Source: an optimization exercise on an open RTL-to-GDS flow (aim: small area, a short achievable clock period and few clock cycles). Production flows keep margins and buffers that such runs may drop.
Where RTL was checked, it was by simulation tests only, not by an equivalence proof against the original.
Not every run is shown, and edits may drop behaviour that the tests do not exercise.
For runs 2, 8 and 9, only the layout was checked, not whether the RTL still works.

==> flow/design.v, too long to show whole: its modules and the start of the top module <==
// module booth_multiplier: 1328 lines
// module bm_gpn: 6 lines
// module bm_gpp: 6 lines
// module bm_gn: 5 lines
// module bm_gp: 5 lines
// module bm_fa: 6 lines
module booth_multiplier(clk, reset_n, multiplier, multiplicand, op_start, op_clear, op_done, result);
  // ...
==> flow/flow/run.sh <==
#!/bin/bash
# The standard synthesis and layout, with the port buffers the standard flow's flow adds made from
# sky130_fd_sc_hd__buf_1 instead of the cell buffer_ports picks by itself.
set -euo pipefail
bash standard.sh synth > synth.log 2>&1
export BUFFER_PORTS_ARGS="-buffer_cell sky130_fd_sc_hd__buf_1"
bash standard.sh > layout.log 2>&1
==> flow/standard.sh <==
#!/bin/bash
# synth_recipe.tcl (not shown) runs the flow's synth.tcl, then flattens the netlist and writes it again
# the make line also repeats each setting of config.mk as NAME=value (left out here)
make -C /OpenROAD-flow-scripts/flow DESIGN_CONFIG=/design/flow/config.mk WORK_HOME=/design/flow/orfs CLKGATE_MAP_FILE= SYNTH_SCRIPT=/design/flow/synth_recipe.tcl "${@:-finish}"
==> flow/config.mk <==
export PLATFORM = sky130hd
export DESIGN_NAME = booth_multiplier
export DESIGN_NICKNAME = booth_multiplier
export VERILOG_FILES = /design/flow/design.v
export SDC_FILE = /design/flow/constraint.sdc
export NUM_CORES = 4
export LEC_CHECK = 0
export ABC_AREA = 1
export CAP_MARGIN = 20
export CORE_MARGIN = 2
export CORE_UTILIZATION = 50
export PLACE_DENSITY = 0.65
export SETUP_SLACK_MARGIN = 2.7
export SLEW_MARGIN = 20
export SYNTH_HIERARCHICAL = 1
==> flow/constraint.sdc <==
create_clock -name core_clock -period 5.5 [get_ports {clk}]
set_input_delay 1.1000 -clock core_clock [delete_from_list [all_inputs] [get_ports {clk}]]
set_output_delay 1.1000 -clock core_clock [all_outputs]
set_load 0.01 [all_outputs]
run_1/drive_strength.png
(2 px per um)
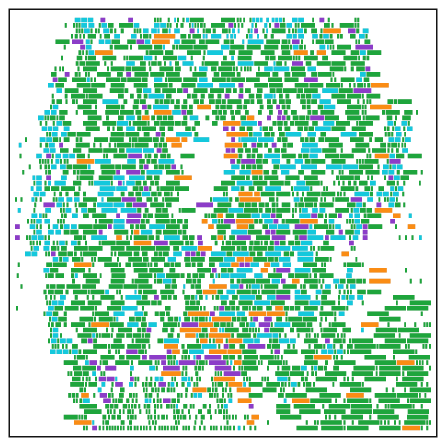
| size | color | cells | share |
|---|---|---|---|
| drive 1 or less | green | 1,923 | 75% |
| drive 3 to 4 | purple | 141 | 5.5% |
| drive 2 | cyan | 424 | 16% |
| drive 6 and up | orange | 87 | 3.4% |

run_1/cell_classes.png
(2 px per um) Fill, decap, tap and diode cells in gray.
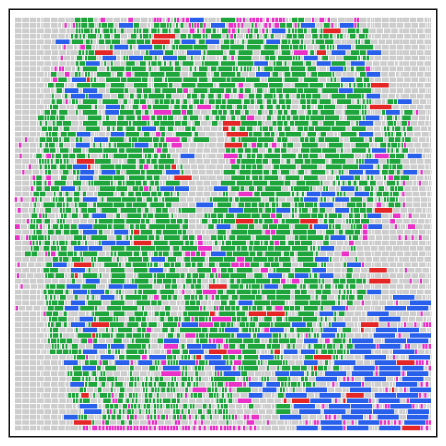
| class | color | cells | share of their area |
|---|---|---|---|
| other buffers and delay cells | magenta | 342 | 7.8% |
| all other logic | green | 1,957 | 68% |
| flip-flops | blue | 228 | 21% |
| clock drivers and dummy loads | red | 48 | 3.5% |
Finished Core Util: 60.5%
Core Footprint: 0.0431 mm^2
sequential portion of the cell area: 20.2%
Final Cell Area: 0.0261 mm^2
row count: 76

run_1/final_routing.png
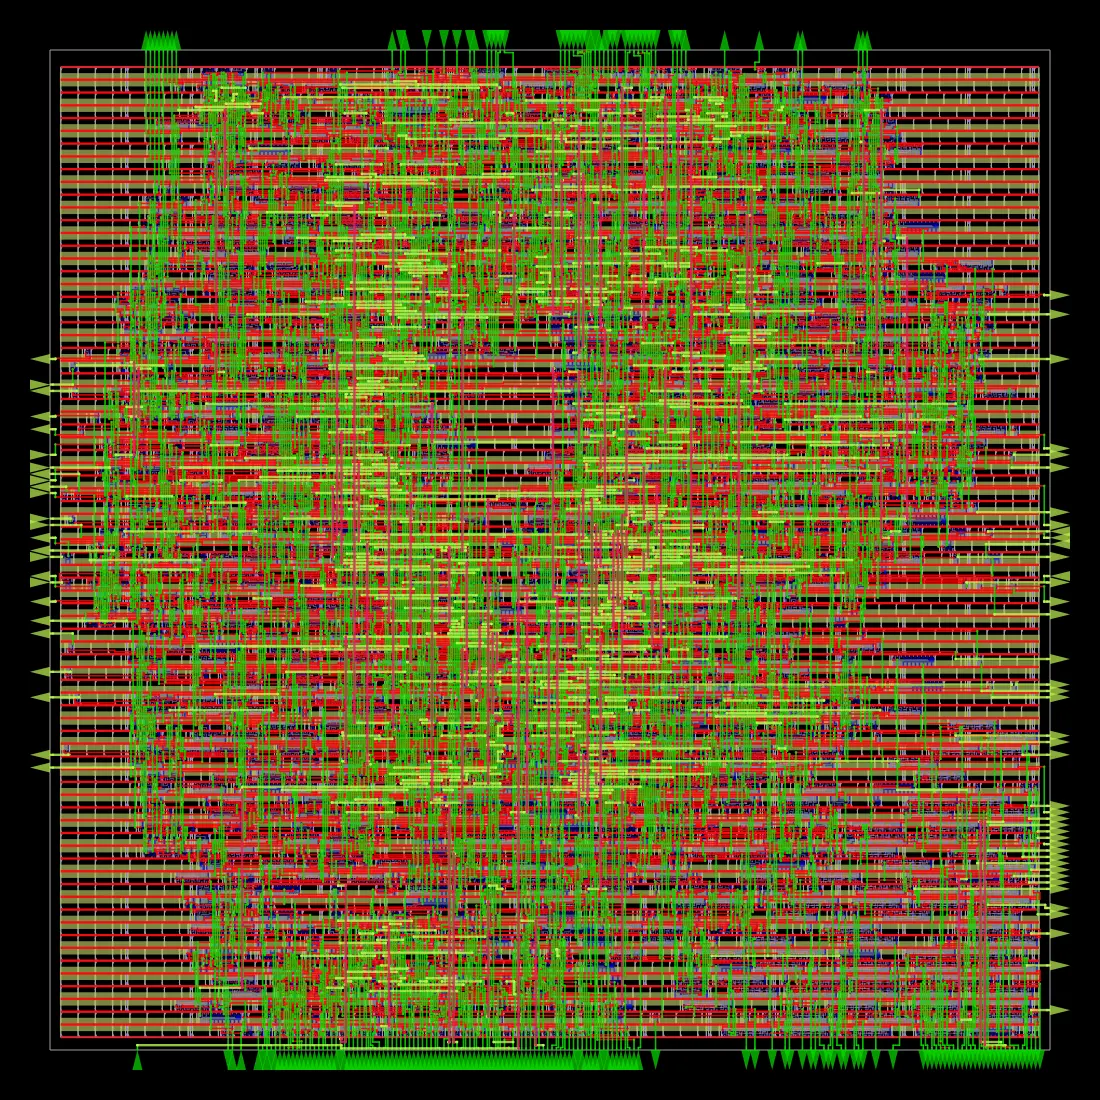
M1 wire length: 28.2 mm
via count: 18.4k
routed length per placed instance: 21.7 um
routed wl met2: 31.7 mm

==> out/results.tsv, run 1 <==
stage	metric	value	unit
logic_synthesis	Seq/Total Area, Yosys	23.9	%
die	Die Y	213	um
logic_synthesis	Synthesis Warnings	7	
routing	Initial DRT Pass Iterations	5	
setup_path	crit path cell chain	buf_2 -> inv_2 -> o22ai_1 -> xor2_1 -> fa_1 -> fa_1 -> fa_2 -> inv_1 -> nor2_1	
logic_synthesis	complex-gate fraction of the synthesized area	17.1	%
setup_path	critical path fanouts, max	8	
global_routing	met2 usage	44.7	%
setup_path	Buf/Inv on CP	3	
placement	post-DP HPWL	45.2	mm
die	Die ar.	0.0454	mm^2
setup_path	Worst path depth	9	
setup_path	cell mode on critical path	fa_1	
finish	Layout Nets	3024	
clock_network	Setup Buffers After CTS	42	
logic_synthesis	xor/xnor cell area share of the yosys netlist	13.4	%
clock_network	Reg clk slew, reported paths	60	ps
logic_synthesis	ys async rst share	0.877	%
finish	most frequent cells in the layout	xor2_1, buf_1, nand2_1	
global_routing	busiest grt layer	met2	
logic_synthesis	ys flop type	dfxtp_1	
sta	Tmin final	2870	ps
placement	RePlAce Congestion	0.911	
sta	Worst Max-Slew Pin Slew	1000	ps
sta	# setup viols final	0	
global_routing	Overflow after GRT	0	
logic_synthesis	post-synthesis simple-gate area fraction	8.78	%
clock_network	root buffer cell	clkbuf_16	
clock_network	H-tree levels	1	
run	Max-cap violations	0	
setup_path	reg2reg path depth	10	
global_routing	initial antenna violation count	5	
outcome	status	timing/DRC/antenna clean	
sta	final period utilization	52.2	%
global_routing	GRT met3 Usage	4.46	%
sta	Peak Freq	348	MHz
setup_path	r2r setup slk	2630	ps
sta	Final TNS setup	0	ps
logic_synthesis	Post-Synth Adder-Cell Area	28.2	%
logic_synthesis	Netlist cell types	35	
sta	Setup Skew	13.7	ps
logic_synthesis	synth cell count leaders	xor2_1, fa_1, o22ai_1	
global_routing	first-pass GRT wire length	100	mm
clock_network	worst skew pair latency	580	ps
clock_network	# hold bufs at CTS	0	
routing	uppermost layer routed	met4	
sta	Max transition margin	33.0	%
sta	RSZ-0062 raised after global routing	true	
clock_network	CTS tree	built	
setup_path	Critical Path Slowest Stage Cell	fa_1	
Testbench counts for the RTL of run 1, summed over its fixed seeds: cycles 4,224.
## run 1: final cells by class
cell class | instances | area [um^2]
Antenna cell | 5 | 12.5
Clock buffer | 27 | 664
Clock inverter | 21 | 228
Fill cell | 3654 | 17000
Inverter | 265 | 1240
Multi-Input combinational cell | 1682 | 15800
Sequential cell | 228 | 5260
Tap cell | 585 | 732
Timing Repair Buffer | 342 | 1960
Timing Repair inverter | 10 | 126
## run 1: stage by stage
stage / hold WS [ps] / utilization [%] / worst slack (ps) / area [um^2] / cells
2_1_floorplan: 472 / - / 2380 / 21900 / 2344
3_3_place_gp: 426 / 53.0 / 1890 / 22800 / 3032
3_5_place_dp: 431 / 53.0 / 1800 / 22800 / 3032
4_1_cts: 286 / 57.1 / 2670 / 24600 / 3124
5_1_grt: 311 / 60.5 / 2590 / 26100 / 3165
6_report: 302 / 60.5 / 2630 / 26100 / 3165
## run 1: cell families after synthesis
kind of cell | count (synthesis)
other | 1
DFF | 228
AOI/OAI and AO/OA | 547
buffers and inverters | 434
xor gates and xnor gates | 335
adders and majority gates | 337
and+or+nand+nor | 459
==> run 1 -> run 2 <==
--- a/flow/design.v
+++ b/flow/design.v
@@ -6,4 +6,5 @@
 	reg run, done;
 	reg [3:0] cnt;
+	reg [63:0] a;             
 	reg [3:0] one, two, neg;  
 	reg [65:0] S, C;         
@@ -45,6 +46,6 @@
 		end
 	end
-	wire [64:0] ae = {multiplicand[63], multiplicand};
-	wire [65:0] ae1 = {multiplicand[63], multiplicand, 1'b0};
+	wire [64:0] ae = {a[63], a};
+	wire [65:0] ae1 = {a[63], a, 1'b0};
 	wire [65:0] pp0;
 	assign pp0[64:0] = (({65{one[0]}} & ae) | ({65{two[0]}} & ae1[64:0])) ^ {65{neg[0]}};
@@ -1307,4 +1308,5 @@
 	assign full[71] = xp[71] ^ pg6_71_g;
 	always @(posedge clk) begin
+		a <= multiplicand;
 		one <= one_n;
 		two <= two_n;
--- a/flow/config.mk
+++ b/flow/config.mk
@@ -6,10 +6,10 @@
 export NUM_CORES = 4
 export LEC_CHECK = 0
-export ABC_AREA = 1
+export ABC_CLOCK_PERIOD_IN_PS = 2500
 export CAP_MARGIN = 20
 export CORE_MARGIN = 2
 export CORE_UTILIZATION = 50
 export PLACE_DENSITY = 0.65
-export SETUP_SLACK_MARGIN = 2.7
+export SETUP_SLACK_MARGIN = 3.0
 export SLEW_MARGIN = 20
 export SYNTH_HIERARCHICAL = 1
==> run 2 against run 1 <==
Cell count down 0.32%. Utilization rose by 3.3 points. Register-to-register slack improved by 40 ps. Sequential share of layout area is 2.2 points higher. Synthesized cell count is 0.51% lower. Routed wire length increased by 12%. Setup slack improved by 36 ps. Critical endpoint is now C[26]. Count of clock-buffer cells in the layout rose by 16. Global-route usage is 1.3 points higher. Design area is 15% higher. Critical path type is now reg -> reg.
==> out/results.tsv, run 2 <==
stage	metric	value	unit	change
placement	dpl cell area	0.0249	mm^2	was 0.0228 mm^2
die	row count	79		was 76
global_routing	first-pass GRT wire length	114	mm	was 100 mm
sta	# setup viols final	0		unchanged
routing	via count	19042		was 18.4k
logic_synthesis	complex-gate fraction of the synthesized area	19.6	%	was 17.1%
setup_path	Worst path depth	8		was 9
placement	post-DP HPWL	48.6	mm	was 45.2 mm
setup_path	r2r setup slk	2670	ps	was 2630 ps
sta	Max transition margin	23.2	%	was 33.0%
finish	Final Cell Area	0.0298	mm^2	was 0.0261 mm^2
sta	RSZ-0062 raised after global routing	true		unchanged
setup_path	crit path cell chain	buf_12 -> buf_16 -> a22oi_2 -> xnor2_1 -> fa_2 -> fa_2 -> fa_2 -> and3_1		was buf_2 -> inv_2 -> o22ai_1 -> xor2_1 -> fa_1 -> fa_1 -> fa_2 -> inv_1 -> nor2_1
sta	Tmin final	2830	ps	was 2870 ps
run	Max-cap violations	0		unchanged
sta	Peak Freq	353	MHz	was 348 MHz
sta	Final TNS setup	0	ps	unchanged
clock_network	worst skew pair latency	570	ps	was 580 ps
logic_synthesis	xor/xnor cell area share of the yosys netlist	12.4	%	was 13.4%
logic_synthesis	Synthesis Warnings	7		unchanged
logic_synthesis	Post-Synth Adder-Cell Area	25.9	%	was 28.2%
outcome	status	timing/DRC/antenna clean		unchanged
routing	uppermost layer routed	met5		was met4
clock_network	# hold bufs at CTS	0		unchanged
sta	Hold WS	322	ps	was 302 ps
placement	Post-Place Setup Slack	1930	ps	was 1800 ps
sta	final period utilization	51.5	%	was 52.2%
placement	RePlAce Congestion	0.890		was 0.911
clock_network	root buffer cell	clkbuf_16		unchanged
==> run 2: cell count changes in the layout (fill, tap and decap cells not counted), sizes merged, moves of 27 or more <==
| cell | previous run | this run |
|---|---|---|
| o22ai | 253 | 12 |
| xnor2 | 38 | 324 |
| o21ai | 154 | 100 |
| buf | 331 | 402 |
| and3 | 0 | 79 |
| xor2 | 297 | 12 |
| dfxtp | 162 | 226 |
| a22oi | 0 | 253 |
| nand2 | 222 | 176 |
| a211oi | 0 | 35 |
| nand4 | 28 | 1 |
| a21oi | 135 | 170 |
| nor2 | 179 | 111 |
| inv | 266 | 80 |
==> run 2: layout make-up <==
cell class | instances | area, um^2 | share of cell area, %
clock inverter | 23 | 292 | 0.977
inverter | 81 | 332 | 1.11
antenna | 4 | 10.0 | 0.0335
clock buffer | 43 | 937 | 3.14
timing repair buffer | 407 | 2910 | 9.76
sequential | 292 | 6670 | 22.4
tap | 607 | 759 | 2.54
multi-input combinational | 1698 | 17900 | 60.1
==> run 2: metrics by stage <==
stage	cells	utilization, %
floorplan	2332	-
global placement	2955	53.2
detailed placement	2955	53.2
CTS	3108	61.0
global route	3155	63.8
finish	3155	63.8
run_2/drive_strength.png
(1.5 px per um)
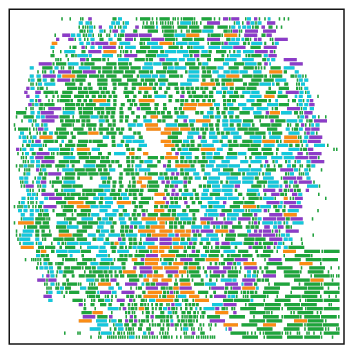
| size | color | cells | share |
|---|---|---|---|
| drive 2 | cyan | 516 | 20% |
| drive 1 or less | green | 1,689 | 66% |
| drive 3 to 4 | purple | 225 | 8.8% |
| drive 6 and up | orange | 114 | 4.5% |
Buffers excl. clock: 407
Area growth syn-to-layout: 25.4%

run_2/registers.png
(2 px per um) Other sequential cells in the stronger gray, the rest of the logic in the fainter gray.
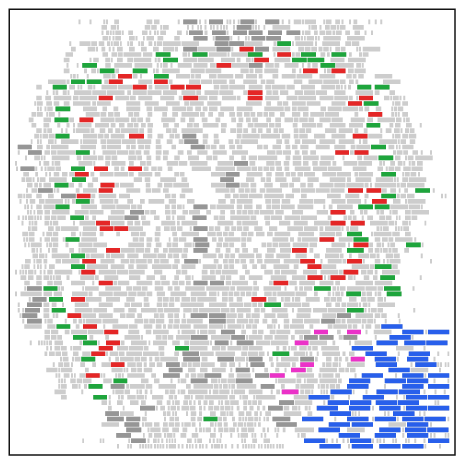
| netlist name | color | sequential cells |
|---|---|---|
| `C` | red | 63 |
| `rlo` | blue | 64 |
| `S` | green | 66 |
| `L1` | magenta | 8 |
register area: 0.00667 mm^2
sequential portion of the cell area: 22.4%

==> run 2 -> run 3 <==
--- a/flow/design.v
+++ b/flow/design.v
@@ -6,5 +6,4 @@
 	reg run, done;
 	reg [3:0] cnt;
-	reg [63:0] a;             
 	reg [3:0] one, two, neg;  
 	reg [65:0] S, C;         
@@ -46,6 +45,6 @@
 		end
 	end
-	wire [64:0] ae = {a[63], a};
-	wire [65:0] ae1 = {a[63], a, 1'b0};
+	wire [64:0] ae = {multiplicand[63], multiplicand};
+	wire [65:0] ae1 = {multiplicand[63], multiplicand, 1'b0};
 	wire [65:0] pp0;
 	assign pp0[64:0] = (({65{one[0]}} & ae) | ({65{two[0]}} & ae1[64:0])) ^ {65{neg[0]}};
@@ -1308,5 +1307,4 @@
 	assign full[71] = xp[71] ^ pg6_71_g;
 	always @(posedge clk) begin
-		a <= multiplicand;
 		one <= one_n;
 		two <= two_n;
--- a/flow/config.mk
+++ b/flow/config.mk
@@ -9,7 +9,7 @@
 export CAP_MARGIN = 20
 export CORE_MARGIN = 2
-export CORE_UTILIZATION = 50
-export PLACE_DENSITY = 0.65
-export SETUP_SLACK_MARGIN = 3.0
+export CORE_UTILIZATION = 55
+export PLACE_DENSITY = 0.75
+export SETUP_SLACK_MARGIN = 2.5
 export SLEW_MARGIN = 20
 export SYNTH_HIERARCHICAL = 1
==> run 3 against run 2 <==
Worst hold slack lost 20 ps. Global-route usage shrank 0.20 points. Sequential cell count shrank 64. Via count shrank 5.0%. Critical endpoint is now C[46]. Still clean.
==> out/results.tsv, run 3 <==
stage	metric	value	unit	change
setup_path	reg2reg path depth	7		was 8
sta	final period utilization	54.4	%	was 51.5%
global_routing	Overflow after GRT	0		unchanged
logic_synthesis	Synthesis Warnings	7		unchanged
routing	Initial DRT Pass Iterations	8		was 5
routing	via count	18081		was 19.0k
sta	Worst Max-Slew Pin Slew	1060	ps	was 1150 ps
sta	Setup Skew	13.0	ps	was 16.3 ps
clock_network	H-tree levels	1		was 2
global_routing	busiest grt layer	met2		unchanged
logic_synthesis	Netlist cell types	60		unchanged
clock_network	root buffer cell	clkbuf_16		unchanged
setup_path	cell mode on critical path	fa_1		was fa_2
logic_synthesis	Seq/Total Area, Yosys	23.2	%	was 27.3%
setup_path	crit path cell chain	buf_1 -> a22oi_1 -> xnor2_1 -> fa_1 -> fa_1 -> fa_1 -> and3_1		was buf_12 -> buf_16 -> a22oi_2 -> xnor2_1 -> fa_2 -> fa_2 -> fa_2 -> and3_1
sta	# setup viols final	0		unchanged
finish	Layout Nets	2819		was 2,985
logic_synthesis	synth cell count leaders	xnor2_1, fa_1, a22oi_1		unchanged
global_routing	initial antenna violation count	12		was 9
sta	Final TNS setup	0	ps	unchanged
die	Core Footprint	0.0406	mm^2	was 0.0468 mm^2
finish	most frequent cells in the layout	xnor2_1, fa_1, a22oi_1		was xnor2_1, buf_1, a22oi_1
placement	RePlAce Congestion	0.921		was 0.890
setup_path	critical path fanouts, max	8		was 7
global_routing	GRT met3 Usage	4.90	%	was 5.73%
routing	M1 wire length	26.3	mm	was 30.8 mm
die	Die Y	206	um	was 222 um
setup_path	Worst path depth	7		was 8
die	row count	74		was 79
placement	post-DP HPWL	45.9	mm	was 48.6 mm
logic_synthesis	ys flop type	dfxtp_1		unchanged
clock_network	worst skew pair latency	580	ps	was 570 ps
setup_path	Buf/Inv on CP	1		was 2
routing	routed length per placed instance	22.7	um	was 24.3 um
outcome	status	timing/DRC/antenna clean		unchanged
sta	Tmin final	2990	ps	was 2830 ps
setup_path	r2r setup slk	2540	ps	was 2670 ps
finish	Post-Layout Cell Count	2911		was 3,155
routing	routed wl met2	31.1	mm	was 36.7 mm
sta	Peak Freq	334	MHz	was 353 MHz
clock_network	Reg clk slew, reported paths	60	ps	about the same
placement	dpl cell area	0.0232	mm^2	was 0.0249 mm^2
Testbench counts for the RTL of run 3, summed over its fixed seeds: cycles 4,224.
## run 3: cell types whose count changed after synthesis
cell     before  now
buf_1        48   47
buf_2        11   12
dfxtp_1     226  162
## run 3: layout make-up
type                            count  area (um^2)
Multi-Input combinational cell   1696        16100
Timing Repair Buffer              317         1770
Antenna cell                       10         25.0
Clock buffer                       29          662
Sequential cell                   228         5260
Fill cell                        3273        15700
Clock inverter                     18          180
Inverter                           81          314
Tap cell                          532          666
## run 3: cells by family (layout without fill, tap and decap cells)
logic type | count (synthesis) | in the layout | synth area share (%)
adder cells (fa/ha/maj) | 337 | 337 | 27.4
AND/OR/NAND/NOR | 390 | 390 | 7.74
flip-flops | 228 | 228 | 23.2
AO/OA/AOI/OAI | 615 | 615 | 20.7
other | 1 | 14 | 0.0166
multiplexers | 14 | 14 | 0.650
buffers and inverters | 344 | 445 | 7.36
XOR/XNOR | 336 | 336 | 13.1
run_3/drive_strength.png
(2 px per um)
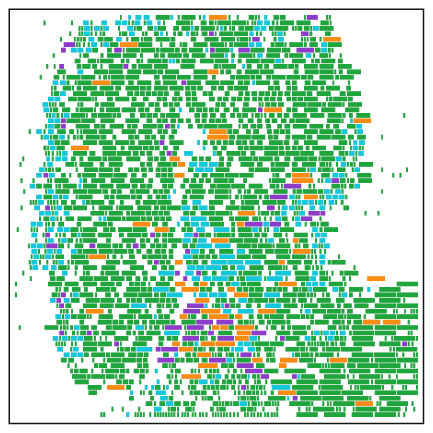
| size | color | cells | share |
|---|---|---|---|
| drive 6 and up | orange | 61 | 2.6% |
| drive 3 to 4 | purple | 71 | 3.0% |
| drive 1 or less | green | 1,938 | 82% |
| drive 2 | cyan | 299 | 13% |
Final Cell Area: 0.0249 mm^2
Area growth syn-to-layout: 10.7%
worst setup margin: 2510 ps

run_3/registers.png
(2 px per um) Other sequential cells in the stronger gray, the rest of the logic in the fainter gray.
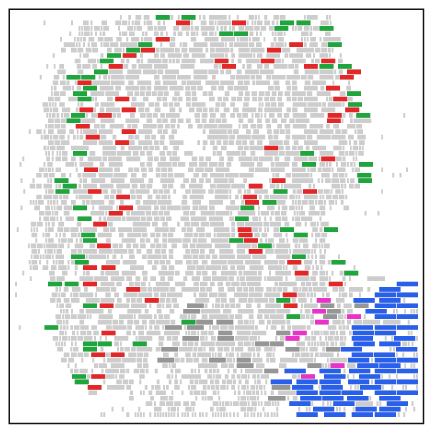
| netlist name | color | sequential cells |
|---|---|---|
| `rlo` | blue | 64 |
| `L1` | magenta | 8 |
| `S` | green | 66 |
| `C` | red | 63 |
not colored: 27

run_3/clock_map.png
(2 px per um)
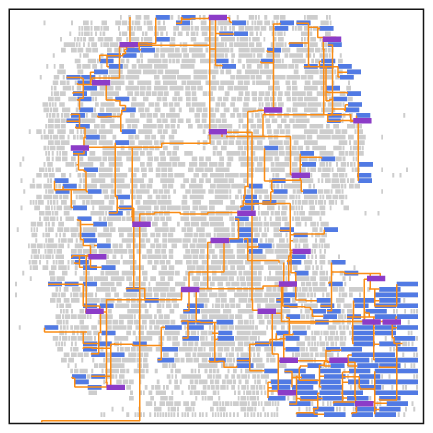

==> run 3 -> run 4 <==
--- a/flow/config.mk
+++ b/flow/config.mk
@@ -9,6 +9,8 @@
 export CAP_MARGIN = 20
 export CORE_MARGIN = 2
-export CORE_UTILIZATION = 55
-export PLACE_DENSITY = 0.75
+export CORE_UTILIZATION = 50
+export CTS_CLUSTER_DIAMETER = 50
+export CTS_CLUSTER_SIZE = 40
+export PLACE_DENSITY = 0.65
 export SETUP_SLACK_MARGIN = 2.5
 export SLEW_MARGIN = 20
run_4/clock_map.png
(2 px per um)
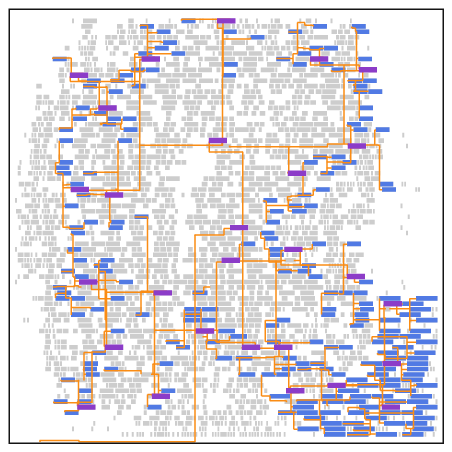
[flip-flops] blue | count: 228
[cells driving clock nets] purple | count: 28
[clock wires] orange | length: 3,410 um
routed clock nets: 29
flops lie: spread over the die
worst skew pair latency: 600 ps
Setup Skew: 37.1 ps

==> run 4 against run 3 <==
Sequential share of layout area decreased by 0.13 points. Synthesized cell count unchanged. Design area increased by 0.56%. Via count decreased by 2.8%. Non-clock buffer count increased by 5. Still clean. Clock skew increased by 24 ps. Routed wire length decreased by 1.0%. Critical path type unchanged.
==> out/results.tsv, run 4 <==
stage	metric	value	unit	change
setup_path	Worst path depth	7		unchanged
sta	# setup viols final	0		unchanged
outcome	status	timing/DRC/antenna clean		unchanged
setup_path	r2r setup slk	2580	ps	was 2540 ps
finish	most frequent cells in the layout	xnor2_1, fa_1, a22oi_1		unchanged
placement	dpl cell area	0.0233	mm^2	was 0.0232 mm^2
logic_synthesis	Netlist cell types	60		unchanged
finish	register area	0.00526	mm^2	about the same
sta	final period utilization	53.3	%	was 54.4%
finish	antenna cell count	11		was 10
finish	Biggest Area Class	multi-input gates		unchanged
global_routing	Overflow after GRT	0		unchanged
finish	Fillers	3876		was 3,273
placement	post-DP HPWL	46.7	mm	was 45.9 mm
sta	worst setup margin	2570	ps	was 2510 ps
finish	Finished Core Util	56.6	%	was 61.4%
setup_path	reg2reg path depth	6		was 7
setup_path	cell mode on critical path	fa_1		unchanged
logic_synthesis	ys async rst share	0.877	%	unchanged
logic_synthesis	Synthesis Warnings	7		unchanged
routing	via count	17568		was 18.1k
sta	Hold WS	282	ps	was 301 ps
clock_network	H-tree levels	1		unchanged
finish	seq_cells	228		unchanged
logic_synthesis	synth cell count leaders	xnor2_1, fa_1, a22oi_1		unchanged
die	Die ar.	0.0468	mm^2	was 0.0426 mm^2
finish	Buffers excl. clock	322		was 317
run_4/final_routing.png
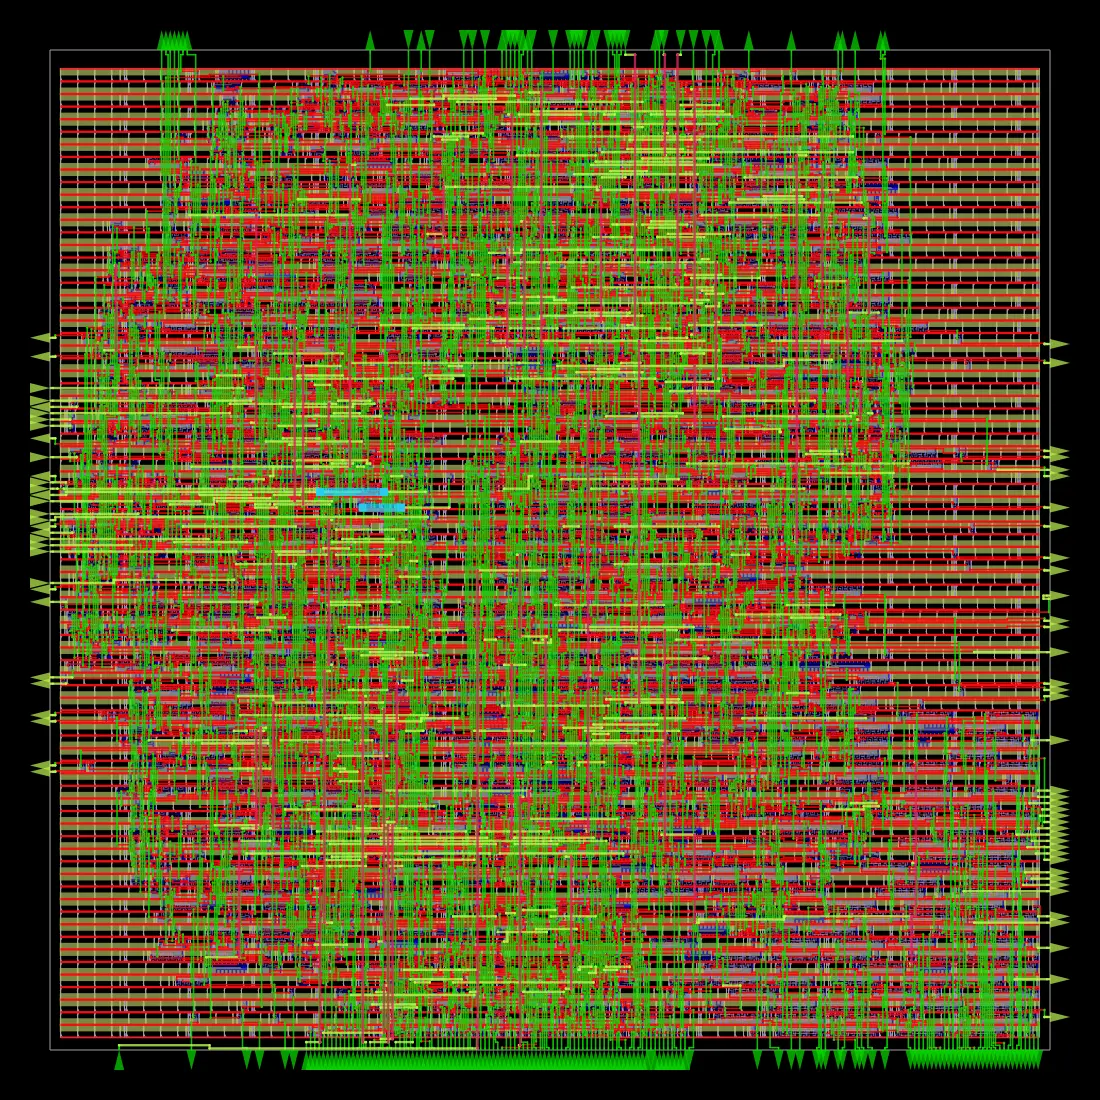
GRT Total Usage: 27.8%
Routed WL: 65.3 mm
routed wl met2: 31.4 mm
routed length per placed instance: 21.9 um

==> run 4: timing repair <==
action                                  CTS  global route
endpoints found under the setup margin  137           114
gates resized for setup                  27            69
pin swaps                                 1             2
buffers inserted                         15            23
==> run 4: worst reg2reg max path, stage by stage, from the launching register on <==
cell and delay [ps]:
dfxtp_4 550, buf_4 380, xnor2_1 170, fa_1 500
fa_1 580, fa_1 440, and3_1 180
==> run 4: cell families after synthesis <==
logic type               count (synthesis)  synth area share (%)
AO/OA/AOI/OAI                          615                  20.7
AND/OR/NAND/NOR                        390                  7.74
buffers and inverters                  344                  7.36
adder cells (fa/ha/maj)                337                  27.4
XOR/XNOR                               336                  13.1
flip-flops                             228                  23.2
multiplexers                            14                 0.650
other                                    1                0.0166
==> run 4: metal layers <==
layer	share of wire (%)	routed length (um)	GRT usage, %	vias up
met2	48	31400	45.7	683
met5	0.034	22	0	-
met3	6.9	4490	4.27	111
met1	42	27600	37.6	8811
met4	2.8	1800	9.13	4
li1	-	-	-	7959
==> run 4 -> run 5 <==
--- a/flow/config.mk
+++ b/flow/config.mk
@@ -10,6 +10,6 @@
 export CORE_MARGIN = 2
 export CORE_UTILIZATION = 50
-export CTS_CLUSTER_DIAMETER = 50
-export CTS_CLUSTER_SIZE = 40
+export CTS_CLUSTER_DIAMETER = 60
+export CTS_CLUSTER_SIZE = 30
 export PLACE_DENSITY = 0.65
 export SETUP_SLACK_MARGIN = 2.5
run_5/registers.png
(2 px per um) Other sequential cells in the stronger gray, the rest of the logic in the fainter gray.
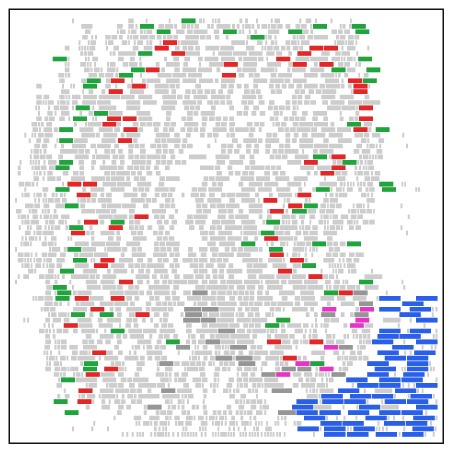
| netlist name | color | sequential cells |
|---|---|---|
| `rlo` | blue | 64 |
| `C` | red | 63 |
| `L1` | magenta | 8 |
| `S` | green | 66 |
not colored: 27
register area: 0.00526 mm^2
Finished Core Util: 56.6%

==> run 5 against run 4 <==
Sequential share of layout area about the same. Maximum frequency up 0.45%. Register-to-register slack better by 30 ps. Sequential cell count unchanged. Setup slack better by 13 ps. Critical path type unchanged. Synthesized area unchanged. Synthesized cell count unchanged. Clock skew up 3.1 ps. Global-route usage about the same.
==> out/results.tsv, run 5 <==
stage	metric	value	unit	change
outcome	status	timing/DRC/antenna clean		unchanged
setup_path	Critical Path Slowest Stage Cell	fa_1		unchanged
sta	Setup Skew	40.3	ps	was 37.1 ps
routing	via count	17497		was 17.6k
sta	Max transition margin	31.2	%	was 31.4%
sta	Final TNS setup	0	ps	unchanged
global_routing	first-pass GRT wire length	103	mm	about the same
setup_path	crit path cell chain	buf_1 -> a22oi_1 -> xnor2_1 -> fa_1 -> fa_1 -> fa_1 -> and3_1		unchanged
sta	Worst Max-Slew Pin Slew	1030	ps	about the same
global_routing	Overflow after GRT	0		unchanged
routing	routed wl met2	31.3	mm	was 31.4 mm
routing	metal3 WL	4.53	mm	was 4.49 mm
setup_path	Buf/Inv on CP	1		unchanged
routing	M1 wire length	27.8	mm	was 27.6 mm
setup_path	critical path fanouts, max	8		unchanged
clock_network	root buffer cell	clkbuf_16		unchanged
run	Max-cap violations	0		unchanged
global_routing	routing usage on met1	37.6	%	about the same
finish	Fillers	3873		was 3,876
logic_synthesis	ys flop type	dfxtp_1		unchanged
clock_network	# hold bufs at CTS	0		unchanged
logic_synthesis	ys async rst share	0.877	%	unchanged
finish	most frequent cells in the layout	xnor2_1, fa_1, a22oi_1		unchanged
sta	Peak Freq	342	MHz	was 341 MHz
sta	final period utilization	53.1	%	was 53.3%
setup_path	reg2reg path depth	6		unchanged
logic_synthesis	Seq/Total Area, Yosys	23.2	%	unchanged
sta	Tmin final	2920	ps	was 2930 ps
logic_synthesis	Netlist cell types	60		unchanged
logic_synthesis	Synthesis Warnings	7		unchanged
sta	RSZ-0062 raised after global routing	true		unchanged
placement	cell count after placement	2880		unchanged
global_routing	initial antenna violation count	12		unchanged
die	row count	77		unchanged
setup_path	cell mode on critical path	fa_1		unchanged
run_5/drive_strength.png
(1.5 px per um)
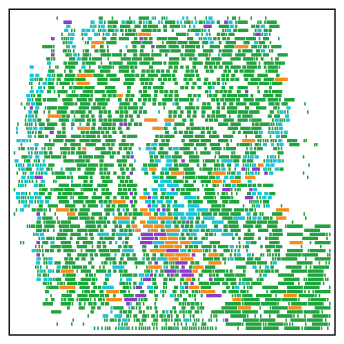
| size | color | cells | share |
|---|---|---|---|
| drive 2 | cyan | 310 | 13% |
| drive 1 or less | green | 1,932 | 82% |
| drive 6 and up | orange | 69 | 2.9% |
| drive 3 to 4 | purple | 59 | 2.5% |

-- run 5: area by class of cell --
class                           count  area, um^2  area share, %
Multi-Input combinational cell   1696       16000           63.7
Tap cell                          592         741           2.95
Sequential cell                   228        5260           21.0
Clock buffer                       25         604           2.41
Timing Repair Buffer              323        1830           7.30
Inverter                           81         314           1.25
Antenna cell                       11        27.5          0.110
Clock inverter                     17         334           1.33
-- run 5: cells by family after synthesis --
logic type,synth area share [%]
XOR/XNOR,13.1
AND/OR/NAND/NOR,7.74
AO/OA/AOI/OAI,20.7
buffers and inverters,7.36
multiplexers,0.650
flip-flops,23.2
adder cells (fa/ha/maj),27.4
other,0.0166
-- run 5: through the flow --
step           hold slack, ps
2_1_floorplan             499
3_3_place_gp              427
3_5_place_dp              431
4_1_cts                   262
5_1_grt                   272
6_report                  285
-- run 5: timing repair --
action	in CTS	in global routing
pin swaps	2	1
endpoints found under the hold margin	0	0
gates cloned	0	0
setup buffers	20	19
resized for setup	27	78
endpoints found under the setup margin	137	115
==> run 5 -> run 6 <==
==> flow/flow/run.sh (replaced) <==
#!/bin/bash
# The standard synthesis and layout, with the port buffers the standard flow's flow adds made from
# sky130_fd_sc_hd__buf_1 instead of the cell buffer_ports picks by itself, and ORFS's
# power recovery (downsizing gates off the critical paths) after global routing.
set -euo pipefail
bash standard.sh synth > synth.log 2>&1
export BUFFER_PORTS_ARGS="-buffer_cell sky130_fd_sc_hd__buf_1"
export RECOVER_POWER=50
bash standard.sh > layout.log 2>&1
--- a/flow/config.mk
+++ b/flow/config.mk
@@ -10,6 +10,4 @@
 export CORE_MARGIN = 2
 export CORE_UTILIZATION = 50
-export CTS_CLUSTER_DIAMETER = 60
-export CTS_CLUSTER_SIZE = 30
 export PLACE_DENSITY = 0.65
 export SETUP_SLACK_MARGIN = 2.5
run_6/registers.png
(2 px per um) Other sequential cells in the stronger gray, the rest of the logic in the fainter gray.
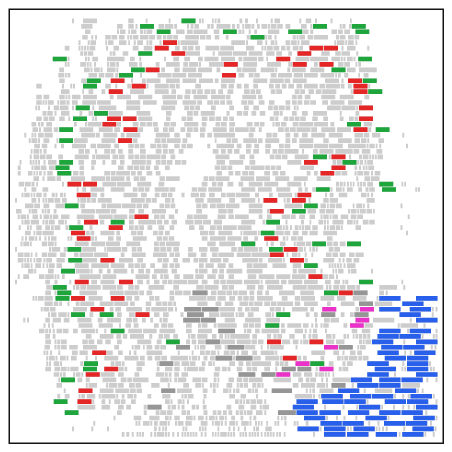
| netlist name | color | sequential cells |
|---|---|---|
| `C` | red | 63 |
| `L1` | magenta | 8 |
| `S` | green | 66 |
| `rlo` | blue | 64 |
not colored: 27

==> run 6 against run 5 <==
The layout now fails its checks (capacitance limit, slew limit). Synthesized cell count did not move. Count of clock-buffer cells in the layout rose by 7. Utilization fell by 0.39 points. Largest cell class unchanged. Highest routed layer unchanged. Critical endpoint is now S[46]. Register-to-register slack got worse by 810 ps. Maximum frequency fell by 21%. Die area did not move. Via count fell by 0.39%. Global-route usage fell by 0.098 points. Clock skew fell by 27 ps.
==> out/results.tsv, run 6 <==
stage	metric	value	unit	change
outcome	status	failed layout checks		was timing/DRC/antenna clean
outcome	layout check faults	capacitance limit, slew limit		
setup_path	Buf/Inv on CP	1		unchanged
logic_synthesis	ys async rst share	0.877	%	unchanged
sta	Hold WS	310	ps	was 285 ps
setup_path	critical path fanouts, max	27		was 8
clock_network	H-tree levels	1		unchanged
die	Die ar.	0.0468	mm^2	unchanged
routing	Initial DRT Pass Iterations	8		was 6
routing	via count	17428		was 17.5k
logic_synthesis	ys flop type	dfxtp_1		unchanged
logic_synthesis	Synthesis Warnings	7		unchanged
routing	routed length per placed instance	21.9	um	was 22.0 um
sta	RSZ-0062 raised after global routing	true		unchanged
placement	cell count after placement	2880		unchanged
sta	Setup Skew	13.6	ps	was 40.3 ps
placement	dpl cell area	0.0233	mm^2	unchanged
sta	Slew Viols, Final	166		was 0
global_routing	GRT Total Usage	27.7	%	was 27.8%
sta	Tmin final	3700	ps	was 2920 ps
global_routing	first-pass GRT wire length	103	mm	about the same
routing	Routed WL	65.2	mm	was 65.5 mm
run	Max-cap violations	3		was 0
routing	uppermost layer routed	met5		unchanged
sta	# setup viols final	0		unchanged
sta	Peak Freq	270	MHz	was 342 MHz
finish	Area growth syn-to-layout	10.6	%	was 11.4%
setup_path	Worst path depth	8		was 7
sta	Worst Max-Slew Pin Slew	3220	ps	was 1030 ps
placement	RePlAce Congestion	0.891		unchanged
setup_path	r2r setup slk	1800	ps	was 2610 ps
logic_synthesis	synth cell count leaders	xnor2_1, fa_1, a22oi_1		unchanged
placement	post-DP HPWL	46.7	mm	unchanged
finish	most frequent cells in the layout	xnor2_1, fa_1, a22oi_1		unchanged
die	Core Footprint	0.0443	mm^2	unchanged
setup_path	crit path cell chain	clkbuf_1 -> a22oi_1 -> xnor2_1 -> fa_1 -> fa_1 -> fa_1 -> nor2_1 -> a211oi_1		was buf_1 -> a22oi_1 -> xnor2_1 -> fa_1 -> fa_1 -> fa_1 -> and3_1
global_routing	met2 usage	45.5	%	was 45.4%
setup_path	reg2reg path depth	8		was 6
run_6/cell_classes.png
(2 px per um) Fill, decap, tap and diode cells in gray.
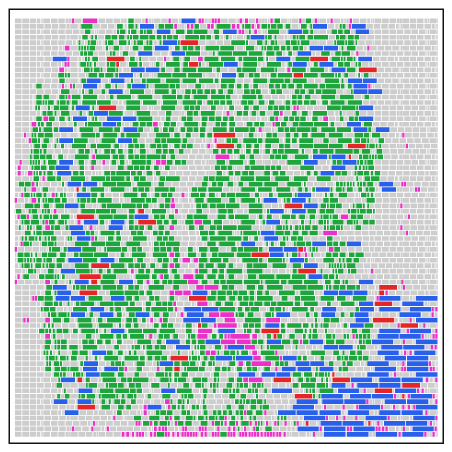
| class | color | cells | share of their area |
|---|---|---|---|
| other buffers and delay cells | magenta | 320 | 7.2% |
| flip-flops | blue | 228 | 22% |
| all other logic | green | 1,777 | 67% |
| clock drivers and dummy loads | red | 46 | 3.5% |
sequential portion of the cell area: 21.1%
Finished Core Util: 56.2%
row count: 77
Final Cell Area: 0.0249 mm^2

run 6: timing repair:
action	in CTS	in global routing
buffers inserted	15	21
gates resized for setup	28	72
endpoints found under the setup margin	137	116
pin swaps	1	2
hold buffers	0	0
run 6: cell type report:
type                            count  area [um^2]
Clock buffer                       32          693
Timing Repair Buffer              320         1740
Antenna cell                        9         22.5
Clock inverter                     14          163
Sequential cell                   228         5260
Fill cell                        3924        19400
Multi-Input combinational cell   1696        16000
Inverter                           81          312
Tap cell                          592          741
run 6: cell families (layout without fill, tap and decap cells):
| group | after synthesis | after routing | share of synthesized area (%) |
|---|---|---|---|
| DFF | 228 | 228 | 23.2 |
| and+or+nand+nor | 390 | 390 | 7.74 |
| adders and majority gates | 337 | 337 | 27.4 |
| buffers and inverters | 344 | 447 | 7.36 |
| xor gates and xnor gates | 336 | 336 | 13.1 |
| other | 1 | 13 | 0.0166 |
| AOI/OAI and AO/OA | 615 | 615 | 20.7 |
| muxes | 14 | 14 | 0.650 |
==> run 6 -> run 7 <==
==> flow/flow/run.sh (replaced) <==
#!/bin/bash
# The standard synthesis and layout, with the port buffers the standard flow's flow adds made from
# sky130_fd_sc_hd__buf_2 instead of the cell buffer_ports picks by itself.
set -euo pipefail
bash standard.sh synth > synth.log 2>&1
export BUFFER_PORTS_ARGS="-buffer_cell sky130_fd_sc_hd__buf_2"
bash standard.sh > layout.log 2>&1
==> run 7 against run 6 <==
Now clean on timing, DRC and antenna. Worst hold slack improved by 16 ps. Critical path type unchanged. Design area increased by 2.0%. Routed wire length increased by 4.5%. Critical path depth decreased by 1.
==> out/results.tsv, run 7 <==
stage	metric	value	unit	change
finish	area of the multi-input gates	0.0160	mm^2	about the same
placement	cell count after placement	2882		was 2,880
finish	Biggest Area Class	multi-input gates		unchanged
sta	RSZ-0062 raised after global routing	false		was true
logic_synthesis	ys async rst share	0.877	%	unchanged
logic_synthesis	ys flop type	dfxtp_1		unchanged
finish	Layout Nets	2833		was 2,822
die	Tap Cells	592		unchanged
finish	sequential portion of the cell area	20.7	%	was 21.1%
placement	post-DP HPWL	47.8	mm	was 46.7 mm
sta	worst setup margin	2540	ps	was 1800 ps
placement	RePlAce Congestion	0.901		was 0.891
finish	multi-input gates	1696		unchanged
sta	Tmin final	2960	ps	was 3700 ps
global_routing	first-pass GRT wire length	105	mm	was 103 mm
finish	Post-Layout Cell Count	2988		was 2,972
finish	Area growth syn-to-layout	12.8	%	was 10.6%
run	Max-cap violations	0		was 3
logic_synthesis	Seq/Total Area, Yosys	23.2	%	unchanged
logic_synthesis	Synthesis Warnings	7		unchanged
global_routing	GRT Total Usage	28.9	%	was 27.7%
finish	register area	0.00526	mm^2	about the same
setup_path	cell mode on critical path	fa_1		unchanged
setup_path	Critical Path Slowest Stage Cell	fa_1		was clkbuf_1
finish	NonClk Buf Share	8.35	%	was 7.00%
clock_network	Reg clk slew, reported paths	70	ps	about the same
clock_network	root buffer cell	clkbuf_16		unchanged
setup_path	reg2reg path depth	7		was 8
finish	CLK BUF	32		unchanged
placement	dpl cell area	0.0237	mm^2	was 0.0233 mm^2
finish	inverters	81		unchanged
finish	seq_cells	228		unchanged
finish	multi-input combinational area share	63.1	%	was 64.2%
outcome	status	timing/DRC/antenna clean		was failed layout checks
==> run 7: what timing repair did <==
action / in CTS / in global routing
gates resized for setup: 26 / 30
pin swaps: 3 / 5
hold buffers: 0 / 0
endpoints found under the setup margin: 127 / 72
gates cloned: 0 / 1
setup buffers: 16 / 29
hold endpoints to repair: 0 / 0
==> run 7: layer usage <==
layer | vias to the layer above | GRT usage, % | part of all wire, %
met3 | 131 | 6.06 | 7.9
li1 | 7943 | - | -
met2 | 768 | 46.2 | 47
met4 | 4 | 11.3 | 3.0
met5 | - | 0 | 0.032
met1 | 8899 | 38.6 | 42
==> run 7: kinds of logic (layout without fill, tap and decap cells) <==
group / Yosys count / count (layout) / share of synthesized area [%]
flops: 228 / 228 / 23.2
compound gates: 615 / 615 / 20.7
xor+xnor: 336 / 336 / 13.1
fa+ha+maj: 337 / 337 / 27.4
other cells: 1 / 16 / 0.0166
mux: 14 / 14 / 0.650
simple gates: 390 / 390 / 7.74
buf+inv: 344 / 460 / 7.36
==> run 7: critical path: cells and delay by family, from the launching register on <==
kind | cells | cell delay (ps)
flops | 1 | 470
fa+ha+maj | 3 | 1500
compound gates | 1 | 130
buf+inv | 1 | 260
simple gates | 1 | 180
xor+xnor | 1 | 310
run_7/final_routing.png
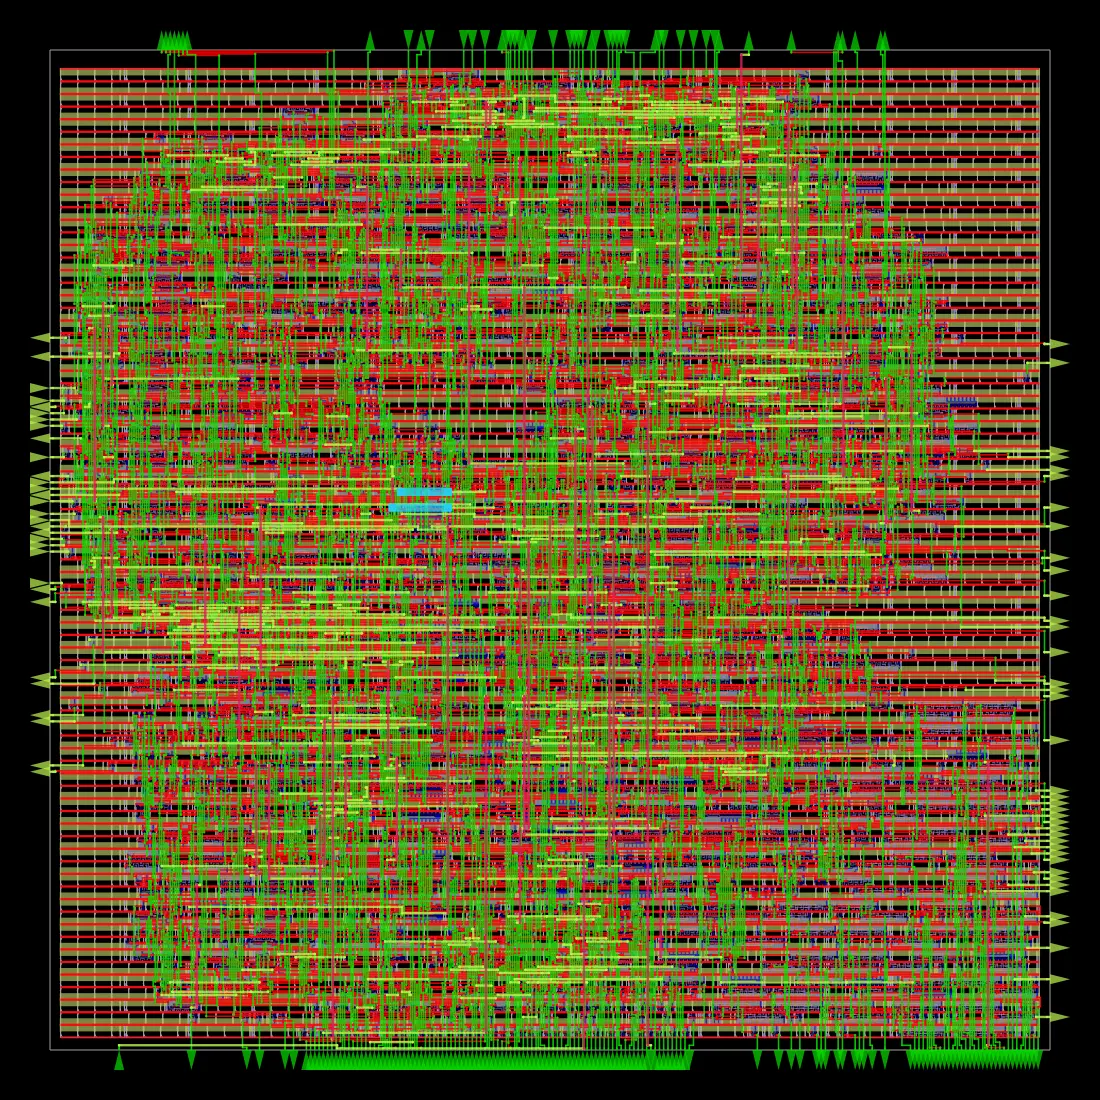
routed wl met2: 32.2 mm
Routed WL: 68.1 mm
via count: 17.7k

run_7/clock_map.png
(2 px per um)
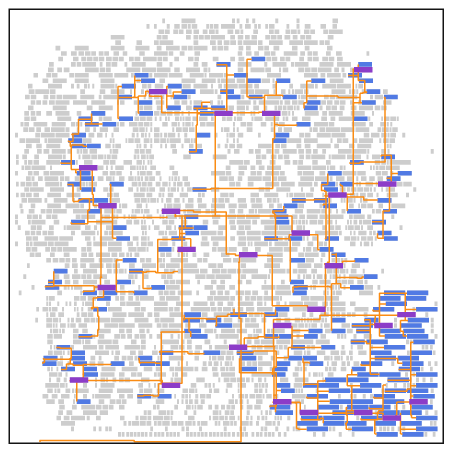
[clock wires] orange | length: 3,310 um
[cells driving clock nets] purple | count: 26
[flip-flops] blue | count: 228
routed clock nets: 27
Setup Skew: 24.6 ps
worst skew pair latency: 570 ps

## Run 8: large edit since run 7, in outline
flow/design.v: 1356 -> 1356 lines; modules unchanged: 5
  booth_multiplier: edited, 1328 -> 1328 lines
==> flow/flow/run.sh (replaced) <==
#!/bin/bash
# The standard synthesis and layout, with the port buffers the standard flow's flow adds made from
# sky130_fd_sc_hd__buf_1 instead of the cell buffer_ports picks by itself.
set -euo pipefail
bash standard.sh synth > synth.log 2>&1
export BUFFER_PORTS_ARGS="-buffer_cell sky130_fd_sc_hd__buf_1"
bash standard.sh > layout.log 2>&1
==> run 8 against run 7 <==
Synthesized area down 1.9%. Synthesized cell count down 1.9%. Setup slack worse by 49 ps. Sequential cell count down 1. Register-to-register slack worse by 50 ps. Worst hold slack worse by 56 ps. Design area up 5.5%. Die area down 1.8%. Critical endpoint is now S[63]. Highest routed layer unchanged.
==> out/results.tsv, run 8 <==
stage	metric	value	unit	change
logic_synthesis	Netlist cell types	58		was 60
sta	worst setup margin	2490	ps	was 2540 ps
sta	Peak Freq	333	MHz	was 338 MHz
placement	post-DP HPWL	46.6	mm	was 47.8 mm
placement	cell count after placement	2902		was 2,882
die	row count	77		unchanged
logic_synthesis	mux contribution to synthesized area	0.674	%	was 0.650%
sta	final period utilization	54.7	%	was 53.8%
global_routing	busiest grt layer	met2		unchanged
clock_network	worst skew pair latency	610	ps	was 570 ps
logic_synthesis	Synthesis Warnings	7		unchanged
global_routing	met2 usage	47.0	%	was 46.2%
global_routing	routing usage on met1	40.5	%	was 38.6%
finish	NonClk Buf Share	7.84	%	was 8.35%
global_routing	initial antenna violation count	14		unchanged
sta	Hold WS	270	ps	was 326 ps
finish	Layout Nets	2868		was 2,833
die	Tap Cells	592		unchanged
global_routing	GRT met3 Usage	5.12	%	was 6.06%
placement	dpl cell area	0.0244	mm^2	was 0.0237 mm^2
finish	Buffers excl. clock	336		was 331
logic_synthesis	xor/xnor cell area share of the yosys netlist	13.3	%	was 13.1%
sta	Final TNS setup	0	ps	unchanged
die	Core Footprint	0.0439	mm^2	was 0.0443 mm^2
placement	RePlAce Congestion	0.926		was 0.901
logic_synthesis	ys flop type	dfxtp_1		unchanged
finish	Finished Core Util	61.0	%	was 57.3%
finish	seq_cells	227		was 228
global_routing	first-pass GRT wire length	106	mm	was 105 mm
clock_network	root buffer cell	clkbuf_16		unchanged
global_routing	Overflow after GRT	0		unchanged
outcome	status	timing/DRC/antenna clean		unchanged
sta	Setup Skew	47.0	ps	was 24.6 ps
setup_path	reg2reg path depth	15		was 7
finish	multi-input combinational area share	65.0	%	was 63.1%
logic_synthesis	main combinational cell family by area after synthesis	adder cells		unchanged
sta	Worst Max-Slew Pin Slew	895	ps	was 920 ps
die	Die ar.	0.0459	mm^2	was 0.0468 mm^2
logic_synthesis	Post-Synth Adder-Cell Area	27.9	%	was 27.4%
routing	routed length per placed instance	23.0	um	was 22.8 um
finish	area of the multi-input gates	0.0174	mm^2	was 0.0160 mm^2
sta	Max transition margin	40.3	%	was 38.7%
finish	multi-input gates	1724		was 1,696
routing	Routed WL	69.5	mm	was 68.1 mm
finish	antenna cell count	10		was 12
routing	Initial DRT Pass Iterations	7		was 6
clock_network	CTS tree	built		unchanged
## run 8: cell types whose count changed after synthesis, sizes merged, moves of 3 or more
cell / previous run / this run
o22ai: 12 / 15
o221ai: 0 / 3
a21oi: 170 / 198
and2: 4 / 145
xnor2: 324 / 295
a211oi: 35 / 5
a2bb2oi: 7 / 4
xor2: 12 / 41
nand2: 176 / 120
clkbuf: 134 / 128
a22o: 4 / 0
and3: 79 / 0
buf: 129 / 63
nor2: 111 / 139
## run 8: timing repair
action / in CTS / in global routing
pin swaps: 8 / 13
endpoints found under the hold margin: 0 / 0
cloned: 0 / 1
setup buffers: 32 / 26
endpoints found under the setup margin: 129 / 64
resized for setup: 69 / 97
hold buffers: 0 / 0
## run 8: critical path: stages (launching register included)
cell     delay (ps)
dfxtp_4         410
buf_16          180
and2_2          220
ha_4            300
nand2_1         120
o21ai_2         210
a21oi_4          60
buf_12          140
o21ai_4         300
a21oi_2         120
o21ai_4         110
inv_2            90
o21ai_2         150
xnor2_1         140
xnor2_1          70
mux2_2          250
## run 8: logic make-up after synthesis
family,count (synthesis)
AOI/OAI and AO/OA,609
and+or+nand+nor,424
adders and majority gates,337
xor gates and xnor gates,336
buffers and inverters,273
DFF,227
muxes,14
other,1
run_8/final_routing.png
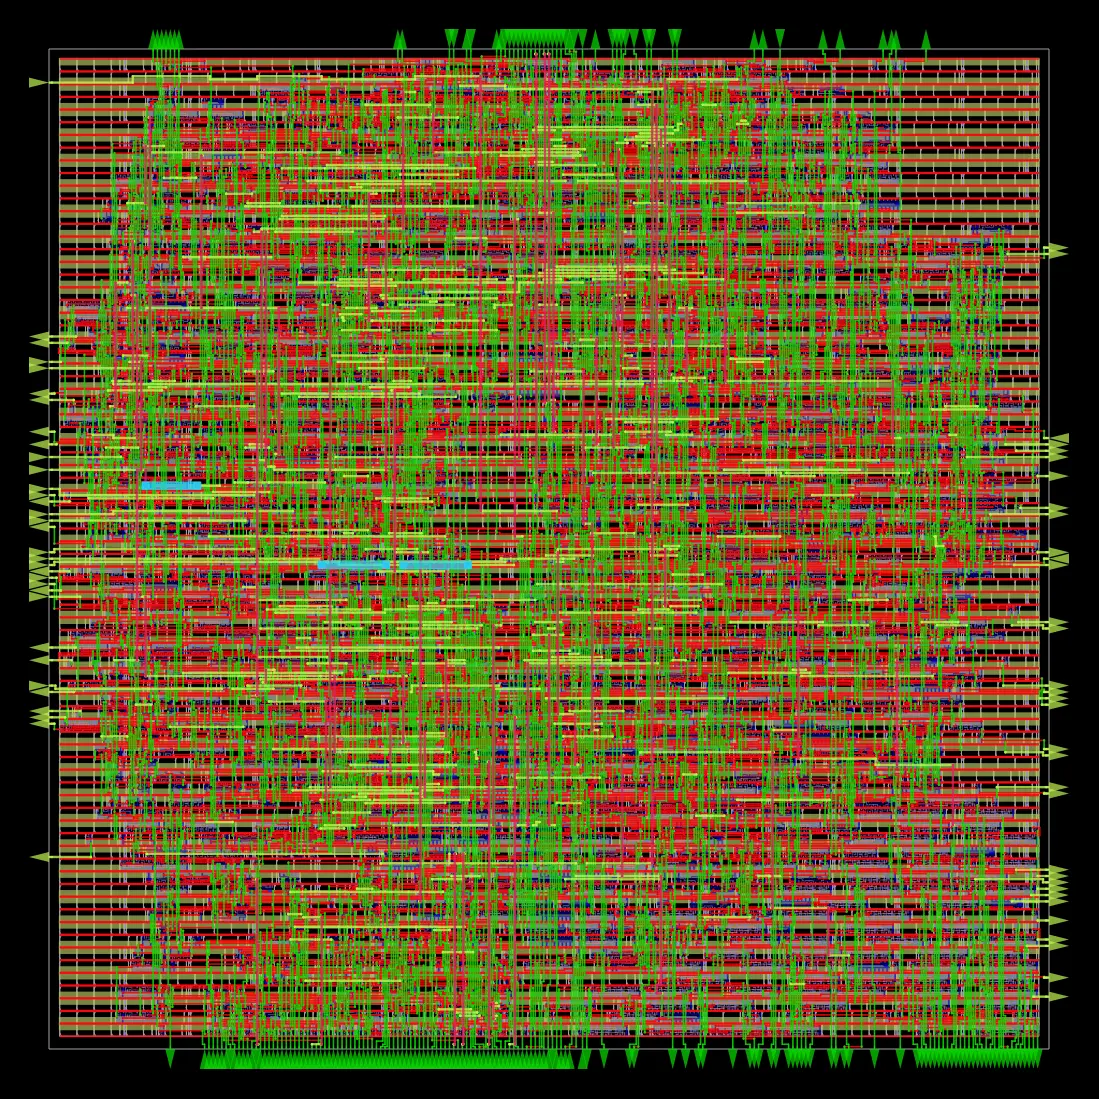
routed wl met2: 32.4 mm
GRT Total Usage: 29.4%
M1 wire length: 29.7 mm
uppermost layer routed: met5
metal3 WL: 4.78 mm

run_8/final_ir_drop.png
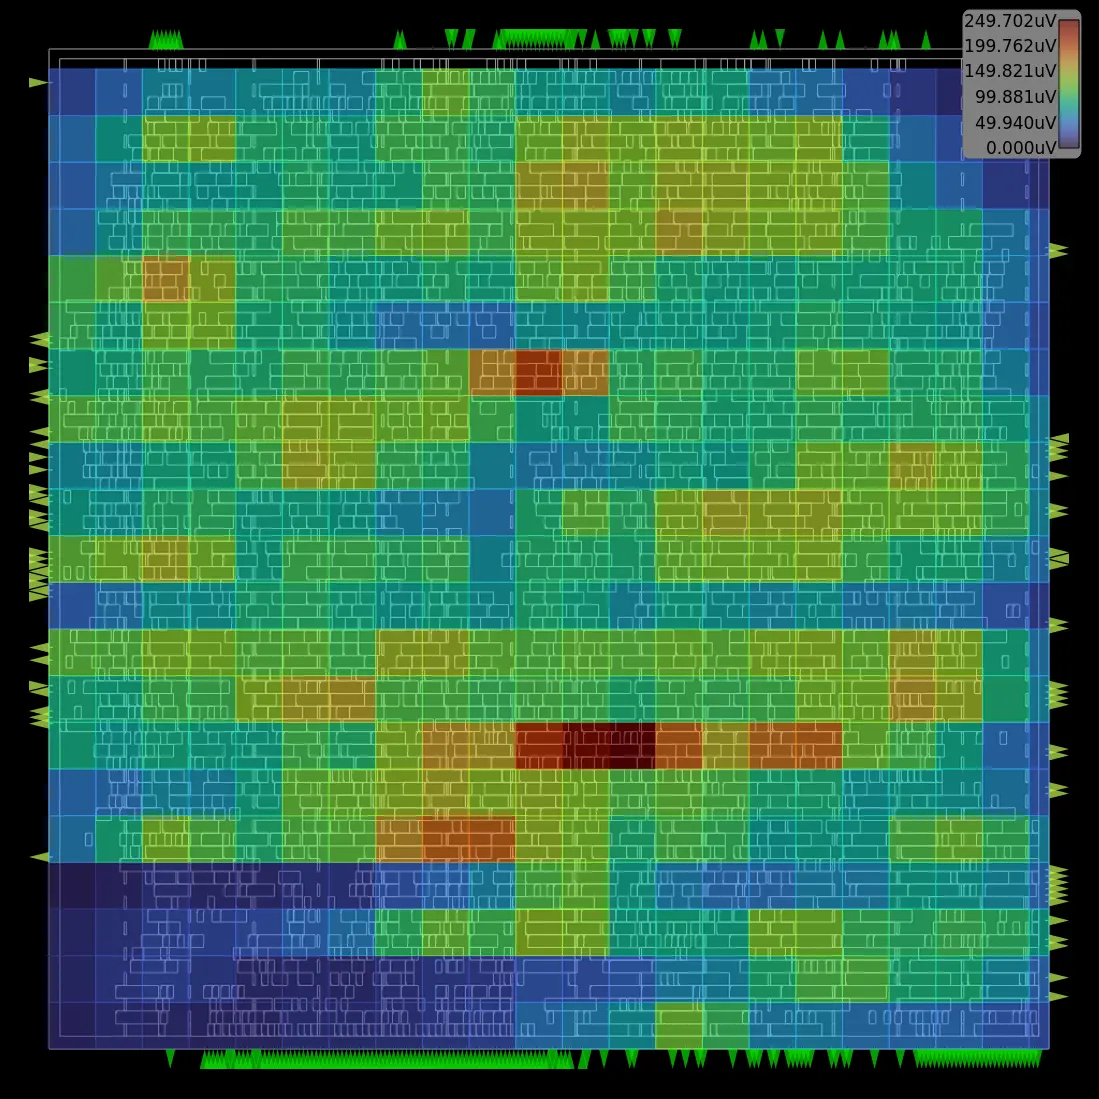

## Run 9: large edit since run 8, in outline
flow/design.v: 1356 -> 2137 lines; modules unchanged: 5
  booth_multiplier: edited, 1328 -> 2099 lines
  bm_xor2: new, 5 lines
  bm_maj: new, 5 lines
==> module bm_xor2 as of run 9 <==
module bm_xor2(a, b, y);
	input a, b;
	output y;
	assign y = a ^ b;
endmodule
==> module bm_maj as of run 9 <==
module bm_maj(a, b, c, y);
	input a, b, c;
	output y;
	assign y = (a & b) | (c & (a | b));
endmodule
==> run 9 against run 8 <==
Die area rose by 11%. Utilization fell by 6.0 points. Setup slack improved by 140 ps. Synthesized cell count rose by 25%. Maximum frequency rose by 4.7%. Sequential cell count rose by 1. First-iteration DRC count rose by 25%. Design area rose by 0.24%. Routed wire length rose by 4.7%. Global-route usage fell by 2.0 points. Highest routed layer unchanged.
==> out/results.tsv, run 9 <==
stage	metric	value	unit	change
placement	RePlAce Congestion	0.987		was 0.926
die	Die Y	226	um	was 214 um
logic_synthesis	synth cell count leaders	xor2_1, xnor2_1, a22oi_1		was xnor2_1, fa_1, a22oi_1
logic_synthesis	Seq/Total Area, Yosys	21.2	%	was 23.5%
sta	Final TNS setup	0	ps	unchanged
setup_path	critical path fanouts, max	10		was 29
placement	post-DP HPWL	51.8	mm	was 46.6 mm
placement	dpl cell area	0.0254	mm^2	was 0.0244 mm^2
outcome	status	timing/DRC/antenna clean		unchanged
setup_path	Buf/Inv on CP	3		unchanged
sta	# setup viols final	0		unchanged
clock_network	CTS tree	built		unchanged
logic_synthesis	Netlist cell types	58		unchanged
clock_network	root buffer cell	clkbuf_16		unchanged
placement	cell count after placement	3464		was 2,902
sta	Tmin final	2870	ps	was 3010 ps
die	Core Footprint	0.0488	mm^2	was 0.0439 mm^2
global_routing	routing usage on met1	35.7	%	was 40.5%
finish	Finished Core Util	55.0	%	was 61.0%
sta	RSZ-0062 raised after global routing	false		was true
global_routing	Overflow after GRT	0		unchanged
routing	uppermost layer routed	met5		unchanged
sta	worst setup margin	2630	ps	was 2490 ps
setup_path	Critical Path Slowest Stage Cell	ha_1		was dfxtp_4
sta	Peak Freq	348	MHz	was 333 MHz
setup_path	slowest cell delay on critical path	380	ps	was 410 ps
clock_network	H-tree levels	1		unchanged
routing	Initial DRT Pass Iterations	6		was 7
finish	Area growth syn-to-layout	9.01	%	was 21.3%
finish	most frequent cells in the layout	xor2_1, xnor2_1, buf_1		was xnor2_1, fa_1, buf_1
die	row count	81		was 77
global_routing	GRT met3 Usage	3.72	%	was 5.12%
setup_path	reg2reg path depth	15		unchanged
global_routing	busiest grt layer	met2		unchanged
finish	Fillers	4534		was 3,689
finish	Post-Layout Cell Count	3540		was 3,023
setup_path	Worst path depth	15		unchanged
routing	M1 wire length	30.7	mm	was 29.7 mm
sta	Max transition margin	34.6	%	was 40.3%
routing	routed wl met2	34.9	mm	was 32.4 mm
logic_synthesis	ys async rst share	0.877	%	was 0.881%
clock_network	Reg clk slew, reported paths	60	ps	about the same
finish	Layout Nets	3061		was 2,868
-- run 9: final cells by class --
type | count | area (um^2) | area share (%)
multi-input cells | 2203 | 18000 | 67.1
inverters | 89 | 347 | 1.29
repair buffers | 300 | 1460 | 5.44
clock inverters | 17 | 208 | 0.773
diodes | 7 | 17.5 | 0.0652
well taps | 664 | 831 | 3.09
clock buffers | 32 | 704 | 2.62
flip-flops and latches | 228 | 5270 | 19.6
-- run 9: logic make-up after synthesis --
group	after synthesis	share of synthesized area (%)
XOR/XNOR	852	30.3
multiplexers	8	0.340
flip-flops	228	21.2
AND/OR/NAND/NOR	401	7.42
adder cells (fa/ha/maj)	337	15.9
buffers and inverters	348	6.63
other	1	0.0152
AO/OA/AOI/OAI	598	18.3
-- run 9: what timing repair did --
| action | CTS | global route |
|---|---|---|
| gates resized for setup | 24 | 40 |
| cloned | 0 | 0 |
| setup buffers | 10 | 10 |
| endpoints found under the setup margin | 117 | 70 |
| pin swaps | 2 | 4 |
run_9/final_routing.png
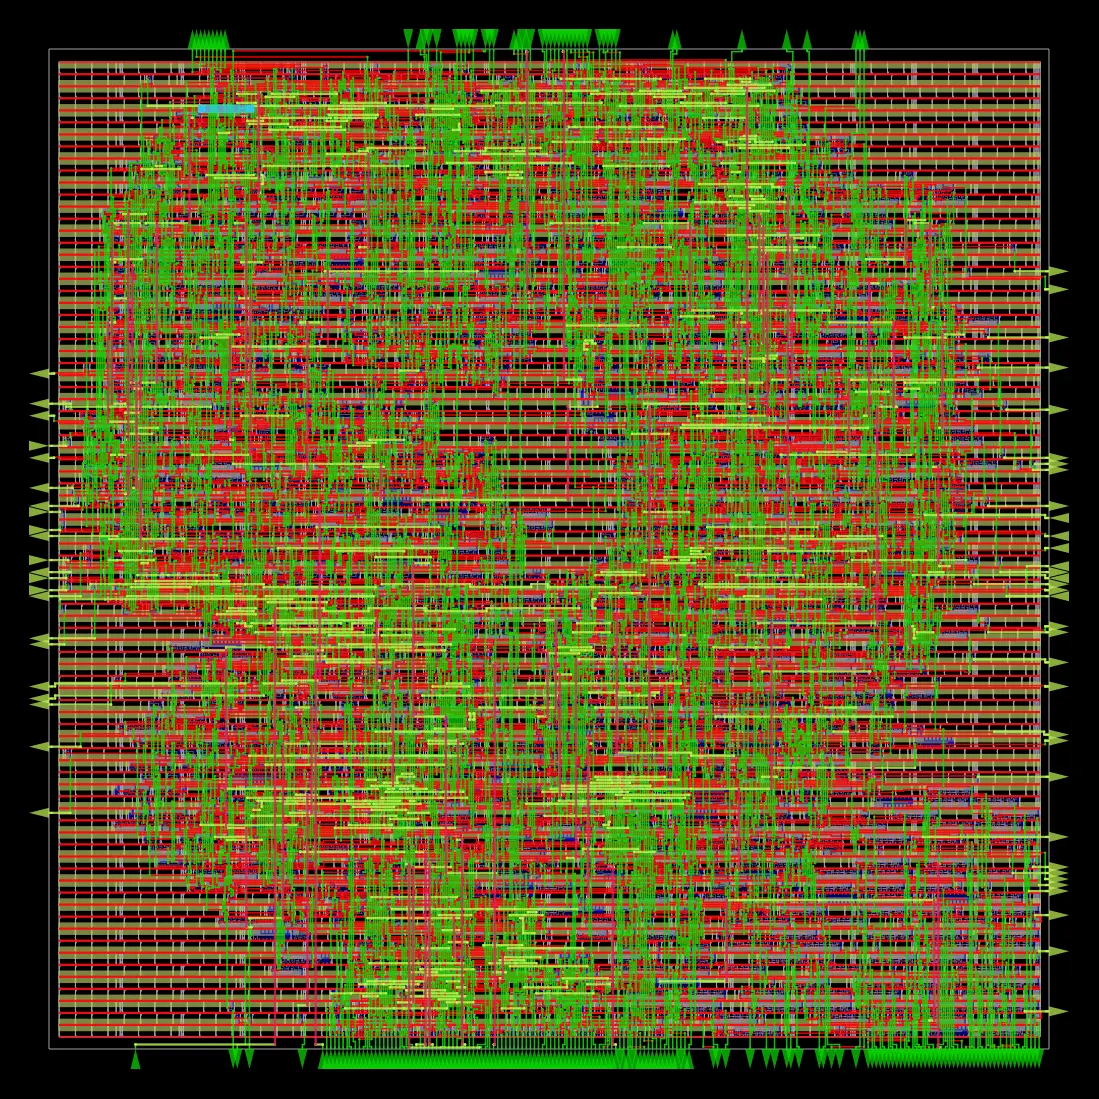
Routed WL: 72.8 mm
GRT Total Usage: 27.4%
routed length per placed instance: 20.6 um

run_9/clock_map.png
(2 px per um)
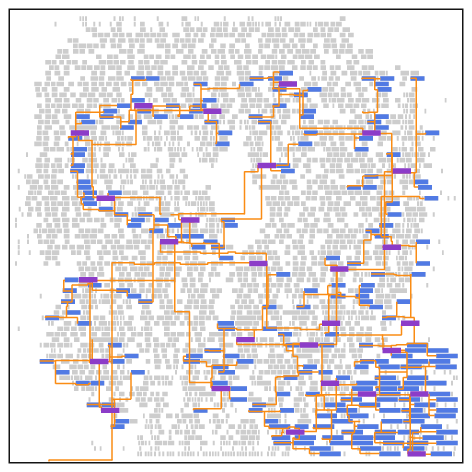
[clock wires] orange | length: 3,580 um
[cells driving clock nets] purple | count: 27
[flip-flops] blue | count: 228
routed clock nets: 28
worst skew pair latency: 580 ps
Setup Skew: 15.8 ps

run_9/drive_strength.png
(1.5 px per um)
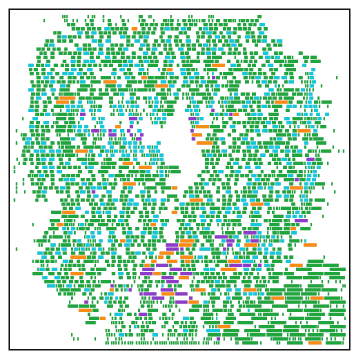

--- run 10: outline of the changes from run 9 ---
flow/design.v: 2137 -> 1032 lines; modules unchanged: 0
  booth_multiplier: edited, 2099 -> 1032 lines
  removed: bm_gpn, bm_gpp, bm_gn, bm_gp, bm_xor2, bm_maj, bm_fa
==> flow/run.sh (new file) <==
#!/bin/bash
# synth_recipe.tcl (not shown) runs the flow's synth.tcl, then flattens the netlist and writes it again
# the make line also repeats each setting of config.mk as NAME=value (left out here)
make -C /OpenROAD-flow-scripts/flow DESIGN_CONFIG=/design/flow/config.mk WORK_HOME=/design/flow/orfs CLKGATE_MAP_FILE= SYNTH_SCRIPT=/design/flow/synth_recipe.tcl finish
==> flow/config.mk (replaced) <==
export PLATFORM = sky130hd
export DESIGN_NAME = booth_multiplier
export DESIGN_NICKNAME = booth_multiplier
export VERILOG_FILES = /design/flow/design.v
export SDC_FILE = /design/flow/constraint.sdc
export NUM_CORES = 4
export LEC_CHECK = 0
export CAP_MARGIN = 20
export CORE_MARGIN = 2
export CORE_UTILIZATION = 40
export PLACE_DENSITY = 0.6
export SLEW_MARGIN = 20
removed: flow/flow/run.sh
removed: flow/standard.sh
run_10/drive_strength.png
(1.5 px per um)
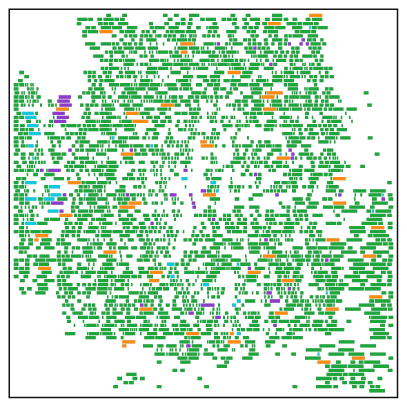
worst setup margin: 1350 ps
Final Cell Area: 0.0295 mm^2

run_10/final_ir_drop.png
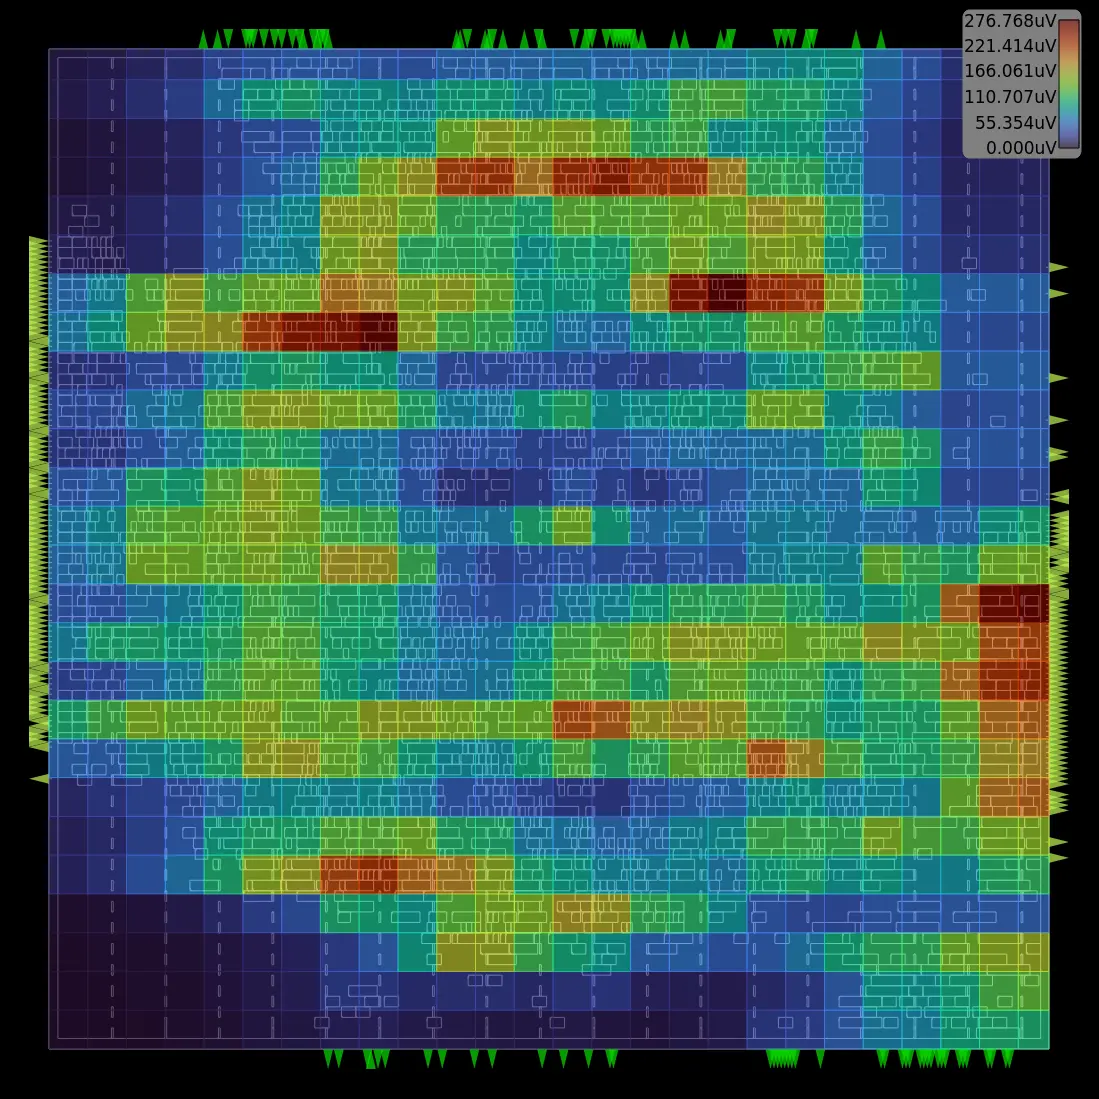

==> run 10 against run 9 <==
Still clean on timing, DRC and antenna. Cell count up 3.9%. Critical endpoint is now S[61]. Die area grew 30%. Utilization fell by 8.9 points.
==> out/results.tsv, run 10 <==
stage	metric	value	unit	change
die	Die Y	258	um	was 226 um
global_routing	initial antenna violation count	1		was 8
routing	via count	20029		was 20.8k
sta	Peak Freq	241	MHz	was 348 MHz
setup_path	slowest cell delay on critical path	490	ps	was 380 ps
setup_path	crit path cell chain	fa_1 -> ha_1 -> fa_1 -> a211oi_1 -> o211ai_1 -> a31oi_1 -> o22ai_1 -> o211ai_1 -> a21oi_1 -> nand2_1 -> mux2_2 -> a311oi_1		was ha_1 -> nand2_1 -> nor2_4 -> nand2_1 -> o21ai_2 -> buf_6 -> a21oi_2 -> buf_6 -> o21ai_4 -> inv_1 -> o21ai_1 -> xnor2_1 -> xnor2_1 -> nand2_1 -> a21oi_1
routing	Routed WL	75.7	mm	was 72.8 mm
placement	cell count after placement	3610		was 3,464
sta	Tmin final	4150	ps	was 2870 ps
die	Die ar.	0.0665	mm^2	was 0.0511 mm^2
die	Core Footprint	0.0641	mm^2	was 0.0488 mm^2
die	row count	93		was 81
logic_synthesis	ys async rst share	0.678	%	was 0.877%
routing	metal3 WL	4.85	mm	was 4.87 mm
global_routing	Overflow after GRT	0		unchanged
sta	final period utilization	75.4	%	was 52.2%
logic_synthesis	synth cell count leaders	inv_1, fa_1, a22oi_1		was xor2_1, xnor2_1, a22oi_1
routing	uppermost layer routed	met5		unchanged
clock_network	root buffer cell	clkbuf_16		unchanged
clock_network	# hold bufs at CTS	0		unchanged
sta	RSZ-0062 raised after global routing	false		unchanged
run	Max-cap violations	0		unchanged
sta	# setup viols final	0		unchanged
clock_network	worst skew pair latency	580	ps	about the same
outcome	status	timing/DRC/antenna clean		unchanged
routing	M1 wire length	32.5	mm	was 30.7 mm
clock_network	Post-CTS Resized	0		was 24
clock_network	Reg clk slew, reported paths	70	ps	was 60 ps
logic_synthesis	Seq/Total Area, Yosys	25.4	%	was 21.2%
finish	antenna cell count	0		was 7
clock_network	Setup Buffers After CTS	0		was 10
logic_synthesis	Synthesis Warnings	1		was 7
setup_path	reg2reg path depth	12		was 15
Testbench counts for the RTL of run 10, summed over its fixed seeds: cycles 4,224.
-- run 10: area by class of cell --
cell class                 instances  area (um^2)
tap                              855         1070
sequential                       295         6590
clock inverter                    22          229
fill                            6019        34600
inverter                         407         1530
timing repair buffer             285         2790
clock buffer                      46         1000
multi-input combinational       1768        16300
-- run 10: layer usage --
layer	GRT usage (%)	vias to the layer above
li1	-	9176
met1	29.8	9908
met2	37.6	818
met3	3.61	125
met4	7.13	2
met5	0	-
-- run 10: worst max-delay path, delay by kind of cell, from the launching register on --
| family | cells | cell delay, ps |
|---|---|---|
| adders and majority gates | 3 | 1190 |
| DFF | 1 | 310 |
| muxes | 1 | 330 |
| AOI/OAI and AO/OA | 7 | 2080 |
| and+or+nand+nor | 1 | 130 |
-- run 10: kinds of logic after synthesis --
family / synth area share [%]
flops: 25.4
simple gates: 7.49
buf+inv: 11.3
xor+xnor: 11.0
compound gates: 16.6
mux: 0.815
fa+ha+maj: 27.4

==> screenshots <==
Clock distribution.
(2 px per um)
Plate I
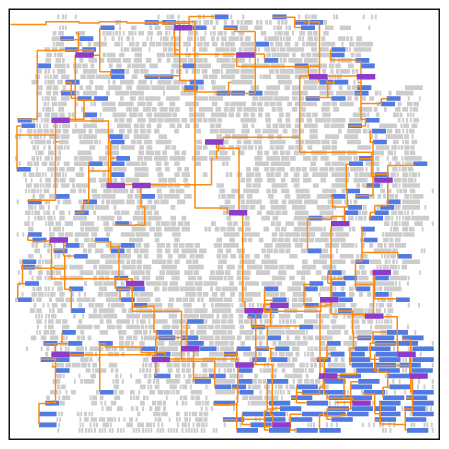
Plate II
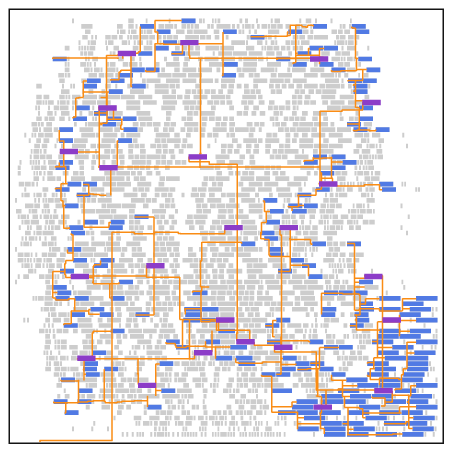
Plate III
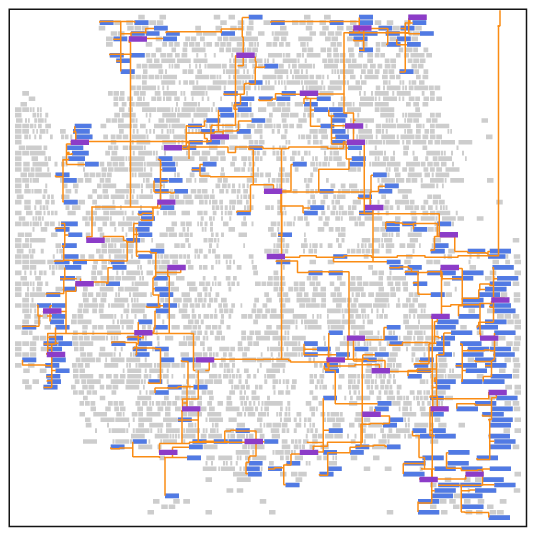
Plate IV
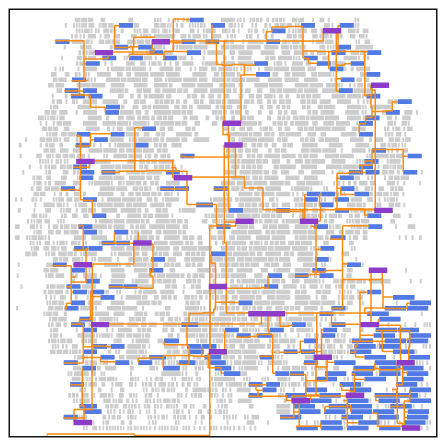
Plate V
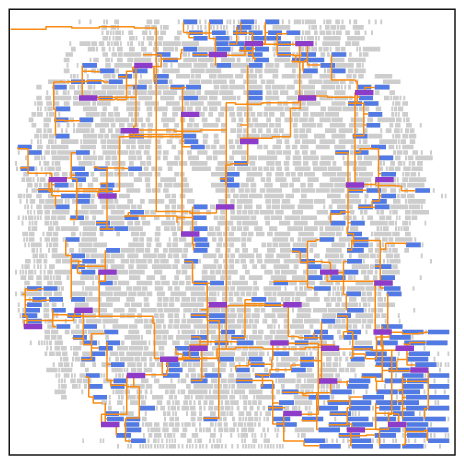
Plate V comes from run 2.
Plate IV comes from run 1.
Plate II comes from run 5.
Plate I comes from run 8.
Plate III comes from run 10.
- largest die: Plate III


==> notes/layouts.md <==
Pictures saved along the way, in no particular order.

Placement by cell class.
(2 px per um) Fill, decap, tap and diode cells in gray.
shot_01.png
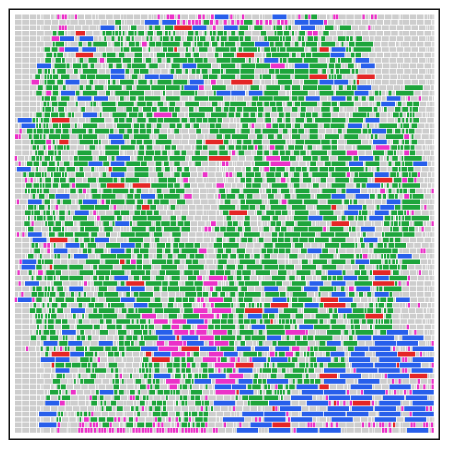
shot_02.png
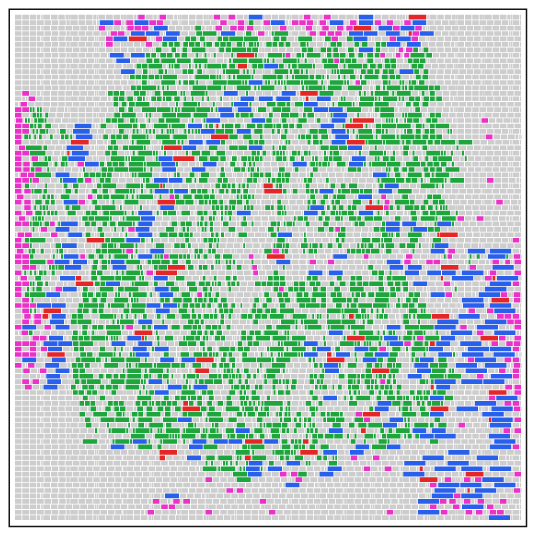
shot_03.png
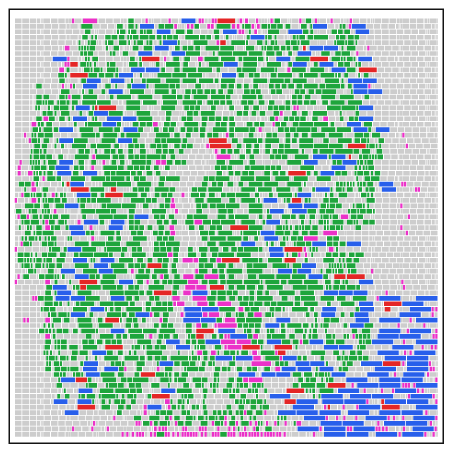
shot_03.png -> run 4
shot_02.png -> run 10
shot_01.png -> run 8
Of these, most cells: shot_02.png
Of these, lowest utilization: shot_02.png

## port drivers added, routing unchanged
How much do the figures lean on ideal ports? The routed layouts below were timed once more, with nothing changed but the port constraints. Step 1 sets driving cells, clkbuf_16 on the clock port and buf_2 on the other inputs (assumed; they add their load-dependent delay and slew). Step 2, shift: input delay + t, output delay - t, t = (earliest + latest rising clock arrival at the registers) / 2. This alone moves slack from input paths to output paths. a / b / c = ideal / step 1 / step 2; a / b = the first two.
run | shift t [ns] | setup WS [ns] | slew at the worst register clock pin (ns)
run 1 | 0.633 | 2.630 / 2.632 / 2.011 | 0.07 / 0.07
run 2 | 0.615 | 2.666 / 2.666 / 2.666 | 0.06 / 0.06
run 3 | 0.632 | 2.509 / 2.481 / 1.849 | 0.07 / 0.07
run 4 | 0.641 | 2.567 / 2.529 / 1.888 | 0.08 / 0.08
run 5 | 0.629 | 2.580 / 2.585 / 1.955 | 0.10 / 0.10
run 6 | 0.622 | 1.798 / 1.798 / 1.798 | 0.07 / 0.07
run 7 | 0.610 | 2.542 / 2.514 / 1.904 | 0.07 / 0.07
run 8 | 0.641 | 2.493 / 2.493 / 1.907 | 0.07 / 0.07
run 9 | 0.631 | 2.628 / 2.628 / 2.093 | 0.07 / 0.07
run 10 | 0.634 | 1.351 / 1.351 / 1.351 | 0.07 / 0.07
The setup slack of run 4, which loses most, moves by -0.038 ns with the drivers and by -0.679 ns with both steps.
